From an optimization exercise on the open Yosys and OpenROAD flow, aimed at small area; shortcuts taken in it are not production practice.
Where RTL was checked, it was by simulation tests only, not by an equivalence proof against the original.
The series may have gaps, and a smaller design here may also do less where the tests do not look.
For run 4, only the layout was checked, not whether the RTL still works.
Power and IR-drop figures of this design are not reliable: the tool's default activity estimate is inflated in some of its runs.

==> run_1/pinout.png <==
Scale: 1 px per um. Pins as bars across the die edge, other pins in gray.
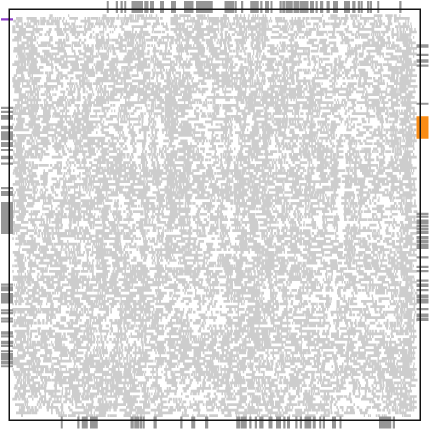
==> run_1/ff_map.png <==
Scale: 1.5 px per um.
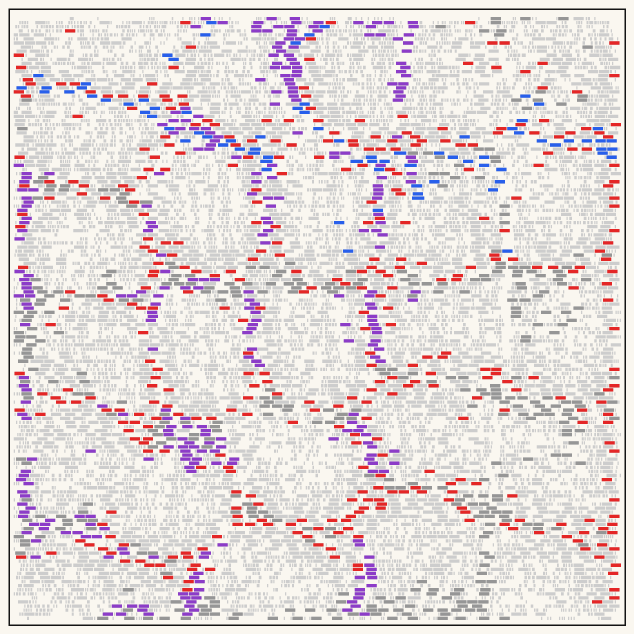
==> run_1/class_map.png <==
Scale: 2 px per um.
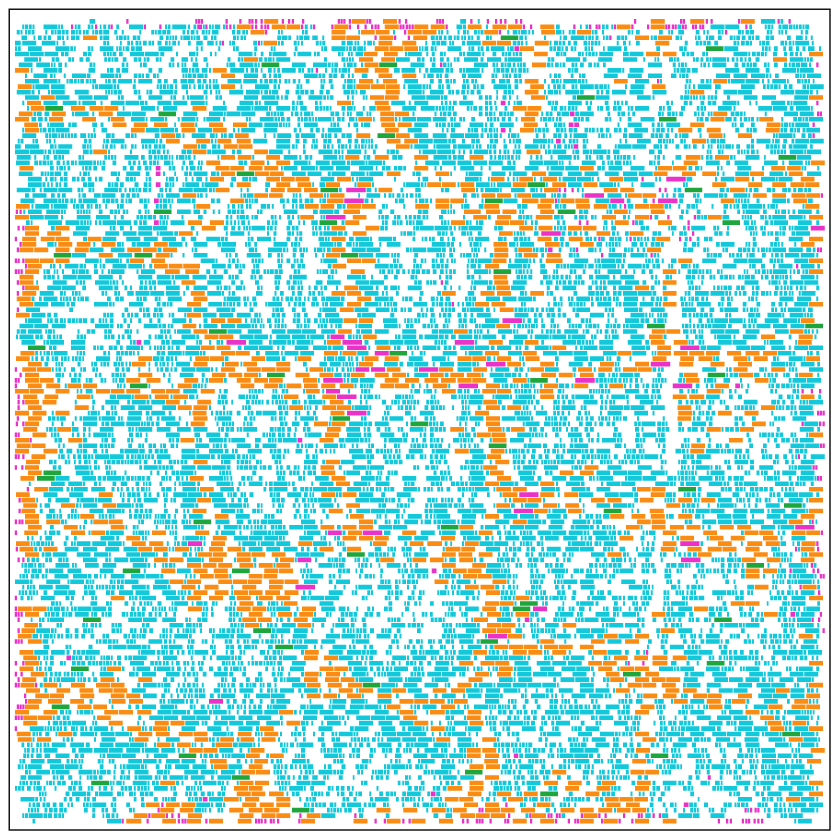
===== config.mk =====
export PLATFORM = sky130hd
export DESIGN_NAME = Systolic_Array_with_Controller
export DESIGN_NICKNAME = Systolic_Array_with_Controller
export VERILOG_FILES = /design/flow/design.v
export SDC_FILE = /design/flow/constraint.sdc
export NUM_CORES = 4
export LEC_CHECK = 0
export CAP_MARGIN = 20
export CORE_MARGIN = 2
export CORE_UTILIZATION = 60
export GPL_TIMING_DRIVEN = 0
export SLEW_MARGIN = 20
export SYNTH_HIERARCHICAL = 1
export SYNTH_MINIMUM_KEEP_SIZE = 0

===== constraint.sdc =====
create_clock -name core_clock -period 10.0 [get_ports {clk}]
set_input_delay 2.0000 -clock core_clock [delete_from_list [all_inputs] [get_ports {clk}]]
set_output_delay 2.0000 -clock core_clock [all_outputs]
set_load 0.01 [all_outputs]

===== design.v =====
module Systolic_Array_with_Controller(init,clk,A0,A1,A2,A3,A4,B0,B1,B2,B3,B4,
  A0_out,A1_out,A2_out,A3_out,A4_out,B0_out,B1_out,B2_out,B3_out,B4_out);
parameter N=16;
input [N-1:0] A0,A1,A2,A3,A4,B0,B1,B2,B3,B4;
output [N-1:0] A0_out,A1_out,A2_out,A3_out,A4_out,B0_out,B1_out,B2_out,B3_out,B4_out;
input init,clk;
reg [4:0] k;
always @(posedge clk) begin
  if (k == 5'd31) k <= init ? 5'd0 : 5'd31;
  else if (k >= 5'd21) k <= 5'd31;
  else k <= k + 5'd1;
end
wire [4:0] v;
assign v[0] = (k >= 5'd1) & (k <= 5'd14);
assign v[1] = (k >= 5'd2) & (k <= 5'd14);
assign v[2] = (k >= 5'd3) & (k <= 5'd14);
assign v[3] = (k >= 5'd4) & (k <= 5'd14);
assign v[4] = (k >= 5'd5) & (k <= 5'd14);
wire sh   = (k >= 5'd15) & (k <= 5'd17);    
wire ra_s = (k == 5'd14);                    
wire ra_3 = (k >= 5'd15) & (k <= 5'd18);    
wire rb   = ((k >= 5'd4) & (k <= 5'd13)) | ((k >= 5'd19) & (k <= 5'd21));
wire oa   = (k >= 5'd4) & (k <= 5'd13);     
wire oh   = (k >= 5'd14) & (k <= 5'd21);    
wire [5*N-1:0] Ain = {A4,A3,A2,A1,A0};
wire [5*N-1:0] Bin = {B4,B3,B2,B1,B0};
reg  [20*N-1:0] as;     
reg  [20*N-1:0] bs;     
reg  [5*N-1:0]  ao;
reg  [5*N-1:0]  bo;
reg  [25*N-1:0] accn;   
wire [25*N-1:0] acc = ~accn;
wire [25*N-1:0] sum;
genvar i, j;
generate
  for (i = 0; i < 5; i = i + 1) begin : row
    always @(posedge clk) begin
      as[(i*4+0)*N +: N] <= Ain[i*N +: N];
      as[(i*4+1)*N +: N] <= as[(i*4+0)*N +: N];
      as[(i*4+2)*N +: N] <= as[(i*4+1)*N +: N];
      as[(i*4+3)*N +: N] <= as[(i*4+2)*N +: N];
      ao[i*N +: N] <= ({N{oa}} & as[(i*4+3)*N +: N]) | ({N{oh}} & ao[i*N +: N]);
    end
  end
  for (j = 0; j < 5; j = j + 1) begin : col
    always @(posedge clk) begin
      bs[(0*5+j)*N +: N] <= Bin[j*N +: N];
      bs[(1*5+j)*N +: N] <= bs[(0*5+j)*N +: N];
      bs[(2*5+j)*N +: N] <= bs[(1*5+j)*N +: N];
      bs[(3*5+j)*N +: N] <= bs[(2*5+j)*N +: N];
      bo[j*N +: N] <= ({N{ra_s}} & sum[(4*5+j)*N +: N]) | ({N{ra_3}} & acc[(3*5+j)*N +: N])
                    | ({N{rb}} & bs[(3*5+j)*N +: N]);
    end
  end
  for (i = 0; i < 5; i = i + 1) begin : pr
    for (j = 0; j < 5; j = j + 1) begin : pc
      wire [N-1:0] a_op;
      wire [N-1:0] b_op;
      if (j < 4) begin : ai
        assign a_op = as[(i*4+j)*N +: N];
      end else begin : ao4
        assign a_op = ao[i*N +: N];
      end
      if (i < 4) begin : bi
        assign b_op = bs[(i*5+j)*N +: N];
      end else begin : bo4
        assign b_op = bo[j*N +: N];
      end
      wire en = v[(i > j) ? i : j];
      mac16 m (.a(a_op), .b(b_op), .c(acc[(i*5+j)*N +: N]), .y(sum[(i*5+j)*N +: N]));
      if (i >= 1 && i <= 3) begin : mid
        always @(posedge clk)
          accn[(i*5+j)*N +: N] <= ~(({N{en}} & sum[(i*5+j)*N +: N]) | ({N{sh}} & acc[((i-1)*5+j)*N +: N]));
      end else begin : rim
        always @(posedge clk)
          accn[(i*5+j)*N +: N] <= ~({N{en}} & sum[(i*5+j)*N +: N]);
      end
    end
  end
endgenerate
assign {A4_out,A3_out,A2_out,A1_out,A0_out} = ao;
assign {B4_out,B3_out,B2_out,B1_out,B0_out} = bo;
endmodule
module mac_fa(input x, input y, input z, output s, output co);
  assign s = x ^ y ^ z;
  assign co = (x & y) | (x & z) | (y & z);
endmodule
module mac_ha(input x, input y, output s, output co);
  assign s = x ^ y;
  assign co = x & y;
endmodule
module mac_bsel(input a1, input a0, input one, input two, input neg, output p);
  assign p = ((a1 & one) | (a0 & two)) ^ neg;
endmodule
module mac16(input [15:0] a, input [15:0] b, input [15:0] c, output [15:0] y);
  wire n1 = b[0] ^ 1'b0;
  wire n2 = (b[1] & ~b[0] & ~1'b0) | (~b[1] & b[0] & 1'b0);
  wire n3 = a[0] & n1;
  wire n4 = b[1] & ~n3;
  wire n5;
  mac_bsel u1 (a[1], a[0], n1, n2, b[1], n5);
  wire n6;
  mac_bsel u2 (a[2], a[1], n1, n2, b[1], n6);
  wire n7;
  mac_bsel u3 (a[3], a[2], n1, n2, b[1], n7);
  wire n8;
  mac_bsel u4 (a[4], a[3], n1, n2, b[1], n8);
  wire n9;
  mac_bsel u5 (a[5], a[4], n1, n2, b[1], n9);
  wire n10;
  mac_bsel u6 (a[6], a[5], n1, n2, b[1], n10);
  wire n11;
  mac_bsel u7 (a[7], a[6], n1, n2, b[1], n11);
  wire n12;
  mac_bsel u8 (a[8], a[7], n1, n2, b[1], n12);
  wire n13;
  mac_bsel u9 (a[9], a[8], n1, n2, b[1], n13);
  wire n14;
  mac_bsel u10 (a[10], a[9], n1, n2, b[1], n14);
  wire n15;
  mac_bsel u11 (a[11], a[10], n1, n2, b[1], n15);
  wire n16;
  mac_bsel u12 (a[12], a[11], n1, n2, b[1], n16);
  wire n17;
  mac_bsel u13 (a[13], a[12], n1, n2, b[1], n17);
  wire n18;
  mac_bsel u14 (a[14], a[13], n1, n2, b[1], n18);
  wire n19;
  mac_bsel u15 (a[15], a[14], n1, n2, b[1], n19);
  wire n20 = b[2] ^ b[1];
  wire n21 = (b[3] & ~b[2] & ~b[1]) | (~b[3] & b[2] & b[1]);
  wire n22 = a[0] & n20;
  wire n23 = b[3] & ~n22;
  wire n24;
  mac_bsel u16 (a[1], a[0], n20, n21, b[3], n24);
  wire n25;
  mac_bsel u17 (a[2], a[1], n20, n21, b[3], n25);
  wire n26;
  mac_bsel u18 (a[3], a[2], n20, n21, b[3], n26);
  wire n27;
  mac_bsel u19 (a[4], a[3], n20, n21, b[3], n27);
  wire n28;
  mac_bsel u20 (a[5], a[4], n20, n21, b[3], n28);
  wire n29;
  mac_bsel u21 (a[6], a[5], n20, n21, b[3], n29);
  wire n30;
  mac_bsel u22 (a[7], a[6], n20, n21, b[3], n30);
  wire n31;
  mac_bsel u23 (a[8], a[7], n20, n21, b[3], n31);
  wire n32;
  mac_bsel u24 (a[9], a[8], n20, n21, b[3], n32);
  wire n33;
  mac_bsel u25 (a[10], a[9], n20, n21, b[3], n33);
  wire n34;
  mac_bsel u26 (a[11], a[10], n20, n21, b[3], n34);
  wire n35;
  mac_bsel u27 (a[12], a[11], n20, n21, b[3], n35);
  wire n36;
  mac_bsel u28 (a[13], a[12], n20, n21, b[3], n36);
  wire n37 = b[4] ^ b[3];
  wire n38 = (b[5] & ~b[4] & ~b[3]) | (~b[5] & b[4] & b[3]);
  wire n39 = a[0] & n37;
  wire n40 = b[5] & ~n39;
  wire n41;
  mac_bsel u29 (a[1], a[0], n37, n38, b[5], n41);
  wire n42;
  mac_bsel u30 (a[2], a[1], n37, n38, b[5], n42);
  wire n43;
  mac_bsel u31 (a[3], a[2], n37, n38, b[5], n43);
  wire n44;
  mac_bsel u32 (a[4], a[3], n37, n38, b[5], n44);
  wire n45;
  mac_bsel u33 (a[5], a[4], n37, n38, b[5], n45);
  wire n46;
  mac_bsel u34 (a[6], a[5], n37, n38, b[5], n46);
  wire n47;
  mac_bsel u35 (a[7], a[6], n37, n38, b[5], n47);
  wire n48;
  mac_bsel u36 (a[8], a[7], n37, n38, b[5], n48);
  wire n49;
  mac_bsel u37 (a[9], a[8], n37, n38, b[5], n49);
  wire n50;
  mac_bsel u38 (a[10], a[9], n37, n38, b[5], n50);
  wire n51;
  mac_bsel u39 (a[11], a[10], n37, n38, b[5], n51);
  wire n52 = b[6] ^ b[5];
  wire n53 = (b[7] & ~b[6] & ~b[5]) | (~b[7] & b[6] & b[5]);
  wire n54 = a[0] & n52;
  wire n55 = b[7] & ~n54;
  wire n56;
  mac_bsel u40 (a[1], a[0], n52, n53, b[7], n56);
  wire n57;
  mac_bsel u41 (a[2], a[1], n52, n53, b[7], n57);
  wire n58;
  mac_bsel u42 (a[3], a[2], n52, n53, b[7], n58);
  wire n59;
  mac_bsel u43 (a[4], a[3], n52, n53, b[7], n59);
  wire n60;
  mac_bsel u44 (a[5], a[4], n52, n53, b[7], n60);
  wire n61;
  mac_bsel u45 (a[6], a[5], n52, n53, b[7], n61);
  wire n62;
  mac_bsel u46 (a[7], a[6], n52, n53, b[7], n62);
  wire n63;
  mac_bsel u47 (a[8], a[7], n52, n53, b[7], n63);
  wire n64;
  mac_bsel u48 (a[9], a[8], n52, n53, b[7], n64);
  wire n65 = b[8] ^ b[7];
  wire n66 = (b[9] & ~b[8] & ~b[7]) | (~b[9] & b[8] & b[7]);
  wire n67 = a[0] & n65;
  wire n68 = b[9] & ~n67;
  wire n69;
  mac_bsel u49 (a[1], a[0], n65, n66, b[9], n69);
  wire n70;
  mac_bsel u50 (a[2], a[1], n65, n66, b[9], n70);
  wire n71;
  mac_bsel u51 (a[3], a[2], n65, n66, b[9], n71);
  wire n72;
  mac_bsel u52 (a[4], a[3], n65, n66, b[9], n72);
  wire n73;
  mac_bsel u53 (a[5], a[4], n65, n66, b[9], n73);
  wire n74;
  mac_bsel u54 (a[6], a[5], n65, n66, b[9], n74);
  wire n75;
  mac_bsel u55 (a[7], a[6], n65, n66, b[9], n75);
  wire n76 = b[10] ^ b[9];
  wire n77 = (b[11] & ~b[10] & ~b[9]) | (~b[11] & b[10] & b[9]);
  wire n78 = a[0] & n76;
  wire n79 = b[11] & ~n78;
  wire n80;
  mac_bsel u56 (a[1], a[0], n76, n77, b[11], n80);
  wire n81;
  mac_bsel u57 (a[2], a[1], n76, n77, b[11], n81);
  wire n82;
  mac_bsel u58 (a[3], a[2], n76, n77, b[11], n82);
  wire n83;
  mac_bsel u59 (a[4], a[3], n76, n77, b[11], n83);
  wire n84;
  mac_bsel u60 (a[5], a[4], n76, n77, b[11], n84);
  wire n85 = b[12] ^ b[11];
  wire n86 = (b[13] & ~b[12] & ~b[11]) | (~b[13] & b[12] & b[11]);
  wire n87 = a[0] & n85;
  wire n88 = b[13] & ~n87;
  wire n89;
  mac_bsel u61 (a[1], a[0], n85, n86, b[13], n89);
  wire n90;
  mac_bsel u62 (a[2], a[1], n85, n86, b[13], n90);
  wire n91;
  mac_bsel u63 (a[3], a[2], n85, n86, b[13], n91);
  wire n92 = b[14] ^ b[13];
  wire n93 = (b[15] & ~b[14] & ~b[13]) | (~b[15] & b[14] & b[13]);
  wire n94 = a[0] & n92;
  wire n95 = b[15] & ~n94;
  wire n96;
  mac_bsel u64 (a[1], a[0], n92, n93, b[15], n96);
  wire n97 = n19 ^ n36;
  wire n98, n99;
  mac_ha u65 (n13, n30, n98, n99);
  wire n100, n101;
  mac_fa u66 (n14, n31, n46, n100, n101);
  wire n102, n103;
  mac_fa u67 (n15, n32, n47, n102, n103);
  wire n104, n105;
  mac_ha u68 (n60, n71, n104, n105);
  wire n106, n107;
  mac_fa u69 (n16, n33, n48, n106, n107);
  wire n108, n109;
  mac_fa u70 (n61, n72, n81, n108, n109);
  wire n110, n111;
  mac_fa u71 (n17, n34, n49, n110, n111);
  wire n112, n113;
  mac_fa u72 (n62, n73, n82, n112, n113);
  wire n114, n115;
  mac_ha u73 (n88, n89, n114, n115);
  wire n116, n117;
  mac_fa u74 (n18, n35, n50, n116, n117);
  wire n118, n119;
  mac_fa u75 (n63, n74, n83, n118, n119);
  wire n120, n121;
  mac_fa u76 (n90, n94, c[14], n120, n121);
  wire n122 = n51 ^ n64 ^ n75;
  wire n123 = n84 ^ n91 ^ n95;
  wire n124 = n96 ^ c[15] ^ n97;
  wire n125, n126;
  mac_ha u77 (n9, n26, n125, n126);
  wire n127, n128;
  mac_fa u78 (n10, n27, n42, n127, n128);
  wire n129, n130;
  mac_fa u79 (n11, n28, n43, n129, n130);
  wire n131, n132;
  mac_ha u80 (n55, n56, n131, n132);
  wire n133, n134;
  mac_fa u81 (n12, n29, n44, n133, n134);
  wire n135, n136;
  mac_fa u82 (n57, n67, c[8], n135, n136);
  wire n137, n138;
  mac_fa u83 (n45, n58, n68, n137, n138);
  wire n139, n140;
  mac_fa u84 (n69, c[9], n98, n139, n140);
  wire n141, n142;
  mac_fa u85 (n59, n70, n78, n141, n142);
  wire n143, n144;
  mac_fa u86 (c[10], n100, n99, n143, n144);
  wire n145, n146;
  mac_fa u87 (n79, n80, c[11], n145, n146);
  wire n147, n148;
  mac_fa u88 (n102, n104, n101, n147, n148);
  wire n149, n150;
  mac_fa u89 (n87, c[12], n106, n149, n150);
  wire n151, n152;
  mac_fa u90 (n108, n103, n105, n151, n152);
  wire n153, n154;
  mac_fa u91 (c[13], n110, n112, n153, n154);
  wire n155, n156;
  mac_fa u92 (n114, n107, n109, n155, n156);
  wire n157, n158;
  mac_fa u93 (n116, n118, n120, n157, n158);
  wire n159, n160;
  mac_fa u94 (n111, n113, n115, n159, n160);
  wire n161 = n122 ^ n123 ^ n124;
  wire n162 = n117 ^ n119 ^ n121;
  wire n163, n164;
  mac_ha u95 (n7, n23, n163, n164);
  wire n165, n166;
  mac_fa u96 (n8, n25, n39, n165, n166);
  wire n167, n168;
  mac_fa u97 (n40, n41, c[5], n167, n168);
  wire n169, n170;
  mac_fa u98 (n54, c[6], n127, n169, n170);
  wire n171, n172;
  mac_fa u99 (c[7], n129, n131, n171, n172);
  wire n173, n174;
  mac_fa u100 (n133, n135, n130, n173, n174);
  wire n175, n176;
  mac_fa u101 (n137, n139, n134, n175, n176);
  wire n177, n178;
  mac_fa u102 (n141, n143, n138, n177, n178);
  wire n179, n180;
  mac_fa u103 (n145, n147, n142, n179, n180);
  wire n181, n182;
  mac_fa u104 (n149, n151, n146, n181, n182);
  wire n183, n184;
  mac_fa u105 (n153, n155, n150, n183, n184);
  wire n185, n186;
  mac_fa u106 (n157, n159, n154, n185, n186);
  wire n187 = n161 ^ n162 ^ n158;
  wire n188, n189;
  mac_ha u107 (n4, n5, n188, n189);
  wire n190, n191;
  mac_fa u108 (n6, n22, c[2], n190, n191);
  wire n192, n193;
  mac_fa u109 (n24, c[3], n163, n192, n193);
  wire n194, n195;
  mac_fa u110 (c[4], n165, n164, n194, n195);
  wire n196, n197;
  mac_fa u111 (n125, n167, n166, n196, n197);
  wire n198, n199;
  mac_fa u112 (n126, n169, n168, n198, n199);
  wire n200, n201;
  mac_fa u113 (n128, n171, n170, n200, n201);
  wire n202, n203;
  mac_fa u114 (n132, n173, n172, n202, n203);
  wire n204, n205;
  mac_fa u115 (n136, n175, n174, n204, n205);
  wire n206, n207;
  mac_fa u116 (n140, n177, n176, n206, n207);
  wire n208, n209;
  mac_fa u117 (n144, n179, n178, n208, n209);
  wire n210, n211;
  mac_fa u118 (n148, n181, n180, n210, n211);
  wire n212, n213;
  mac_fa u119 (n152, n183, n182, n212, n213);
  wire n214, n215;
  mac_fa u120 (n156, n185, n184, n214, n215);
  wire n216 = n160 ^ n187 ^ n186;
  wire n217, n218;
  mac_ha u121 (n3, c[0], n217, n218);
  wire n219, n220;
  mac_fa u122 (c[1], n188, n218, n219, n220);
  wire n221, n222;
  mac_fa u123 (n190, n189, n220, n221, n222);
  wire n223, n224;
  mac_fa u124 (n192, n191, n222, n223, n224);
  wire n225, n226;
  mac_fa u125 (n194, n193, n224, n225, n226);
  wire n227, n228;
  mac_fa u126 (n196, n195, n226, n227, n228);
  wire n229, n230;
  mac_fa u127 (n198, n197, n228, n229, n230);
  wire n231, n232;
  mac_fa u128 (n200, n199, n230, n231, n232);
  wire n233, n234;
  mac_fa u129 (n202, n201, n232, n233, n234);
  wire n235, n236;
  mac_fa u130 (n204, n203, n234, n235, n236);
  wire n237, n238;
  mac_fa u131 (n206, n205, n236, n237, n238);
  wire n239, n240;
  mac_fa u132 (n208, n207, n238, n239, n240);
  wire n241, n242;
  mac_fa u133 (n210, n209, n240, n241, n242);
  wire n243, n244;
  mac_fa u134 (n212, n211, n242, n243, n244);
  wire n245, n246;
  mac_fa u135 (n214, n213, n244, n245, n246);
  wire n247 = n216 ^ n215 ^ n246;
  assign y = {n247, n245, n243, n241, n239, n237, n235, n233, n231, n229, n227, n225, n223, n221, n219, n217};
endmodule

===== flow/run.sh =====
#!/bin/bash
set -euo pipefail
W=$(pwd)
R=$W/orfs/results/${FLOW_PLATFORM}/Systolic_Array_with_Controller/base
LIB=$FLOW_HOME/platforms/${FLOW_PLATFORM}/lib/sky130_fd_sc_hd__tt_025C_1v80.lib
YOSYS=$FLOW_HOME/../tools/install/yosys/bin/yosys
export BUFFER_PORTS_ARGS="-buffer_cell sky130_fd_sc_hd__buf_1"
export CTS_ARGS="-sink_clustering_enable -repair_clock_nets -dont_use_dummy_load -buf_list sky130_fd_sc_hd__clkbuf_16 -sink_clustering_size 25 -sink_clustering_max_diameter 100"
bash standard.sh synth > "$W/log_synth.txt" 2>&1
cp "$R/1_2_yosys.v" "$W/net_standard.v"
if python3 "$W/flow/polopt.py" "$W/net_standard.v" "$W/net_polopt.v" > "$W/log_polopt.txt" 2>&1 &&
   sed -e "s#LIB#$LIB#g" -e "s#IN#$W/net_polopt.v#" -e "s#OUT#$W/net_remap.v#" \
       -e "s#TOP#$FLOW_TOP#g" -e "s#ABCSCRIPT#$W/flow/amap.abc#" "$W/flow/remap.ys" > "$W/remap_run.ys" &&
   "$YOSYS" -s "$W/remap_run.ys" > "$W/log_remap.txt" 2>&1 &&
   python3 "$W/flow/check.py" "$W/net_standard.v" "$W/net_remap.v" "$LIB" > "$W/log_check.txt" 2>&1; then
  cp "$W/net_remap.v" "$R/1_2_yosys.v"
  touch "$R/1_2_yosys.v"
fi
bash standard.sh finish > "$W/log_layout.txt" 2>&1

===== flow/amap.abc =====
strash
dch
amap
strash
dch
amap

===== flow/check.py =====
#!/usr/bin/env python3
"""check.py standard.v candidate.v lib: exit 1 unless the candidate netlist uses only
library cells (none lpflow/probe) and holds exactly the standard netlist's flip-flops
(same instance names and cell types)."""
import re
import sys

inst = re.compile(r"^[ \t]*([A-Za-z_$\\][\w$]*)[ \t]+(\\\S+|[\w$]+)[ \t]*\(", re.M)


def cells(path):
    text = open(path).read()
    body = text[text.index(");") + 2:]
    out = []
    for m in inst.finditer(body):
        t, n = m.group(1), m.group(2)
        if t in ("wire", "input", "output", "assign", "module", "endmodule", "reg"):
            continue
        out.append((t, n))
    return out


std, cand, lib = sys.argv[1:4]
libcells = set(re.findall(r"cell\s*\(\s*\"?(\w+)\"?\s*\)", open(lib).read()))
c = cells(cand)
if re.search(r"^\s*\\\$|#\(", open(cand).read(), re.M):
    sys.exit("check: internal or parameterized cells left")
bad = [t for t, n in c if t not in libcells or "lpflow" in t or "probe" in t]
if bad:
    sys.exit(f"check: unexpected cells {sorted(set(bad))[:10]}")
ff = lambda cs: sorted((n, t) for t, n in cs if "df" in t or "dl" in t)
if ff(cells(std)) != ff(c):
    sys.exit("check: flip-flops differ from the standard synthesis")
print(f"check: ok, {len(c)} cells, {len(ff(c))} flip-flops")

===== flow/polopt.py =====
#!/usr/bin/env python3
"""Polarity optimisation of a Yosys-written sky130hd gate netlist.

Full adders are self-dual: FA(~a,~b,~c) = (~sum, ~cout).  Yosys' extract_fa picks each
adder's polarity on its own, which leaves inverters between adders.  This pass chooses, for
every fa_1, whether it works on true or complemented signals; re-types 2-input AND/OR-type
gates (and2 nand2 or2 nor2 and2b nor2b nand2b or2b), xor/xnor gates and half adders so that
they take their inputs at whatever polarity is at hand and give the output polarity that is
wanted; and drops the inverters this makes needless.  Registers and all other cells are kept.

usage: polopt.py in.v out.v
"""
import re
import sys
import math
import random
from collections import defaultdict

OUTPINS = {"X", "Y", "Q", "Q_N", "SUM", "COUT", "HI", "LO"}
INV = 3.7536
A_AND = 6.256
A_NAND = 3.7536
A_XOR = 8.7584
A_HA = 12.5120

cell_re = re.compile(r"^\s*(sky130_fd_sc_hd__\w+)\s+(\S+)\s*\((.*?)\);", re.S | re.M)
pin_re = re.compile(r"\.(\w+)\(\s*((?:\\\S+)|[^()\s]+(?:\s*\[[^\]]*\])?)\s*\)")

# 2-input and-type gates: (pin1, pin2, out, inv1, inv2, invout): out = (p1^i1 & p2^i2) ^ io
ANDTYPE = {
    "and2_1": ("A", "B", "X", 0, 0, 0),
    "nand2_1": ("A", "B", "Y", 0, 0, 1),
    "or2_1": ("A", "B", "X", 1, 1, 1),
    "nor2_1": ("A", "B", "Y", 1, 1, 0),
    "and2b_1": ("A_N", "B", "X", 1, 0, 0),
    "nor2b_1": ("A", "B_N", "Y", 1, 0, 0),
    "nand2b_1": ("A_N", "B", "Y", 1, 0, 1),
    "or2b_1": ("B_N", "A", "X", 1, 0, 1),
}


def and_cell(i1, i2, io):
    """cheapest cell for out = (x1^i1 & x2^i2) ^ io: (type, cost, pins for x1, x2, out)"""
    if (i1, i2) == (0, 0):
        return ("nand2_1", A_NAND, "A", "B", "Y") if io else ("and2_1", A_AND, "A", "B", "X")
    if (i1, i2) == (1, 1):
        return ("or2_1", A_AND, "A", "B", "X") if io else ("nor2_1", A_NAND, "A", "B", "Y")
    if (i1, i2) == (1, 0):
        return ("nand2b_1", A_AND, "A_N", "B", "Y") if io else ("nor2b_1", A_AND, "A", "B_N", "Y")
    return ("nand2b_1", A_AND, "B", "A_N", "Y") if io else ("nor2b_1", A_AND, "B_N", "A", "Y")


def main(inp, outp):
    text = open(inp).read()
    first = text.index("sky130_fd_sc_hd__")
    first = text.rfind("\n", 0, first) + 1
    endm = text.rindex("endmodule")
    header, body, footer = text[:first], text[first:endm], text[endm:]
    cells = []
    pos = 0
    rest = []
    for m in cell_re.finditer(body):
        gap = body[pos:m.start()]
        if gap.strip():
            rest.append(gap)
        pos = m.end()
        typ = m.group(1)[len("sky130_fd_sc_hd__"):]
        pins = [(p, n.strip()) for p, n in pin_re.findall(m.group(3))]
        cells.append([typ, m.group(2), pins])
    if body[pos:].strip():
        rest.append(body[pos:])
    for r in rest:
        if not re.fullmatch(r"(\s*assign\s[^;]*;)*\s*", r):
            raise SystemExit("polopt: cannot parse: " + r.strip()[:200])

    ports = set()
    for m in re.finditer(r"^\s*(input|output)\s+(\[[^\]]*\])?\s*(\S+);", header, re.M):
        name = m.group(3)
        if m.group(2):
            hi, lo = [int(x) for x in m.group(2)[1:-1].split(":")]
            for b in range(min(hi, lo), max(hi, lo) + 1):
                ports.add(f"{name}[{b}]")
        else:
            ports.add(name)

    # nets named in assign statements keep their polarity, like ports
    widths = {}
    for m in re.finditer(r"^\s*(?:wire|input|output|reg)\s+(?:\[(\d+):(\d+)\]\s*)?(\\\S+|[\w$]+)\s*;", header, re.M):
        if m.group(1) is not None:
            widths[m.group(3)] = (int(m.group(1)), int(m.group(2)))

    def expand(term):
        term = term.strip()
        m = re.match(r"^(\\\S+|[\w$]+)\s*\[(\d+):(\d+)\]$", term)
        if m:
            a, b = int(m.group(2)), int(m.group(3))
            return [f"{m.group(1)}[{i}]" for i in range(min(a, b), max(a, b) + 1)]
        m = re.match(r"^(\\\S+|[\w$]+)\s*\[(\d+)\]$", term)
        if m:
            return [f"{m.group(1)}[{m.group(2)}]"]
        if term in widths:
            a, b = widths[term]
            return [f"{term}[{i}]" for i in range(min(a, b), max(a, b) + 1)]
        return [term]

    for r in rest:
        for m in re.finditer(r"assign\s+(.*?)\s*=\s*(.*?);", r, re.S):
            for side in (m.group(1), m.group(2)):
                side = side.strip()
                if side.startswith("{"):
                    side = side[1:-1]
                for term in re.split(r",(?![^\[]*\])", side):
                    for n in expand(term):
                        ports.add(n)

    driver = {}
    for ci, (typ, name, pins) in enumerate(cells):
        for p, n in pins:
            if p in OUTPINS:
                driver[n] = (ci, p)

    inv = set()
    for ci, (typ, name, pins) in enumerate(cells):
        if typ in ("inv_1", "inv_2", "clkinv_1") and dict(pins)["Y"] not in ports:
            inv.add(ci)

    def root(n):
        par = 0
        while n in driver and driver[n][0] in inv:
            n = dict(cells[driver[n][0]][2])["A"]
            par ^= 1
        return n, par

    # kinds: FA (var = flip), AND (var = out flip), XOR (var = out flip), HA (vars on sum/cout)
    kind = {}
    for ci, (typ, name, pins) in enumerate(cells):
        if ci in inv:
            continue
        if typ == "fa_1":
            kind[ci] = "fa"
        elif typ in ANDTYPE:
            kind[ci] = "and"
        elif typ in ("xor2_1", "xnor2_1"):
            kind[ci] = "xor"
        elif typ == "ha_1":
            kind[ci] = "ha"
    # a cell that drives a port keeps its output polarity (the port net keeps its name)
    fixedout = set()
    for n in ports:
        if n in driver and driver[n][0] in kind:
            fixedout.add(driver[n][0])

    # output-net variable: provided polarity of each root net relative to its original signal
    prov = defaultdict(int)
    # per-cell data
    ins = {}      # ci -> list of (pin, root, par)
    for ci, (typ, name, pins) in enumerate(cells):
        if ci in inv:
            continue
        ins[ci] = [(p,) + root(n) for p, n in pins if p not in OUTPINS]
    outs = {ci: [(p, n) for p, n in cells[ci][2] if p in OUTPINS] for ci in ins}

    # consumers of each root: (ci, pin, par); ci None for a port
    cons = defaultdict(list)
    for ci in ins:
        for p, r, par in ins[ci]:
            cons[r].append((ci, p, par))
    for n in ports:
        if n in driver:
            r, par = root(n)
            if r != n or True:
                cons[r].append((None, None, par))

    fa_flip = {ci: 0 for ci, k in kind.items() if k == "fa"}

    def need(ci, par):
        if ci is None:
            return par
        k = kind.get(ci)
        if k == "fa":
            return par ^ fa_flip[ci]
        if k in ("and", "xor", "ha"):
            return None
        return par

    def root_cost(r):
        pv = prov[r]
        for ci, p, par in cons[r]:
            q = need(ci, par)
            if q is not None and q != pv:
                return INV
        return 0.0

    def in_inv(ci, p, r, par):
        # inversion a cell input must apply, relative to the cell's original input net
        return par ^ prov[r]

    def cell_cost(ci):
        k = kind.get(ci)
        typ = cells[ci][0]
        if k == "and":
            p1, p2, po, i1, i2, io = ANDTYPE[typ]
            d = {p: (r, par) for p, r, par in ins[ci]}
            (r1, a1), (r2, a2) = d[p1], d[p2]
            out_n = dict(outs[ci])[po]
            return and_cell(i1 ^ a1 ^ prov[r1], i2 ^ a2 ^ prov[r2], io ^ prov[out_n])[1]
        if k == "ha":
            d = {p: (r, par) for p, r, par in ins[ci]}
            o = dict(outs[ci])
            a = d["A"][1] ^ prov[d["A"][0]]
            b = d["B"][1] ^ prov[d["B"][0]]
            if a == 0 and b == 0 and prov[o["COUT"]] == 0 and prov[o["SUM"]] == 0:
                return A_HA
            return A_XOR + and_cell(a, b, prov[o["COUT"]])[1]
        return 0.0

    # variables: list of (name, cells whose output polarity flips together)
    var_out = {}   # var id -> list of output root nets
    var_kind = {}
    for ci, k in kind.items():
        if ci in fixedout:
            continue
        if k == "fa":
            var_out[("fa", ci)] = [n for p, n in outs[ci]]
            var_kind[("fa", ci)] = ci
        elif k in ("and", "xor"):
            var_out[("o", ci)] = [n for p, n in outs[ci]]
        elif k == "ha":
            for p, n in outs[ci]:
                var_out[("o", ci, p)] = [n]

    def affected(v):
        rs = set(var_out[v])
        cs = set()
        if v[0] == "fa":
            ci = v[1]
            rs |= {r for p, r, par in ins[ci]}
        for r in var_out[v]:
            for ci, p, par in cons[r]:
                if ci is not None and kind.get(ci) in ("and", "ha"):
                    cs.add(ci)
        return rs, cs

    aff = {v: affected(v) for v in var_out}

    def local(v):
        rs, cs = aff[v]
        c = sum(root_cost(r) for r in rs) + sum(cell_cost(ci) for ci in cs)
        if v[0] == "o":
            c += cell_cost(v[1])
        return c

    def flip(v):
        for n in var_out[v]:
            prov[n] ^= 1
        if v[0] == "fa":
            fa_flip[v[1]] ^= 1

    def total():
        return sum(root_cost(r) for r in list(cons.keys())) + sum(cell_cost(ci) for ci in kind)

    start = total()
    vars_ = list(var_out.keys())
    rnd = random.Random(1)
    # neighbours for compound moves: vars whose outputs feed an FA
    feeders = defaultdict(list)
    for v in vars_:
        if v[0] == "fa":
            for p, r, par in ins[v[1]]:
                for w in (("o", driver[r][0]) if r in driver else None,
                          ("fa", driver[r][0]) if r in driver else None,
                          ("o", driver[r][0], driver[r][1]) if r in driver else None):
                    if w in var_out:
                        feeders[v].append(w)
    T = 2.0
    cur = start
    for it in range(60):
        rnd.shuffle(vars_)
        changed = 0
        for v in vars_:
            grp = [v]
            before = local(v)
            flip(v)
            after = local(v)
            d = after - before
            # compound: also re-choose the feeders of a flipped FA
            if v[0] == "fa":
                for w in feeders[v]:
                    b2 = local(w)
                    flip(w)
                    a2 = local(w)
                    if a2 < b2 - 1e-9:
                        d += a2 - b2
                        grp.append(w)
                    else:
                        flip(w)
            if d < -1e-9 or (T > 0.05 and rnd.random() < math.exp(-d / T) and d > 0):
                cur += d
                changed += 1
            else:
                for w in reversed(grp):
                    flip(w)
        T *= 0.85
        if T < 0.05 and changed == 0:
            break
    # final greedy polish
    for _ in range(10):
        ch = 0
        for v in vars_:
            b = local(v)
            flip(v)
            if local(v) < b - 1e-9:
                ch += 1
            else:
                flip(v)
        if not ch:
            break
    end = total()
    print(f"polopt: polarity-dependent area {start:.1f} -> {end:.1f}", file=sys.stderr)

    # rebuild
    newwires = []
    invnet = {}
    out_cells = []

    def comp(r):
        if r not in invnet:
            nm = f"_polinv{len(invnet)}_"
            invnet[r] = nm
            newwires.append(nm)
            out_cells.append(("inv_1", f"_polinvc{len(invnet)}_", [("A", r), ("Y", nm)]))
        return invnet[r]

    def pick(r, want):
        return r if prov[r] == want else comp(r)

    for ci, (typ, name, pins) in enumerate(cells):
        if ci in inv:
            continue
        k = kind.get(ci)
        o = dict(outs[ci])
        d = {p: (r, par) for p, r, par in ins[ci]}
        if k == "and":
            p1, p2, po, i1, i2, io = ANDTYPE[typ]
            (r1, a1), (r2, a2) = d[p1], d[p2]
            t, c, q1, q2, qo = and_cell(i1 ^ a1 ^ prov[r1], i2 ^ a2 ^ prov[r2], io ^ prov[o[po]])
            out_cells.append((t, name, [(q1, r1), (q2, r2), (qo, o[po])]))
            continue
        if k == "xor":
            (ra, aa), (rb, ab) = d["A"], d["B"]
            po = "X" if "X" in o else "Y"
            x = (1 if typ.startswith("xnor") else 0) ^ aa ^ prov[ra] ^ ab ^ prov[rb] ^ prov[o[po]]
            out_cells.append(("xnor2_1", name, [("A", ra), ("B", rb), ("Y", o[po])]) if x else
                             ("xor2_1", name, [("A", ra), ("B", rb), ("X", o[po])]))
            continue
        if k == "ha":
            (ra, aa), (rb, ab) = d["A"], d["B"]
            a = aa ^ prov[ra]
            b = ab ^ prov[rb]
            if a == 0 and b == 0 and prov[o["COUT"]] == 0 and prov[o["SUM"]] == 0:
                out_cells.append(("ha_1", name, [("A", ra), ("B", rb), ("COUT", o["COUT"]), ("SUM", o["SUM"])]))
            else:
                x = a ^ b ^ prov[o["SUM"]]
                out_cells.append(("xnor2_1", name + "_s", [("A", ra), ("B", rb), ("Y", o["SUM"])]) if x else
                                 ("xor2_1", name + "_s", [("A", ra), ("B", rb), ("X", o["SUM"])]))
                t, c, q1, q2, qo = and_cell(a, b, prov[o["COUT"]])
                out_cells.append((t, name + "_c", [(q1, ra), (q2, rb), (qo, o["COUT"])]))
            continue
        newpins = []
        for p, n in pins:
            if p in OUTPINS:
                newpins.append((p, n))
            else:
                r, par = root(n)
                newpins.append((p, pick(r, need(ci, par))))
        out_cells.append((typ, name, newpins))
    # ports driven through absorbed inverters keep their polarity via root consumers: a port
    # net that was the output of an absorbed inverter must still be driven
    for n in ports:
        if n in driver and driver[n][0] in inv:
            raise SystemExit("polopt: port driven by absorbed inverter")

    lines = [header.rstrip("\n") + "\n"]
    for w in newwires:
        lines.append(f"  wire {w};\n")
    for typ, name, pins in out_cells:
        conn = ",\n".join(f"    .{p}({n}{' ' if n.startswith(chr(92)) else ''})" for p, n in pins)
        lines.append(f"  sky130_fd_sc_hd__{typ} {name} (\n{conn}\n  );\n")
    for r in rest:
        lines.append(r)
    lines.append(footer)
    open(outp, "w").write("".join(lines))
    cnt = defaultdict(int)
    for typ, _, _ in out_cells:
        cnt[typ] += 1
    print("polopt: " + " ".join(f"{k} {v}" for k, v in sorted(cnt.items()) if v > 50), file=sys.stderr)


if __name__ == "__main__":
    main(sys.argv[1], sys.argv[2])

===== flow/remap.ys =====
# Re-map the logic around the full adders and flip-flops (kept as they are)
# after polopt.py has fixed the adders' polarities, so inverters fold into other gates.
read_liberty -ignore_miss_func LIB
read_verilog -sv IN
hierarchy -top TOP
setattr -mod -set keep_hierarchy 1 sky130_fd_sc_hd__fa_1 sky130_fd_sc_hd__dfxtp_1
flatten
rename -hide w:*.*
opt_clean -purge
abc -liberty LIB -dont_use *lpflow* -dont_use *probe* -dont_use *clk* -script ABCSCRIPT
opt_clean -purge
splitnets
opt_clean -purge
insbuf -buf sky130_fd_sc_hd__buf_1 A X
opt_clean -purge
select -module TOP
write_verilog -noattr -noexpr -selected OUT

===== standard.sh =====
#!/bin/bash
# synth_recipe.tcl (not shown) runs the flow's synth.tcl, then flattens the netlist and writes it again
# the make line also repeats each setting of config.mk as NAME=value (left out here)
make -C /OpenROAD-flow-scripts/flow DESIGN_CONFIG=/design/flow/config.mk WORK_HOME=/design/flow/orfs CLKGATE_MAP_FILE= SYNTH_SCRIPT=/design/flow/synth_recipe.tcl "${@:-finish}"

==> summary.txt, run 1 <==
Synthesis:
- The mapped netlist covers 98710 sq um.
- Synthesis handed over a netlist of around 11000 instances.
- The number of warnings printed during yosys synthesis is 7.
- The number of nets handed over by synthesis was 13223.

Timing:
- The max-slew headroom at the worst pin is a little under a fifth.
- The number of failing hold endpoints at the final stage is 0.
- Setup violations remaining at the end of the flow were counted as 0.
- The period utilization is 95.41%.
- At the pin with the least slew margin, the transition time is 1.203 ns.
- The time the final worst path needs with I/O delays and setup is 9.541 ns.
- The number of slew-limit violations in the final report was 0.

Critical path:
- The worst path required time is 10.62 ns.
- Tracing the worst setup path back leads to its startpoint at bs[144].
- The startpoint identified for the worst register-to-register timing path is bs[144].
- STA classifies the critical path endpoint as a register.
- The worst setup path is of the register to register kind.
- The critical path contains buffers and inverters numbering 2 combined.
- The critical path launch point type is a register.
- The worst-path cell with the longest stage delay is dfxtp_2.

Global routing:
- Global routing used 38.57% of the available tracks across all layers.
- The number of global-route vias before repair is approximately 86000.
- The pin count of the biggest net entering global routing is 66.
- The first global-routing pass estimated ~500000 um of wire.
- The number of antenna violations at the first check in global routing is 5.

Clock network:
- The clock latency of the later-clocked register in the worst-skew pair is between 0.7 and 0.8 ns.
- The deepest level of the CTS H-tree is 3.
- The library cell used as clock root buffer is clkbuf_16.
- Clock-pin slew was measured on the worst setup and hold paths at 0.10 ns.
- The TritonCTS clock tree is yes.

Finish:
- The net total in the final layout is between 10000 and 15000.
- The area overhead of the layout relative to synthesis is 7.276%.
- In the final layout, the share of cells above drive strength 1 is under 10%.
- At the end of the flow the core is filled with cells to 64.91%.

Status:
- The run finished with no timing, DRC or antenna violations.

Drt:
- After detailed routing, the number of remaining DRC violations is 0.
- After the first detailed-routing iteration, the DRC count stood at 10908.
- The routed design has approximately 330000 um of wire.
- In this run the remaining antenna-violating nets after routing total 0.
- The routed layout has 91313 vias.
- The average via count per standard cell is 6.461.
- Before antenna repair, the detailed router went through 11 iterations.

Run:
- The max-cap violation count is 0.

Floorplanning:
- Once the floorplan was initialized, standard cells occupied 60.51% of the core.
- The floorplan has 148 rows.
- During I/O placement, the number of pins put on the boundary was 322.
- The area of the core is 163100 sq um.
- The die covers 167800 sq um.

Placed design:
- The half-perimeter wire length after placement is 258800 um.

Min path:
- The class of the worst hold path is register to register.
-- pinout.png (at the start) --
- clk: purple (pins 1; direction input; edge left)
- B3_out: orange (pins 16; direction output; edge right)
Die W: 409.6 um
Port Buf Inserts: 321
die height: 409.6 um

-- ff_map.png (at the start) --
- as: purple (sequential cells 320)
- bo: blue (sequential cells 80; where a band across the top)
- accn: red (sequential cells 400; where widely spread)
sequential share of cell area: 22.86%
register area: 24200 sq um

-- class_map.png (at the start) --
- remaining logic cells: cyan (cells 10290)
- remaining buffers and delay cells: magenta (cells 390)
- sequential cells: orange (cells 1205)
- clock-net drivers: green (cells 66)

==> run 1: final timing paths <==
check                                 end  depth (start not counted)
worst max-delay path            accn[159]                         30
worst min-delay path               as[37]                          0
worst max register to register  accn[159]                         30
worst min register to register     as[37]                          0
==> run 1: per-layer routing <==
metal | up-vias | part of all wire, % | global-route usage, %
li1 | 41950 | - | -
met1 | 43538 | 39 | 51.88
met2 | 4955 | 47 | 62.08
met3 | 866 | 8.7 | 5.453
met4 | 4 | 5.5 | 17.67
met5 | - | 0.0083 | 0
==> run 1: registers in the layout (all words and copies together), names as in the netlist <==
signal	count
accn	400
ao	80
as	320
bo	80
bs	320
k	5
==> run 1: final cells by class <==
| type | count | area, sq um |
|---|---|---|
| fillers | 14045 | 57250 |
| flip-flops and latches | 1205 | 24200 |
| diodes | 6 | 15.01 |
| inverters | 1064 | 4043 |
| well taps | 2175 | 2721 |
| repair buffers | 390 | 2471 |
| clock buffers | 66 | 1652 |
| multi-input cells | 9217 | 70740 |
| repair inverters | 9 | 45.04 |
==> run 1: placed cells by master (no fill, tap or decap), types with 60 or more instances in the layout <==
| cell | count |
|---|---|
| xor2_1 | 77 |
| a31oi_1 | 357 |
| dfxtp_1 | 1159 |
| nor2_1 | 1439 |
| nand2_1 | 1264 |
| a21oi_1 | 830 |
| a22oi_1 | 70 |
| nor3_1 | 89 |
| and2_0 | 60 |
| o22ai_1 | 1433 |
| buf_1 | 321 |
| o21ai_0 | 1529 |
| inv_1 | 1050 |
| o32a_1 | 129 |
| fa_1 | 1575 |
| clkbuf_16 | 66 |
==> run 1: timing repair <==
| item | 4_1_cts | 5_1_grt |
|---|---|---|
| hold buffers | 0 | 0 |
| resized for setup | 2 | 81 |
| pin swaps | 0 | 1 |
| buffers inserted | 0 | 12 |
| endpoints found under the hold margin | 0 | 0 |
| setup endpoints to repair | 3 | 28 |
| gates cloned | 0 | 9 |
==> run 1: metrics by stage <==
stage / setup TNS (ns) / std cells / cell area [sq um] / setup slack (ns) / hold WS, ns
finish: 0 / 14132 / 105900 / 0.4586 / 0.3237
global placement: -2352.34 / 13982 / 102600 / -11.80 / 0.3397
floorplan: 0 / 11486 / 98720 / 0.6313 / 0.3308
detailed placement: -0.1439 / 14037 / 103900 / -0.09710 / 0.3414
global route: -0.02205 / 14126 / 105900 / -0.02096 / 0.3239
CTS: 0 / 14103 / 105600 / 0.007771 / 0.3223
==> run_1/ir_map.png <==
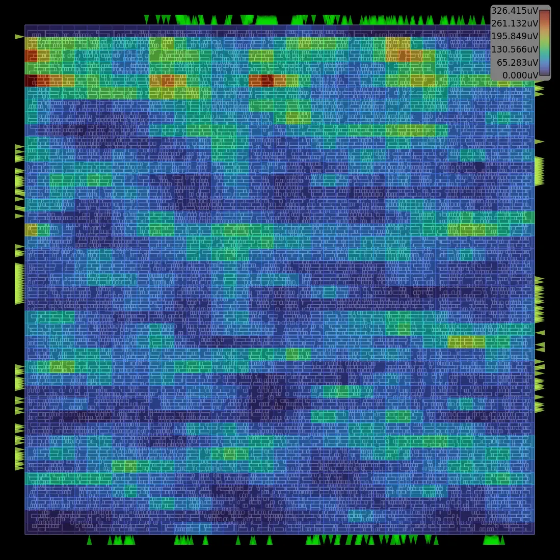

==> run 2: changes to the inputs <==
--- a/design.v
+++ b/design.v
@@ -28,8 +28,7 @@
 reg  [20*N-1:0] bs;     
 reg  [5*N-1:0]  ao;
 reg  [5*N-1:0]  bo;
-reg  [25*N-1:0] accn;   
-wire [25*N-1:0] acc = ~accn;
+reg  [25*N-1:0] acc;    
 wire [25*N-1:0] sum;
 genvar i, j;
 generate
@@ -70,10 +69,10 @@
       mac16 m (.a(a_op), .b(b_op), .c(acc[(i*5+j)*N +: N]), .y(sum[(i*5+j)*N +: N]));
       if (i >= 1 && i <= 3) begin : mid
         always @(posedge clk)
-          accn[(i*5+j)*N +: N] <= ~(({N{en}} & sum[(i*5+j)*N +: N]) | ({N{sh}} & acc[((i-1)*5+j)*N +: N]));
+          acc[(i*5+j)*N +: N] <= ({N{en}} & sum[(i*5+j)*N +: N]) | ({N{sh}} & acc[((i-1)*5+j)*N +: N]);
       end else begin : rim
         always @(posedge clk)
-          accn[(i*5+j)*N +: N] <= ~({N{en}} & sum[(i*5+j)*N +: N]);
+          acc[(i*5+j)*N +: N] <= {N{en}} & sum[(i*5+j)*N +: N];
       end
     end
   end
--- a/flow/run.sh
+++ b/flow/run.sh
@@ -5,7 +5,7 @@
 LIB=$FLOW_HOME/platforms/${FLOW_PLATFORM}/lib/sky130_fd_sc_hd__tt_025C_1v80.lib
 YOSYS=$FLOW_HOME/../tools/install/yosys/bin/yosys
 export BUFFER_PORTS_ARGS="-buffer_cell sky130_fd_sc_hd__buf_1"
-export CTS_ARGS="-sink_clustering_enable -repair_clock_nets -dont_use_dummy_load -buf_list sky130_fd_sc_hd__clkbuf_16 -sink_clustering_size 25 -sink_clustering_max_diameter 100"
+export CTS_ARGS="-sink_clustering_enable -repair_clock_nets -dont_use_dummy_load -buf_list sky130_fd_sc_hd__clkbuf_16 -sink_clustering_size 28 -sink_clustering_max_diameter 110"
 bash standard.sh synth > "$W/log_synth.txt" 2>&1
 cp "$R/1_2_yosys.v" "$W/net_standard.v"
 if python3 "$W/flow/polopt.py" "$W/net_standard.v" "$W/net_polopt.v" > "$W/log_polopt.txt" 2>&1 &&
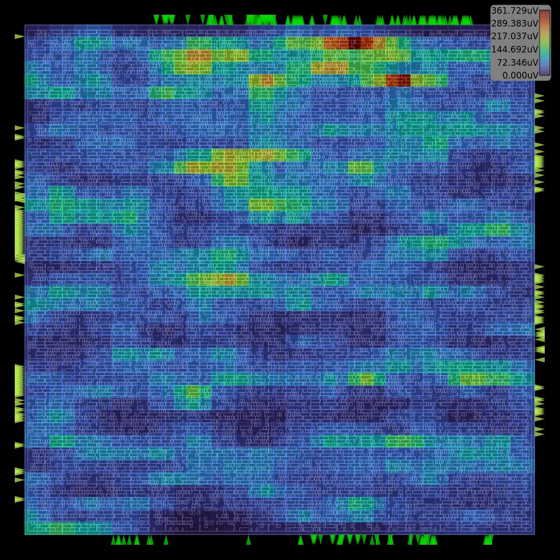
(run_2/ir_map.png)

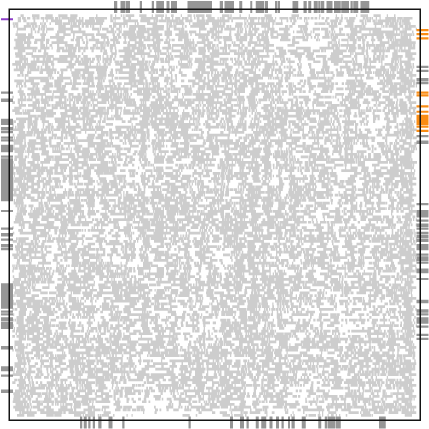
(run_2/pinout.png)
Scale: 1 px per um. Pins as bars across the die edge, other pins in gray.
Die W: 409.4 um
die height: 409.4 um

==> run 2 against run 1 <==
Compared with the run above: global-route usage down 0.74 points; sequential cell count unchanged; clock skew down 0.0023 ns; routed wire length down 1.8%.
==> summary.txt, run 2 <==
Status:
- The flow ran to the end and the layout has no timing, DRC or antenna violations.

Critical path:
- The worst flop-to-flop path startpoint is bs[51].
- The worst-path cell with the longest stage delay is dfxtp_1.
- The worst register-to-register path ends at acc[63].
- The depth of the worst register-to-register path is 29 (-3.3%).
- The type of the worst setup path is register to register.
- The worst path required time is 10.66 ns (+0.04 ns).

Global routing:
- The number of global-route vias before repair is 84762 (-1.1%).
- The pin count of the biggest net entering global routing came to 74 (+12%).
- The number of antenna violations at the first check in global routing is 8 (+3).

Floorplanning:
- The full die area is 167600 sq um (about the same).

Timing:
- The period utilization was 95.97% (+0.55 points).
- The worst slack on hold paths is 0.3478 ns (+0.02410 ns).
- The transition at the pin with the smallest max-transition slack is 1.125 ns (-0.07787 ns).

Drt:
- The number of detailed-routing iterations run before antenna repair is 12 (+1).
- The wire length reported by the detailed router is 320300 um (-1.8%).
- The post-route antenna net violation count came to 0 (unchanged).
- The average via count per standard cell is 6.416 (-0.70%).

Finish:
- The top register by number of flip-flops is acc.
- The net total in the final layout is 13595 (-0.69%).
- The count of filler cells inserted in the layout is 13928 (-0.83%).
- The summed area of non-filler cells in the final layout is 105400 sq um (-0.47%).
- The flip-flop count of the largest register after layout was 400 (unchanged).
- Compared with the post-synthesis result, the final layout area differs by 6.854%.

Synthesis:
- The number of warnings printed during yosys synthesis is 7 (unchanged).
- The net count after synthesis is 13122 (-0.76%).

Clock network:
- The register clock-pin slew on the reported worst setup and hold paths is 0.12 ns (+0.02 ns).
- TritonCTS built the clock tree.
- The clock latency of the later-clocked register in the worst-skew pair is 0.75 ns (about the same).

Placed design:
- The pre-CTS setup slack is -0.02188 ns (+0.07521 ns).
- The cell area after placement is 103400 sq um (-0.48%).
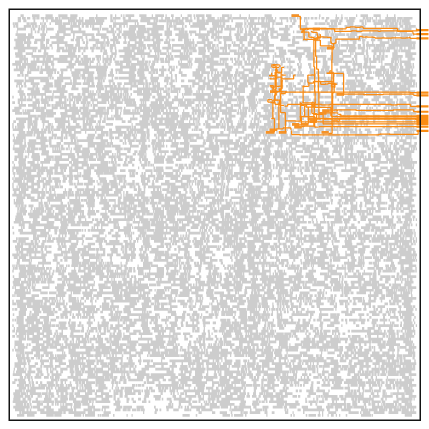
(run_2/port_trees.png)
Scale: 1 px per um.
- B3_out: orange (bits 16; direction output; end cells 16; buffers 16; wire 3010 um)
# IOs: 322

## run 2: per-stage QoR
step / setup TNS (ns) / cells / util, %
6_report: 0 / 14037 / 64.68
3_5_place_dp: -0.02188 / 13925 / 63.46
3_3_place_gp: -1727.07 / 13881 / 62.94
5_1_grt: -0.1371 / 14031 / 64.67
2_1_floorplan: 0 / 11385 / -
4_1_cts: 0 / 13982 / 64.33
## run 2: worst max path at each step
stage	endpoint	slack (ns)	cells after the start	startpoint
after floorplan	acc[367]	0.86	29	bo[33]
after global placement	bo[26]	-11.45	10	k[0]
after detailed placement	bo[31]	-0.02	33	bo[16]
after CTS	acc[319]	0.02	28	bs[304]
after global routing	bo[63]	-0.13	31	bo[49]
final	acc[63]	0.40	29	bs[51]
## run 2: layout make-up
class | count | area [sq um] | area share, %
multi-input combinational | 8975 | 70120 | 66.53
sequential | 1205 | 24210 | 22.97
inverter | 1205 | 4633 | 4.396
tap | 2175 | 2721 | 2.582
timing repair buffer | 396 | 2180 | 2.068
clock buffer | 57 | 1426 | 1.353
timing repair inverter | 18 | 90.09 | 0.08548
antenna | 6 | 15.01 | 0.01425
## run 2: repair_timing
action | CTS | global route
setup endpoints to repair | 1 | 27
cloned | 0 | 18
buffers inserted | 0 | 28
resized for setup | 1 | 100
## run 2: routing by layer
metal / wire [um] / vias up / share of wire [%] / global-route usage, %
met4: 19130 / 8 / 6.0 / 18.57
li1: - / 41716 / - / -
met2: 147100 / 4779 / 46 / 60.02
met5: 53 / - / 0.017 / 0
met3: 27230 / 831 / 8.5 / 5.268
met1: 126900 / 42729 / 40 / 51.23
==> run_2/class_map.png <==
Scale: 2 px per um.
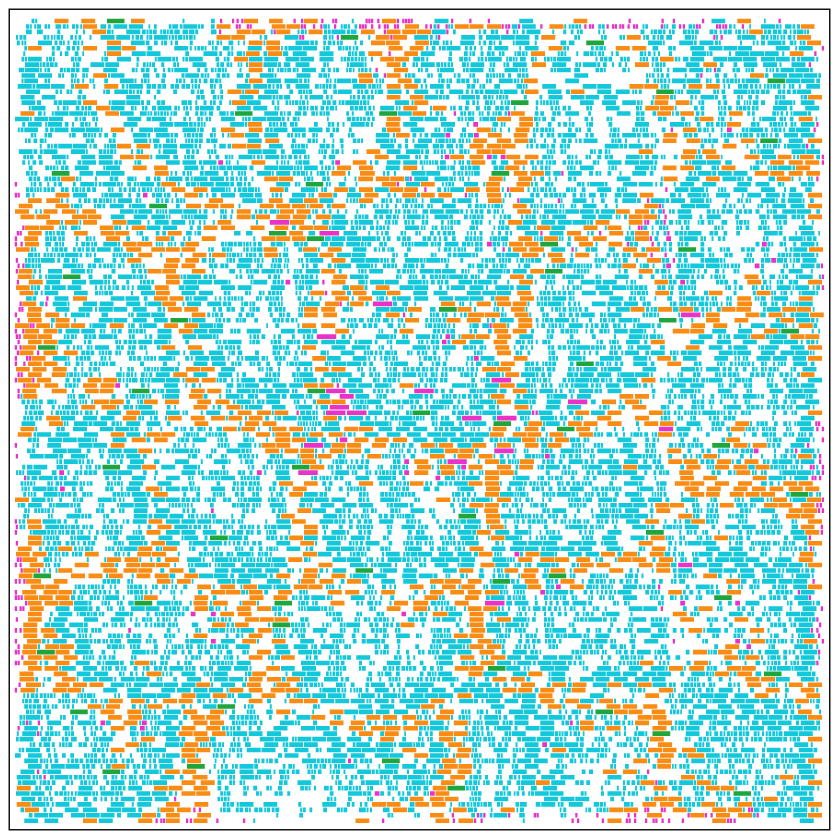

==> run 3: changes to the inputs <==
--- a/design.v
+++ b/design.v
@@ -24,6 +24,20 @@
 wire oh   = (k >= 5'd14) & (k <= 5'd21);    
 wire [5*N-1:0] Ain = {A4,A3,A2,A1,A0};
 wire [5*N-1:0] Bin = {B4,B3,B2,B1,B0};
+function [N-1:0] to_e(input [N-1:0] x);
+  integer q;
+  begin
+    for (q = 0; q < N; q = q + 1)
+      to_e[q] = (q % 2 == 0 && q > 0) ? x[q] ^ x[q-1] : x[q];
+  end
+endfunction
+function [N-1:0] from_e(input [N-1:0] x);
+  integer q;
+  begin
+    for (q = 0; q < N; q = q + 1)
+      from_e[q] = (q % 2 == 0 && q > 0) ? x[q] ^ x[q-1] : x[q];
+  end
+endfunction
 reg  [20*N-1:0] as;     
 reg  [20*N-1:0] bs;     
 reg  [5*N-1:0]  ao;
@@ -43,12 +57,12 @@
   end
   for (j = 0; j < 5; j = j + 1) begin : col
     always @(posedge clk) begin
-      bs[(0*5+j)*N +: N] <= Bin[j*N +: N];
+      bs[(0*5+j)*N +: N] <= to_e(Bin[j*N +: N]);
       bs[(1*5+j)*N +: N] <= bs[(0*5+j)*N +: N];
       bs[(2*5+j)*N +: N] <= bs[(1*5+j)*N +: N];
       bs[(3*5+j)*N +: N] <= bs[(2*5+j)*N +: N];
       bo[j*N +: N] <= ({N{ra_s}} & sum[(4*5+j)*N +: N]) | ({N{ra_3}} & acc[(3*5+j)*N +: N])
-                    | ({N{rb}} & bs[(3*5+j)*N +: N]);
+                    | ({N{rb}} & from_e(bs[(3*5+j)*N +: N]));
     end
   end
   for (i = 0; i < 5; i = i + 1) begin : pr
@@ -66,7 +80,11 @@
         assign b_op = bo[j*N +: N];
       end
       wire en = v[(i > j) ? i : j];
-      mac16 m (.a(a_op), .b(b_op), .c(acc[(i*5+j)*N +: N]), .y(sum[(i*5+j)*N +: N]));
+      if (i < 4) begin : me
+        mac16e m (.a(a_op), .b(b_op), .c(acc[(i*5+j)*N +: N]), .y(sum[(i*5+j)*N +: N]));
+      end else begin : mr
+        mac16 m (.a(a_op), .b(b_op), .c(acc[(i*5+j)*N +: N]), .y(sum[(i*5+j)*N +: N]));
+      end
       if (i >= 1 && i <= 3) begin : mid
         always @(posedge clk)
           acc[(i*5+j)*N +: N] <= ({N{en}} & sum[(i*5+j)*N +: N]) | ({N{sh}} & acc[((i-1)*5+j)*N +: N]);
@@ -405,3 +423,309 @@
   wire n247 = n216 ^ n215 ^ n246;
   assign y = {n247, n245, n243, n241, n239, n237, n235, n233, n231, n229, n227, n225, n223, n221, n219, n217};
 endmodule
+module mac16e(input [15:0] a, input [15:0] b, input [15:0] c, output [15:0] y);
+  wire n1 = ~b[0] & (b[1] ^ 1'b0);
+  wire n2 = a[0] & b[0];
+  wire n3 = b[1] & ~n2;
+  wire n4;
+  mac_bsel u1 (a[1], a[0], b[0], n1, b[1], n4);
+  wire n5;
+  mac_bsel u2 (a[2], a[1], b[0], n1, b[1], n5);
+  wire n6;
+  mac_bsel u3 (a[3], a[2], b[0], n1, b[1], n6);
+  wire n7;
+  mac_bsel u4 (a[4], a[3], b[0], n1, b[1], n7);
+  wire n8;
+  mac_bsel u5 (a[5], a[4], b[0], n1, b[1], n8);
+  wire n9;
+  mac_bsel u6 (a[6], a[5], b[0], n1, b[1], n9);
+  wire n10;
+  mac_bsel u7 (a[7], a[6], b[0], n1, b[1], n10);
+  wire n11;
+  mac_bsel u8 (a[8], a[7], b[0], n1, b[1], n11);
+  wire n12;
+  mac_bsel u9 (a[9], a[8], b[0], n1, b[1], n12);
+  wire n13;
+  mac_bsel u10 (a[10], a[9], b[0], n1, b[1], n13);
+  wire n14;
+  mac_bsel u11 (a[11], a[10], b[0], n1, b[1], n14);
+  wire n15;
+  mac_bsel u12 (a[12], a[11], b[0], n1, b[1], n15);
+  wire n16;
+  mac_bsel u13 (a[13], a[12], b[0], n1, b[1], n16);
+  wire n17;
+  mac_bsel u14 (a[14], a[13], b[0], n1, b[1], n17);
+  wire n18;
+  mac_bsel u15 (a[15], a[14], b[0], n1, b[1], n18);
+  wire n19 = ~b[2] & (b[3] ^ b[1]);
+  wire n20 = a[0] & b[2];
+  wire n21 = b[3] & ~n20;
+  wire n22;
+  mac_bsel u16 (a[1], a[0], b[2], n19, b[3], n22);
+  wire n23;
+  mac_bsel u17 (a[2], a[1], b[2], n19, b[3], n23);
+  wire n24;
+  mac_bsel u18 (a[3], a[2], b[2], n19, b[3], n24);
+  wire n25;
+  mac_bsel u19 (a[4], a[3], b[2], n19, b[3], n25);
+  wire n26;
+  mac_bsel u20 (a[5], a[4], b[2], n19, b[3], n26);
+  wire n27;
+  mac_bsel u21 (a[6], a[5], b[2], n19, b[3], n27);
+  wire n28;
+  mac_bsel u22 (a[7], a[6], b[2], n19, b[3], n28);
+  wire n29;
+  mac_bsel u23 (a[8], a[7], b[2], n19, b[3], n29);
+  wire n30;
+  mac_bsel u24 (a[9], a[8], b[2], n19, b[3], n30);
+  wire n31;
+  mac_bsel u25 (a[10], a[9], b[2], n19, b[3], n31);
+  wire n32;
+  mac_bsel u26 (a[11], a[10], b[2], n19, b[3], n32);
+  wire n33;
+  mac_bsel u27 (a[12], a[11], b[2], n19, b[3], n33);
+  wire n34;
+  mac_bsel u28 (a[13], a[12], b[2], n19, b[3], n34);
+  wire n35 = ~b[4] & (b[5] ^ b[3]);
+  wire n36 = a[0] & b[4];
+  wire n37 = b[5] & ~n36;
+  wire n38;
+  mac_bsel u29 (a[1], a[0], b[4], n35, b[5], n38);
+  wire n39;
+  mac_bsel u30 (a[2], a[1], b[4], n35, b[5], n39);
+  wire n40;
+  mac_bsel u31 (a[3], a[2], b[4], n35, b[5], n40);
+  wire n41;
+  mac_bsel u32 (a[4], a[3], b[4], n35, b[5], n41);
+  wire n42;
+  mac_bsel u33 (a[5], a[4], b[4], n35, b[5], n42);
+  wire n43;
+  mac_bsel u34 (a[6], a[5], b[4], n35, b[5], n43);
+  wire n44;
+  mac_bsel u35 (a[7], a[6], b[4], n35, b[5], n44);
+  wire n45;
+  mac_bsel u36 (a[8], a[7], b[4], n35, b[5], n45);
+  wire n46;
+  mac_bsel u37 (a[9], a[8], b[4], n35, b[5], n46);
+  wire n47;
+  mac_bsel u38 (a[10], a[9], b[4], n35, b[5], n47);
+  wire n48;
+  mac_bsel u39 (a[11], a[10], b[4], n35, b[5], n48);
+  wire n49 = ~b[6] & (b[7] ^ b[5]);
+  wire n50 = a[0] & b[6];
+  wire n51 = b[7] & ~n50;
+  wire n52;
+  mac_bsel u40 (a[1], a[0], b[6], n49, b[7], n52);
+  wire n53;
+  mac_bsel u41 (a[2], a[1], b[6], n49, b[7], n53);
+  wire n54;
+  mac_bsel u42 (a[3], a[2], b[6], n49, b[7], n54);
+  wire n55;
+  mac_bsel u43 (a[4], a[3], b[6], n49, b[7], n55);
+  wire n56;
+  mac_bsel u44 (a[5], a[4], b[6], n49, b[7], n56);
+  wire n57;
+  mac_bsel u45 (a[6], a[5], b[6], n49, b[7], n57);
+  wire n58;
+  mac_bsel u46 (a[7], a[6], b[6], n49, b[7], n58);
+  wire n59;
+  mac_bsel u47 (a[8], a[7], b[6], n49, b[7], n59);
+  wire n60;
+  mac_bsel u48 (a[9], a[8], b[6], n49, b[7], n60);
+  wire n61 = ~b[8] & (b[9] ^ b[7]);
+  wire n62 = a[0] & b[8];
+  wire n63 = b[9] & ~n62;
+  wire n64;
+  mac_bsel u49 (a[1], a[0], b[8], n61, b[9], n64);
+  wire n65;
+  mac_bsel u50 (a[2], a[1], b[8], n61, b[9], n65);
+  wire n66;
+  mac_bsel u51 (a[3], a[2], b[8], n61, b[9], n66);
+  wire n67;
+  mac_bsel u52 (a[4], a[3], b[8], n61, b[9], n67);
+  wire n68;
+  mac_bsel u53 (a[5], a[4], b[8], n61, b[9], n68);
+  wire n69;
+  mac_bsel u54 (a[6], a[5], b[8], n61, b[9], n69);
+  wire n70;
+  mac_bsel u55 (a[7], a[6], b[8], n61, b[9], n70);
+  wire n71 = ~b[10] & (b[11] ^ b[9]);
+  wire n72 = a[0] & b[10];
+  wire n73 = b[11] & ~n72;
+  wire n74;
+  mac_bsel u56 (a[1], a[0], b[10], n71, b[11], n74);
+  wire n75;
+  mac_bsel u57 (a[2], a[1], b[10], n71, b[11], n75);
+  wire n76;
+  mac_bsel u58 (a[3], a[2], b[10], n71, b[11], n76);
+  wire n77;
+  mac_bsel u59 (a[4], a[3], b[10], n71, b[11], n77);
+  wire n78;
+  mac_bsel u60 (a[5], a[4], b[10], n71, b[11], n78);
+  wire n79 = ~b[12] & (b[13] ^ b[11]);
+  wire n80 = a[0] & b[12];
+  wire n81 = b[13] & ~n80;
+  wire n82;
+  mac_bsel u61 (a[1], a[0], b[12], n79, b[13], n82);
+  wire n83;
+  mac_bsel u62 (a[2], a[1], b[12], n79, b[13], n83);
+  wire n84;
+  mac_bsel u63 (a[3], a[2], b[12], n79, b[13], n84);
+  wire n85 = ~b[14] & (b[15] ^ b[13]);
+  wire n86 = a[0] & b[14];
+  wire n87 = b[15] & ~n86;
+  wire n88;
+  mac_bsel u64 (a[1], a[0], b[14], n85, b[15], n88);
+  wire n89 = n18 ^ n34;
+  wire n90, n91;
+  mac_ha u65 (n12, n28, n90, n91);
+  wire n92, n93;
+  mac_fa u66 (n13, n29, n43, n92, n93);
+  wire n94, n95;
+  mac_fa u67 (n14, n30, n44, n94, n95);
+  wire n96, n97;
+  mac_ha u68 (n56, n66, n96, n97);
+  wire n98, n99;
+  mac_fa u69 (n15, n31, n45, n98, n99);
+  wire n100, n101;
+  mac_fa u70 (n57, n67, n75, n100, n101);
+  wire n102, n103;
+  mac_fa u71 (n16, n32, n46, n102, n103);
+  wire n104, n105;
+  mac_fa u72 (n58, n68, n76, n104, n105);
+  wire n106, n107;
+  mac_ha u73 (n81, n82, n106, n107);
+  wire n108, n109;
+  mac_fa u74 (n17, n33, n47, n108, n109);
+  wire n110, n111;
+  mac_fa u75 (n59, n69, n77, n110, n111);
+  wire n112, n113;
+  mac_fa u76 (n83, n86, c[14], n112, n113);
+  wire n114 = n48 ^ n60 ^ n70;
+  wire n115 = n78 ^ n84 ^ n87;
+  wire n116 = n88 ^ c[15] ^ n89;
+  wire n117, n118;
+  mac_ha u77 (n8, n24, n117, n118);
+  wire n119, n120;
+  mac_fa u78 (n9, n25, n39, n119, n120);
+  wire n121, n122;
+  mac_fa u79 (n10, n26, n40, n121, n122);
+  wire n123, n124;
+  mac_ha u80 (n51, n52, n123, n124);
+  wire n125, n126;
+  mac_fa u81 (n11, n27, n41, n125, n126);
+  wire n127, n128;
+  mac_fa u82 (n53, n62, c[8], n127, n128);
+  wire n129, n130;
+  mac_fa u83 (n42, n54, n63, n129, n130);
+  wire n131, n132;
+  mac_fa u84 (n64, c[9], n90, n131, n132);
+  wire n133, n134;
+  mac_fa u85 (n55, n65, n72, n133, n134);
+  wire n135, n136;
+  mac_fa u86 (c[10], n92, n91, n135, n136);
+  wire n137, n138;
+  mac_fa u87 (n73, n74, c[11], n137, n138);
+  wire n139, n140;
+  mac_fa u88 (n94, n96, n93, n139, n140);
+  wire n141, n142;
+  mac_fa u89 (n80, c[12], n98, n141, n142);
+  wire n143, n144;
+  mac_fa u90 (n100, n95, n97, n143, n144);
+  wire n145, n146;
+  mac_fa u91 (c[13], n102, n104, n145, n146);
+  wire n147, n148;
+  mac_fa u92 (n106, n99, n101, n147, n148);
+  wire n149, n150;
+  mac_fa u93 (n108, n110, n112, n149, n150);
+  wire n151, n152;
+  mac_fa u94 (n103, n105, n107, n151, n152);
+  wire n153 = n114 ^ n115 ^ n116;
+  wire n154 = n109 ^ n111 ^ n113;
+  wire n155, n156;
+  mac_ha u95 (n6, n21, n155, n156);
+  wire n157, n158;
+  mac_fa u96 (n7, n23, n36, n157, n158);
+  wire n159, n160;
+  mac_fa u97 (n37, n38, c[5], n159, n160);
+  wire n161, n162;
+  mac_fa u98 (n50, c[6], n119, n161, n162);
+  wire n163, n164;
+  mac_fa u99 (c[7], n121, n123, n163, n164);
+  wire n165, n166;
+  mac_fa u100 (n125, n127, n122, n165, n166);
+  wire n167, n168;
+  mac_fa u101 (n129, n131, n126, n167, n168);
+  wire n169, n170;
+  mac_fa u102 (n133, n135, n130, n169, n170);
+  wire n171, n172;
+  mac_fa u103 (n137, n139, n134, n171, n172);
+  wire n173, n174;
+  mac_fa u104 (n141, n143, n138, n173, n174);
+  wire n175, n176;
+  mac_fa u105 (n145, n147, n142, n175, n176);
+  wire n177, n178;
+  mac_fa u106 (n149, n151, n146, n177, n178);
+  wire n179 = n153 ^ n154 ^ n150;
+  wire n180, n181;
+  mac_ha u107 (n3, n4, n180, n181);
+  wire n182, n183;
+  mac_fa u108 (n5, n20, c[2], n182, n183);
+  wire n184, n185;
+  mac_fa u109 (n22, c[3], n155, n184, n185);
+  wire n186, n187;
+  mac_fa u110 (c[4], n157, n156, n186, n187);
+  wire n188, n189;
+  mac_fa u111 (n117, n159, n158, n188, n189);
+  wire n190, n191;
+  mac_fa u112 (n118, n161, n160, n190, n191);
+  wire n192, n193;
+  mac_fa u113 (n120, n163, n162, n192, n193);
+  wire n194, n195;
+  mac_fa u114 (n124, n165, n164, n194, n195);
+  wire n196, n197;
+  mac_fa u115 (n128, n167, n166, n196, n197);
+  wire n198, n199;
+  mac_fa u116 (n132, n169, n168, n198, n199);
+  wire n200, n201;
+  mac_fa u117 (n136, n171, n170, n200, n201);
+  wire n202, n203;
+  mac_fa u118 (n140, n173, n172, n202, n203);
+  wire n204, n205;
+  mac_fa u119 (n144, n175, n174, n204, n205);
+  wire n206, n207;
+  mac_fa u120 (n148, n177, n176, n206, n207);
+  wire n208 = n152 ^ n179 ^ n178;
+  wire n209, n210;
+  mac_ha u121 (n2, c[0], n209, n210);
+  wire n211, n212;
+  mac_fa u122 (c[1], n180, n210, n211, n212);
+  wire n213, n214;
+  mac_fa u123 (n182, n181, n212, n213, n214);
+  wire n215, n216;
+  mac_fa u124 (n184, n183, n214, n215, n216);
+  wire n217, n218;
+  mac_fa u125 (n186, n185, n216, n217, n218);
+  wire n219, n220;
+  mac_fa u126 (n188, n187, n218, n219, n220);
+  wire n221, n222;
+  mac_fa u127 (n190, n189, n220, n221, n222);
+  wire n223, n224;
+  mac_fa u128 (n192, n191, n222, n223, n224);
+  wire n225, n226;
+  mac_fa u129 (n194, n193, n224, n225, n226);
+  wire n227, n228;
+  mac_fa u130 (n196, n195, n226, n227, n228);
+  wire n229, n230;
+  mac_fa u131 (n198, n197, n228, n229, n230);
+  wire n231, n232;
+  mac_fa u132 (n200, n199, n230, n231, n232);
+  wire n233, n234;
+  mac_fa u133 (n202, n201, n232, n233, n234);
+  wire n235, n236;
+  mac_fa u134 (n204, n203, n234, n235, n236);
+  wire n237, n238;
+  mac_fa u135 (n206, n205, n236, n237, n238);
+  wire n239 = n208 ^ n207 ^ n238;
+  assign y = {n239, n237, n235, n233, n231, n229, n227, n225, n223, n221, n219, n217, n215, n213, n211, n209};
+endmodule
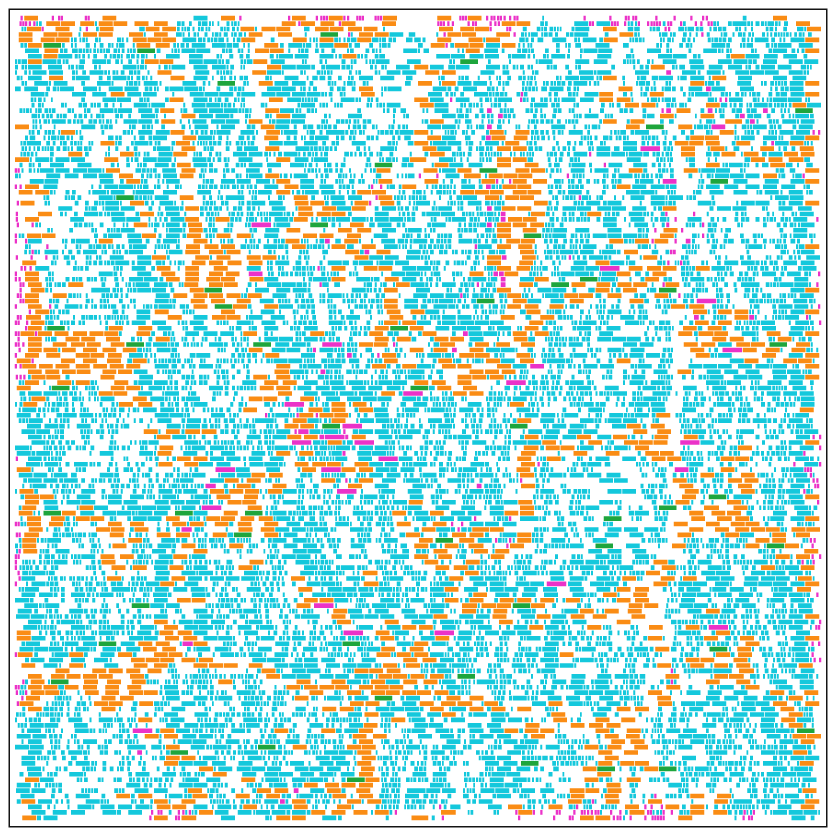
(run_3/class_map.png)
Scale: 2 px per um.
Placeable Area: 162400 sq um
Final Cell Area: 105000 sq um
Post-Route Utilization: 64.65%
sequential share of cell area: 23.04%

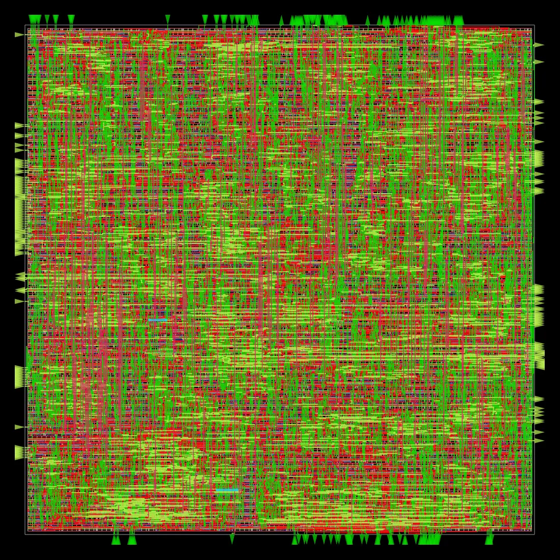
(run_3/routed.png)
overall track demand over capacity in global routing: 38.37%
total length of routed wires: 322000 um
total routed wire length on the met1 layer: 126200 um
Met3 Wirelength: 31920 um

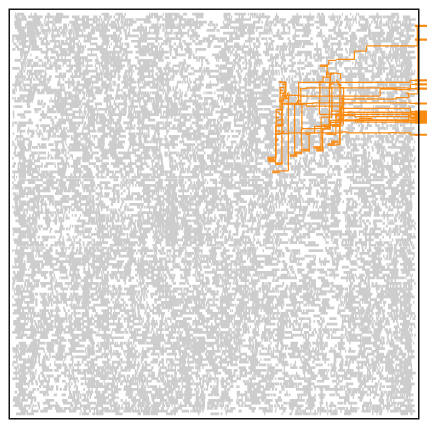
(run_3/port_trees.png)
Scale: 1 px per um.
- B3_out: orange (bits 16; direction output; end cells 16; buffers 16; wire 3040 um)

==> run 3 against run 2 <==
Compared with the run above: highest routed layer unchanged; fmax is 0.46% higher; die area fell by 0.71%; clock skew fell by 0.0069 ns; non-clock buffer count did not move; sequential share of layout area grew 0.073 points; count of clock-buffer cells in the layout down 4; sequential cell count unchanged; critical path depth is 3 lower; synthesized cell count shrank 1.2%; worst hold slack better by 0.0071 ns.
==> summary.txt, run 3 <==
Drt:
- The number of detailed-routing iterations run before antenna repair came to 9 (-3).
- The post-route antenna net violation count is 0 (unchanged).
- The average via count per standard cell is 6.468 (+0.81%).

Global routing:
- The pin count of the biggest net entering global routing is 63 (-15%).
- The number of global-route vias before repair is 83921 (-0.99%).

Timing:
- The period utilization is 95.53% (-0.44 points).
- The final sum of negative setup slack was 0 ns (unchanged).
- The worst slack on hold paths is 0.3549 ns (+0.007097 ns).

Synthesis:
- The number of warnings printed during yosys synthesis came to 7 (unchanged).
- The net count after synthesis came to 12980 (-1.1%).

Clock network:
- The register clock-pin slew on the reported worst setup and hold paths is 0.12 ns (about the same).
- The clock latency of the later-clocked register in the worst-skew pair came to 0.75 ns (about the same).

Critical path:
- The worst register-to-register path begins at bs[81].
- In this run the critical register-to-register path is captured at acc[95].
- The depth of the worst register-to-register path is 26 (-10%).
- The most critical setup path has its startpoint at bs[81].
- The critical path is of the register to register type.
- In this run the worst setup path terminates at acc[95].
- The worst path required time was 10.62 ns (-0.04 ns).

Floorplanning:
- The count of boundary I/O pins came to 322 (unchanged).
- The full die area is 166500 sq um (-0.71%).

Finish:
- The count of filler cells inserted in the layout is 13970 (+0.30%).
- The number of standard cells in the layout, taps in and fillers out is 13883 (-1.1%).
- The flip-flop count of the largest register after layout was 400 (unchanged).
- Relative to the synthesized area, the layout overhead comes to 7.216%.
- The top register by number of flip-flops is acc.
- The net total in the final layout came to 13444 (-1.1%).

Placed design:
- The count of placed standard cells including taps was 13787 (-0.99%).

Status:
- The flow ran to the end and the layout has no timing, DRC or antenna violations.
-- run 3: worst max-delay path, stage by stage, from the launching register on --
cell and delay, ns:
dfxtp_1 0.83, inv_1 0.52, o221ai_4 0.54, o22ai_1 0.17
nand2_1 0.10, o21ai_0 0.13, fa_1 0.55, fa_1 0.50
fa_1 0.40, fa_1 0.44, fa_1 0.43, fa_1 0.43
fa_1 0.46, fa_1 0.43, fa_1 0.44, fa_1 0.44
fa_1 0.44, fa_1 0.43, fa_1 0.42, a21oi_1 0.20
xor2_1 0.21, a21oi_1 0.10, o21ai_0 0.31, nor2_1 0.09
a21oi_1 0.16, xnor2_1 0.14, o22ai_1 0.11
-- run 3: metrics by stage --
step                area [sq um]  setup slack, ns
finish                    105000           0.4472
global route              105000        -0.006437
CTS                       104200          0.03576
detailed placement        102900          -0.4244
global placement          101800           -9.911
floorplan                  97920           0.1581
-- run 3: final cells by class --
class                           count  area (sq um)  area share [%]
Multi-Input combinational cell   8791         69580           66.27
Sequential cell                  1205         24190           23.04
Inverter                         1247          4755           4.529
Antenna cell                        3         7.507        0.007150
Tap cell                         2175          2721           2.592
Clock buffer                       53          1326           1.263
Timing Repair Buffer              396          2346           2.235
Timing Repair inverter             13         65.06         0.06197
-- run 3: timing repair --
item	CTS	global route
cloned	1	12
resized for setup	7	108
pin swaps	0	2
buffers inserted	0	25
endpoints found under the setup margin	5	28
-- run 3: routing by layer --
layer  vias to the layer above  GRT usage (%)  part of all wire, %
met5                         -              0               0.0087
met4                         4          18.16                  5.8
met2                      5016          59.55                   45
met3                       802          6.912                  9.9
li1                      41102              -                    -
met1                     42868          52.42                   39
-- run 3: worst min-delay path by stage --
| stage | end | slack [ns] | cells after the start |
|---|---|---|---|
| final | as[149] | 0.35 | 0 |
| after global routing | bs[198] | 0.34 | 0 |
| after CTS | bs[198] | 0.35 | 0 |
| after detailed placement | as[241] | 0.34 | 0 |
| after global placement | as[147] | 0.34 | 0 |
| after floorplan | as[101] | 0.33 | 0 |
==> run_3/pinout.png <==
Scale: 1 px per um. Pins as bars across the die edge, other pins in gray.
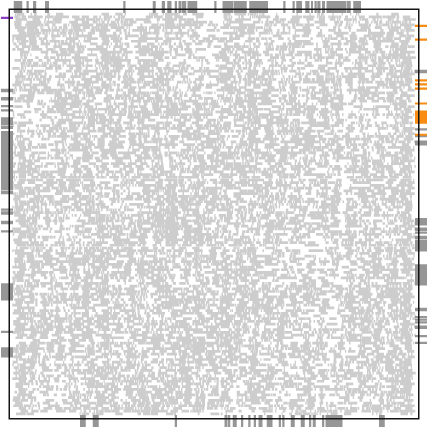

## Run 4: files that changed since run 3, shown whole
removed: flow/run.sh
removed: flow/amap.abc
removed: flow/check.py
removed: flow/polopt.py
removed: flow/remap.ys
removed: standard.sh
==> design.v <==
module counter(out,clk,clr);
input clk,clr;
output reg[3:0] out;
always @(posedge clk) begin
    if(clr)out<=4'b0000;
    else out<=out+1;
end
endmodule
module Processing_Element(A,B,Aout,Bout,clk,clr,read,write);
parameter N=16;
input[N-1:0] A,B;
output reg[N-1:0] Aout,Bout;
reg[N-1:0] Acc;
input clk,clr,read,write;
always @(posedge clk)begin
    if(clr & ~read & ~write)begin
        Acc<=0;
        Aout<=0;
        Bout<=0;
    end
    else if(~clr & read & ~write)begin
      Bout<=Acc;
    end
    else if(~clr & ~read & write )begin
      Bout<=B;
    end
    else begin
        Acc<=Acc+A*B;
        Aout<=A;
        Bout<=B;
    end
end
endmodule
module PE_layer(A0,B0,B1,B2,B3,B4,A0_out,B0_out,B1_out,B2_out,B3_out,B4_out,clk,clr,read,write);
parameter N=16;
parameter M=5;
input[N-1:0] A0,B0,B1,B2,B3,B4;
output[N-1:0] A0_out,B0_out,B1_out,B2_out,B3_out,B4_out;
input clk;
input[M-1:0] clr,read,write;
wire[N-1:0] A0_temp0,A0_temp1,A0_temp2,A0_temp3;
Processing_Element PE0(A0,B0,A0_temp0,B0_out,clk,clr[0],read[0],write[0]);
Processing_Element PE1(A0_temp0,B1,A0_temp1,B1_out,clk,clr[1],read[1],write[1]);
Processing_Element PE2(A0_temp1,B2,A0_temp2,B2_out,clk,clr[2],read[2],write[2]);
Processing_Element PE3(A0_temp2,B3,A0_temp3,B3_out,clk,clr[3],read[3],write[3]);
Processing_Element PE4(A0_temp3,B4,A0_out,B4_out,clk,clr[4],read[4],write[4]);
endmodule
module Systolic_Array(A0,A1,A2,A3,A4,B0,B1,B2,B3,B4,A0_out,A1_out,A2_out,A3_out,A4_out,B0_out,B1_out,B2_out,B3_out,B4_out,clk,clr,clr_C,read,write);
parameter N=16;
parameter M=25;
input[N-1:0] A0,A1,A2,A3,A4,B0,B1,B2,B3,B4;
output[N-1:0] A0_out,A1_out,A2_out,A3_out,A4_out,B0_out,B1_out,B2_out,B3_out,B4_out;
input clk,clr_C;
input[M-1:0] clr,read,write;
wire[3:0] cout;
wire[N-1:0] B0_temp0,B1_temp0,B2_temp0,B3_temp0,B4_temp0;
wire[N-1:0] B0_temp1,B1_temp1,B2_temp1,B3_temp1,B4_temp1;
wire[N-1:0] B0_temp2,B1_temp2,B2_temp2,B3_temp2,B4_temp2;
wire[N-1:0] B0_temp3,B1_temp3,B2_temp3,B3_temp3,B4_temp3;
counter C0(cout,clk,clr_C);
PE_layer PE_layer0(A0,B0,B1,B2,B3,B4,A0_out,B0_temp0,B1_temp0,B2_temp0,B3_temp0,B4_temp0,clk,clr[4:0],read[4:0],write[4:0]);
PE_layer PE_layer1(A1,B0_temp0,B1_temp0,B2_temp0,B3_temp0,B4_temp0,A1_out,B0_temp1,B1_temp1,B2_temp1,B3_temp1,B4_temp1,clk,clr[9:5],read[9:5],write[9:5]);
PE_layer PE_layer2(A2,B0_temp1,B1_temp1,B2_temp1,B3_temp1,B4_temp1,A2_out,B0_temp2,B1_temp2,B2_temp2,B3_temp2,B4_temp2,clk,clr[14:10],read[14:10],write[14:10]);
PE_layer PE_layer3(A3,B0_temp2,B1_temp2,B2_temp2,B3_temp2,B4_temp2,A3_out,B0_temp3,B1_temp3,B2_temp3,B3_temp3,B4_temp3,clk,clr[19:15],read[19:15],write[19:15]);
PE_layer PE_layer4(A4,B0_temp3,B1_temp3,B2_temp3,B3_temp3,B4_temp3,A4_out,B0_out,B1_out,B2_out,B3_out,B4_out,clk,clr[24:20],read[24:20],write[24:20]);
endmodule
module Controller(init,C,read,write,clr,clr_C,clk);
input init,clk;
input[3:0] C;
output reg[24:0] read,write,clr;
output reg clr_C;
reg[1:0] state;
parameter Sinit=2'b00,S1=2'b01,S2=2'b10,S3=2'b11;
always @(posedge clk) begin
    case (state)
        Sinit:state<=init?S1:Sinit;
        S1:state<=(C==4'b1101)?S2:S1;
        S2:state<=S3;
        S3:state<=(C==4'b0110)?Sinit:S3;
    endcase
end
always @(state) begin
    case(state)
    Sinit:begin read<=25'b0;write<=25'b0;clr={25{1'b1}};clr_C=1'b1; end
    S1:begin read<=25'b0;write<=25'b0;clr=25'b0;clr_C=1'b0; end
    S2:begin read<={25{1'b1}};write<=25'b0;clr=25'b0;clr_C=1'b1; end
    S3:begin read<=25'b0;write<={25{1'b1}};clr=25'b0;clr_C=1'b0; end
    endcase
end
endmodule
module Systolic_Array_Controller(init,read,write,clr,clr_C,clk);
input init,clk;
output[24:0] read,write,clr;
output clr_C;
wire[3:0] C;
Controller C1(init,C,read,write,clr,clr_C,clk);
counter co(C,clk,clr_C);
endmodule
module Systolic_Array_with_Controller(init,clk,A0,A1,A2,A3,A4,B0,B1,B2,B3,B4,A0_out,A1_out,A2_out,A3_out,A4_out,B0_out,B1_out,B2_out,B3_out,B4_out);
parameter N=16;
parameter M=25;
input[N-1:0] A0,A1,A2,A3,A4,B0,B1,B2,B3,B4;
output[N-1:0] A0_out,A1_out,A2_out,A3_out,A4_out,B0_out,B1_out,B2_out,B3_out,B4_out;
input init,clk;
wire[24:0] read,write,clr;
wire clr_C;
Systolic_Array_Controller SAC(init,read,write,clr,clr_C,clk);
Systolic_Array SA(A0,A1,A2,A3,A4,B0,B1,B2,B3,B4,A0_out,A1_out,A2_out,A3_out,A4_out,B0_out,B1_out,B2_out,B3_out,B4_out,clk,clr,clr_C,read,write);
endmodule
==> run.sh <==
#!/bin/bash
# synth_recipe.tcl (not shown) runs the flow's synth.tcl, then flattens the netlist and writes it again
# the make line also repeats each setting of config.mk as NAME=value (left out here)
make -C /OpenROAD-flow-scripts/flow DESIGN_CONFIG=/design/flow/config.mk WORK_HOME=/design/flow/orfs CLKGATE_MAP_FILE= SYNTH_SCRIPT=/design/flow/synth_recipe.tcl finish
==> config.mk <==
export PLATFORM = sky130hd
export DESIGN_NAME = Systolic_Array_with_Controller
export DESIGN_NICKNAME = Systolic_Array_with_Controller
export VERILOG_FILES = /design/flow/design.v
export SDC_FILE = /design/flow/constraint.sdc
export NUM_CORES = 4
export LEC_CHECK = 0
export CAP_MARGIN = 20
export CORE_MARGIN = 2
export CORE_UTILIZATION = 40
export SLEW_MARGIN = 20
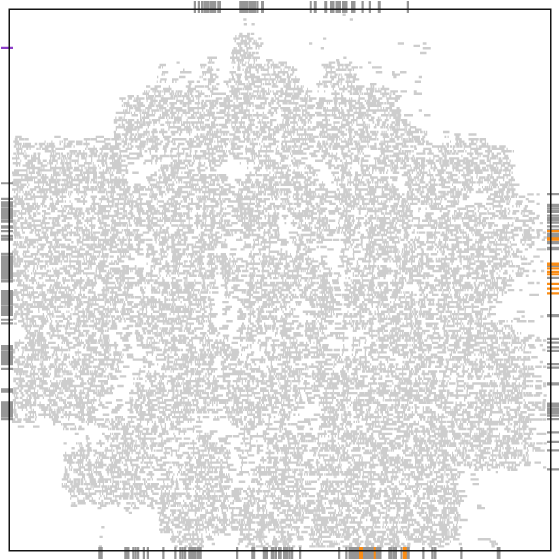
(run_4/pinout.png)
Pins as bars across the die edge, other pins in gray.
die height: 613.3 um
Die W: 613.3 um

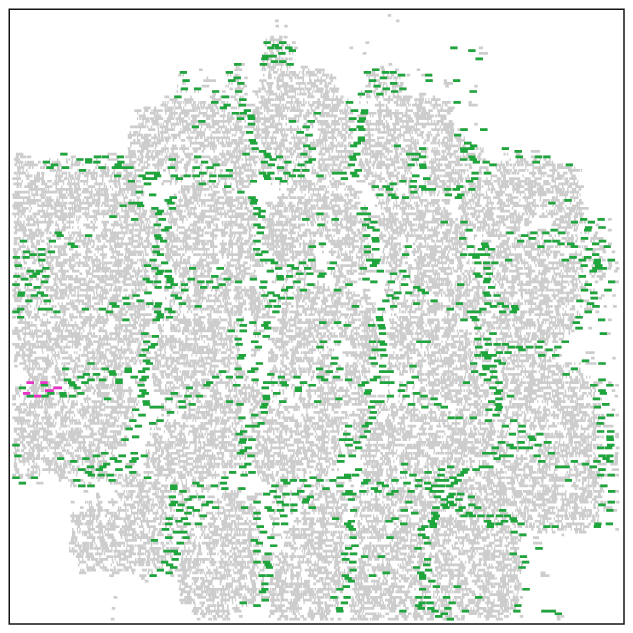
(run_4/blocks.png)
Scale: 1 px per um.
- SA: green (sequential cells 1200)
- SAC: magenta (sequential cells 6)

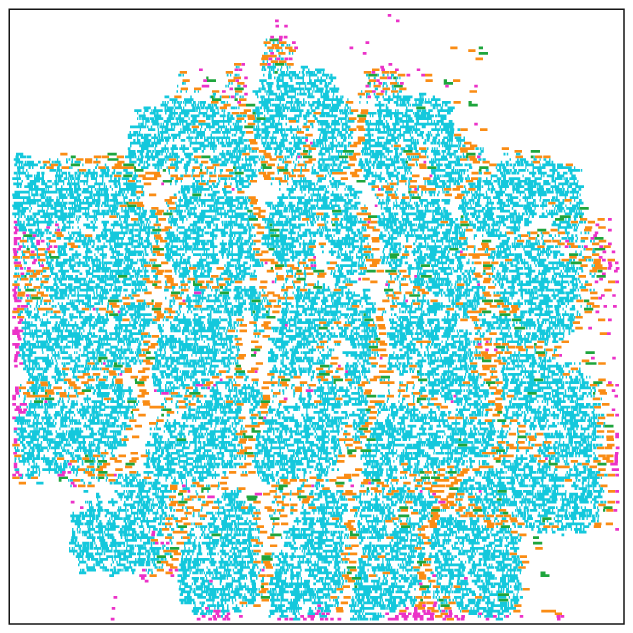
(run_4/class_map.png)
Scale: 1 px per um.
- clock drivers and dummy loads: green (cells 286)
- remaining buffers and delay cells: magenta (cells 379)
- sequential cells: orange (cells 1206)
- remaining logic cells: cyan (cells 15899)
sequential share of cell area: 15.01%
Final Cell Area: 160900 sq um
Post-Route Utilization: 43.59%
row cnt: 223
Placeable Area: 369100 sq um

==> run 4 against run 3 <==
Compared with the run above: still clean on timing, DRC and antenna; final cell count up 64%; critical path depth down 8; setup slack better by 2.6 ns; worst hold slack better by 0.088 ns; first-iteration DRC count down 50%; via count up 22%; synthesized cell count up 60%; utilization down 21 points; fmax up 37%; critical path type is now input pin to register.
==> summary.txt, run 4 <==
Finish:
- The number of standard cells in the layout, taps in and fillers out is 22728 (+64%).
- The area overhead of the layout relative to synthesis is 8.372%.
- The net total in the final layout was 21461 (+60%).

Drt:
- The wire length reported by the detailed router came to 394900 um (+23%).
- The average via count per standard cell was 4.831 (-25%).
- The post-route antenna net violation count was 0 (unchanged).

Floorplanning:
- The count of boundary I/O pins came to 322 (unchanged).
- For this configuration, the core starts out at a cell density of 40.22%.

Synthesis:
- The number of warnings printed during yosys synthesis is 3 (-4).
- The net count after synthesis was 21748 (+68%).
- nand2_1 is the most common cell in the netlist.

Status:
- The run finished with no timing, DRC or antenna violations.

Placed design:
- The count of placed standard cells including taps was 22434 (+63%).
- The pre-CTS setup slack is 2.168 ns (+2.592 ns).

Global routing:
- The number of global-route vias before repair was 115005 (+37%).
- The pin count of the biggest net entering global routing is 195 (+210%).
- The aggregate global-route resource usage is 21.38% (-17 points).

Critical path:
- The worst path required time is 10.69 ns (+0.07 ns).
- In this run the critical register-to-register path is launched from SA.PE_layer2.PE2.Bout[1].
- By startpoint and endpoint, the worst setup path is classified as input pin to register.
- In this run the worst setup path terminates at SA.PE_layer0.PE4.Acc[14].
- The startpoint of the most critical setup path is B4[1].

Timing:
- The post-layout worst setup margin is 3.014 ns (+2.566 ns).

Clock network:
- The post-cts gate resize count is 0 (-7).
- The number of setup buffers added after CTS came to 0 (unchanged).

Power and ir drop:
run 4: kinds of logic after synthesis:
logic type / count (synthesis) / synth area share (%)
compound gates: 1639 / 6.345
xor+xnor: 984 / 5.804
fa+ha+maj: 3653 / 42.66
buf+inv: 4768 / 12.06
flops: 1206 / 16.26
mux: 2 / 0.01348
simple gates: 5681 / 16.85
run 4: metrics by stage:
| stage | util [%] | instance area, sq um | hold WS [ns] |
|---|---|---|---|
| floorplan | - | 148500 | 0.4254 |
| finish | 43.59 | 160900 | 0.4424 |
| CTS | 43.59 | 160900 | 0.4400 |
| global placement | 42.07 | 155300 | 0.4372 |
| detailed placement | 42.07 | 155300 | 0.4413 |
| global route | 43.59 | 160900 | 0.4760 |
run 4: layout make-up:
cell class              instances  area (sq um)
diodes                          8         20.02
multi-input cells           11959        106400
flip-flops and latches       1206         24150
clock buffers                 202          4454
repair buffers                379          3724
well taps                    4950          6193
fillers                     36807        208200
clock inverters                84          1137
inverters                    3940         14790
run 4: how the worst min path moves through the flow:
stage,from,to,slack (ns),cells after the start
final,SA.PE_layer0.PE3.Acc[6],SA.PE_layer0.PE3.Bout[6],0.44,2
after global routing,SA.PE_layer2.PE4.Aout[0],SA.PE_layer2.PE4.Aout[0],0.48,2
after CTS,SA.PE_layer0.PE3.Acc[6],SA.PE_layer0.PE3.Bout[6],0.44,2
after detailed placement,SA.PE_layer3.PE4.Aout[4],SA.PE_layer3.PE4.Aout[4],0.44,2
after global placement,SA.PE_layer4.PE4.Aout[8],SA.PE_layer4.PE4.Aout[8],0.44,2
after floorplan,SA.PE_layer0.PE0.Bout[15],SA.PE_layer1.PE0.Bout[15],0.43,2
run 4: worst max-delay path, cell delays in order:
cell and delay, ns:
clkdlybuf4s50_1 0.74, and2_1 0.35, fa_1 0.53, inv_1 0.05, fa_1 0.55, fa_1 0.45
fa_1 0.54, inv_1 0.05, fa_1 0.47, inv_1 0.05, fa_1 0.47, inv_1 0.04
ha_1 0.32, a21oi_1 0.37, o21ai_0 0.15, a211oi_1 0.26, xor2_1 0.18, o21ai_1 0.08
run 4: routing by layer:
layer  vias to the layer above  part of all wire [%]  GRT usage, %
li1                      52205                     -             -
met5                         -                 0.016             0
met3                       579                   4.6         2.457
met4                        10                   2.7         5.607
met1                     54625                    45         29.10
met2                      2377                    47         35.98

re-timing with driven ports:
How much do the figures lean on ideal ports? The routed layouts below were timed once more, with nothing changed but the port constraints. Step 1 assumes that a clkbuf_16 drives the clock port and a buf_2 every other input. Step 2 times the ports against the registers' clock, not the clock port: input delays grow and output delays shrink by t, the midpoint of the rising clock arrivals with the driver on. Three values: ideal ports, drivers, drivers and shift; two values: the first two.
run | t (ns) | setup slack, ns | worst setup path at the end | worst register clock-pin slew, ns | pins driven straight from the clock port
run 1 | 0.801 | 0.459 / 0.459 / 0.459 | register to register | 0.11 / 0.11 | 1
run 2 | 0.794 | 0.403 / 0.403 / 0.403 | register to register | 0.12 / 0.12 | 1
run 3 | 0.797 | 0.447 / 0.447 / 0.447 | register to register | 0.12 / 0.12 | 1
run 4 | 0.981 | 3.014 / 3.064 / 2.083 | input to register | 0.07 / 0.07 | 1
After both steps setup and hold are still met in every run listed. For run 4, which loses most, drivers alone change the setup slack by +0.050 ns; drivers and shift together by -0.931 ns.
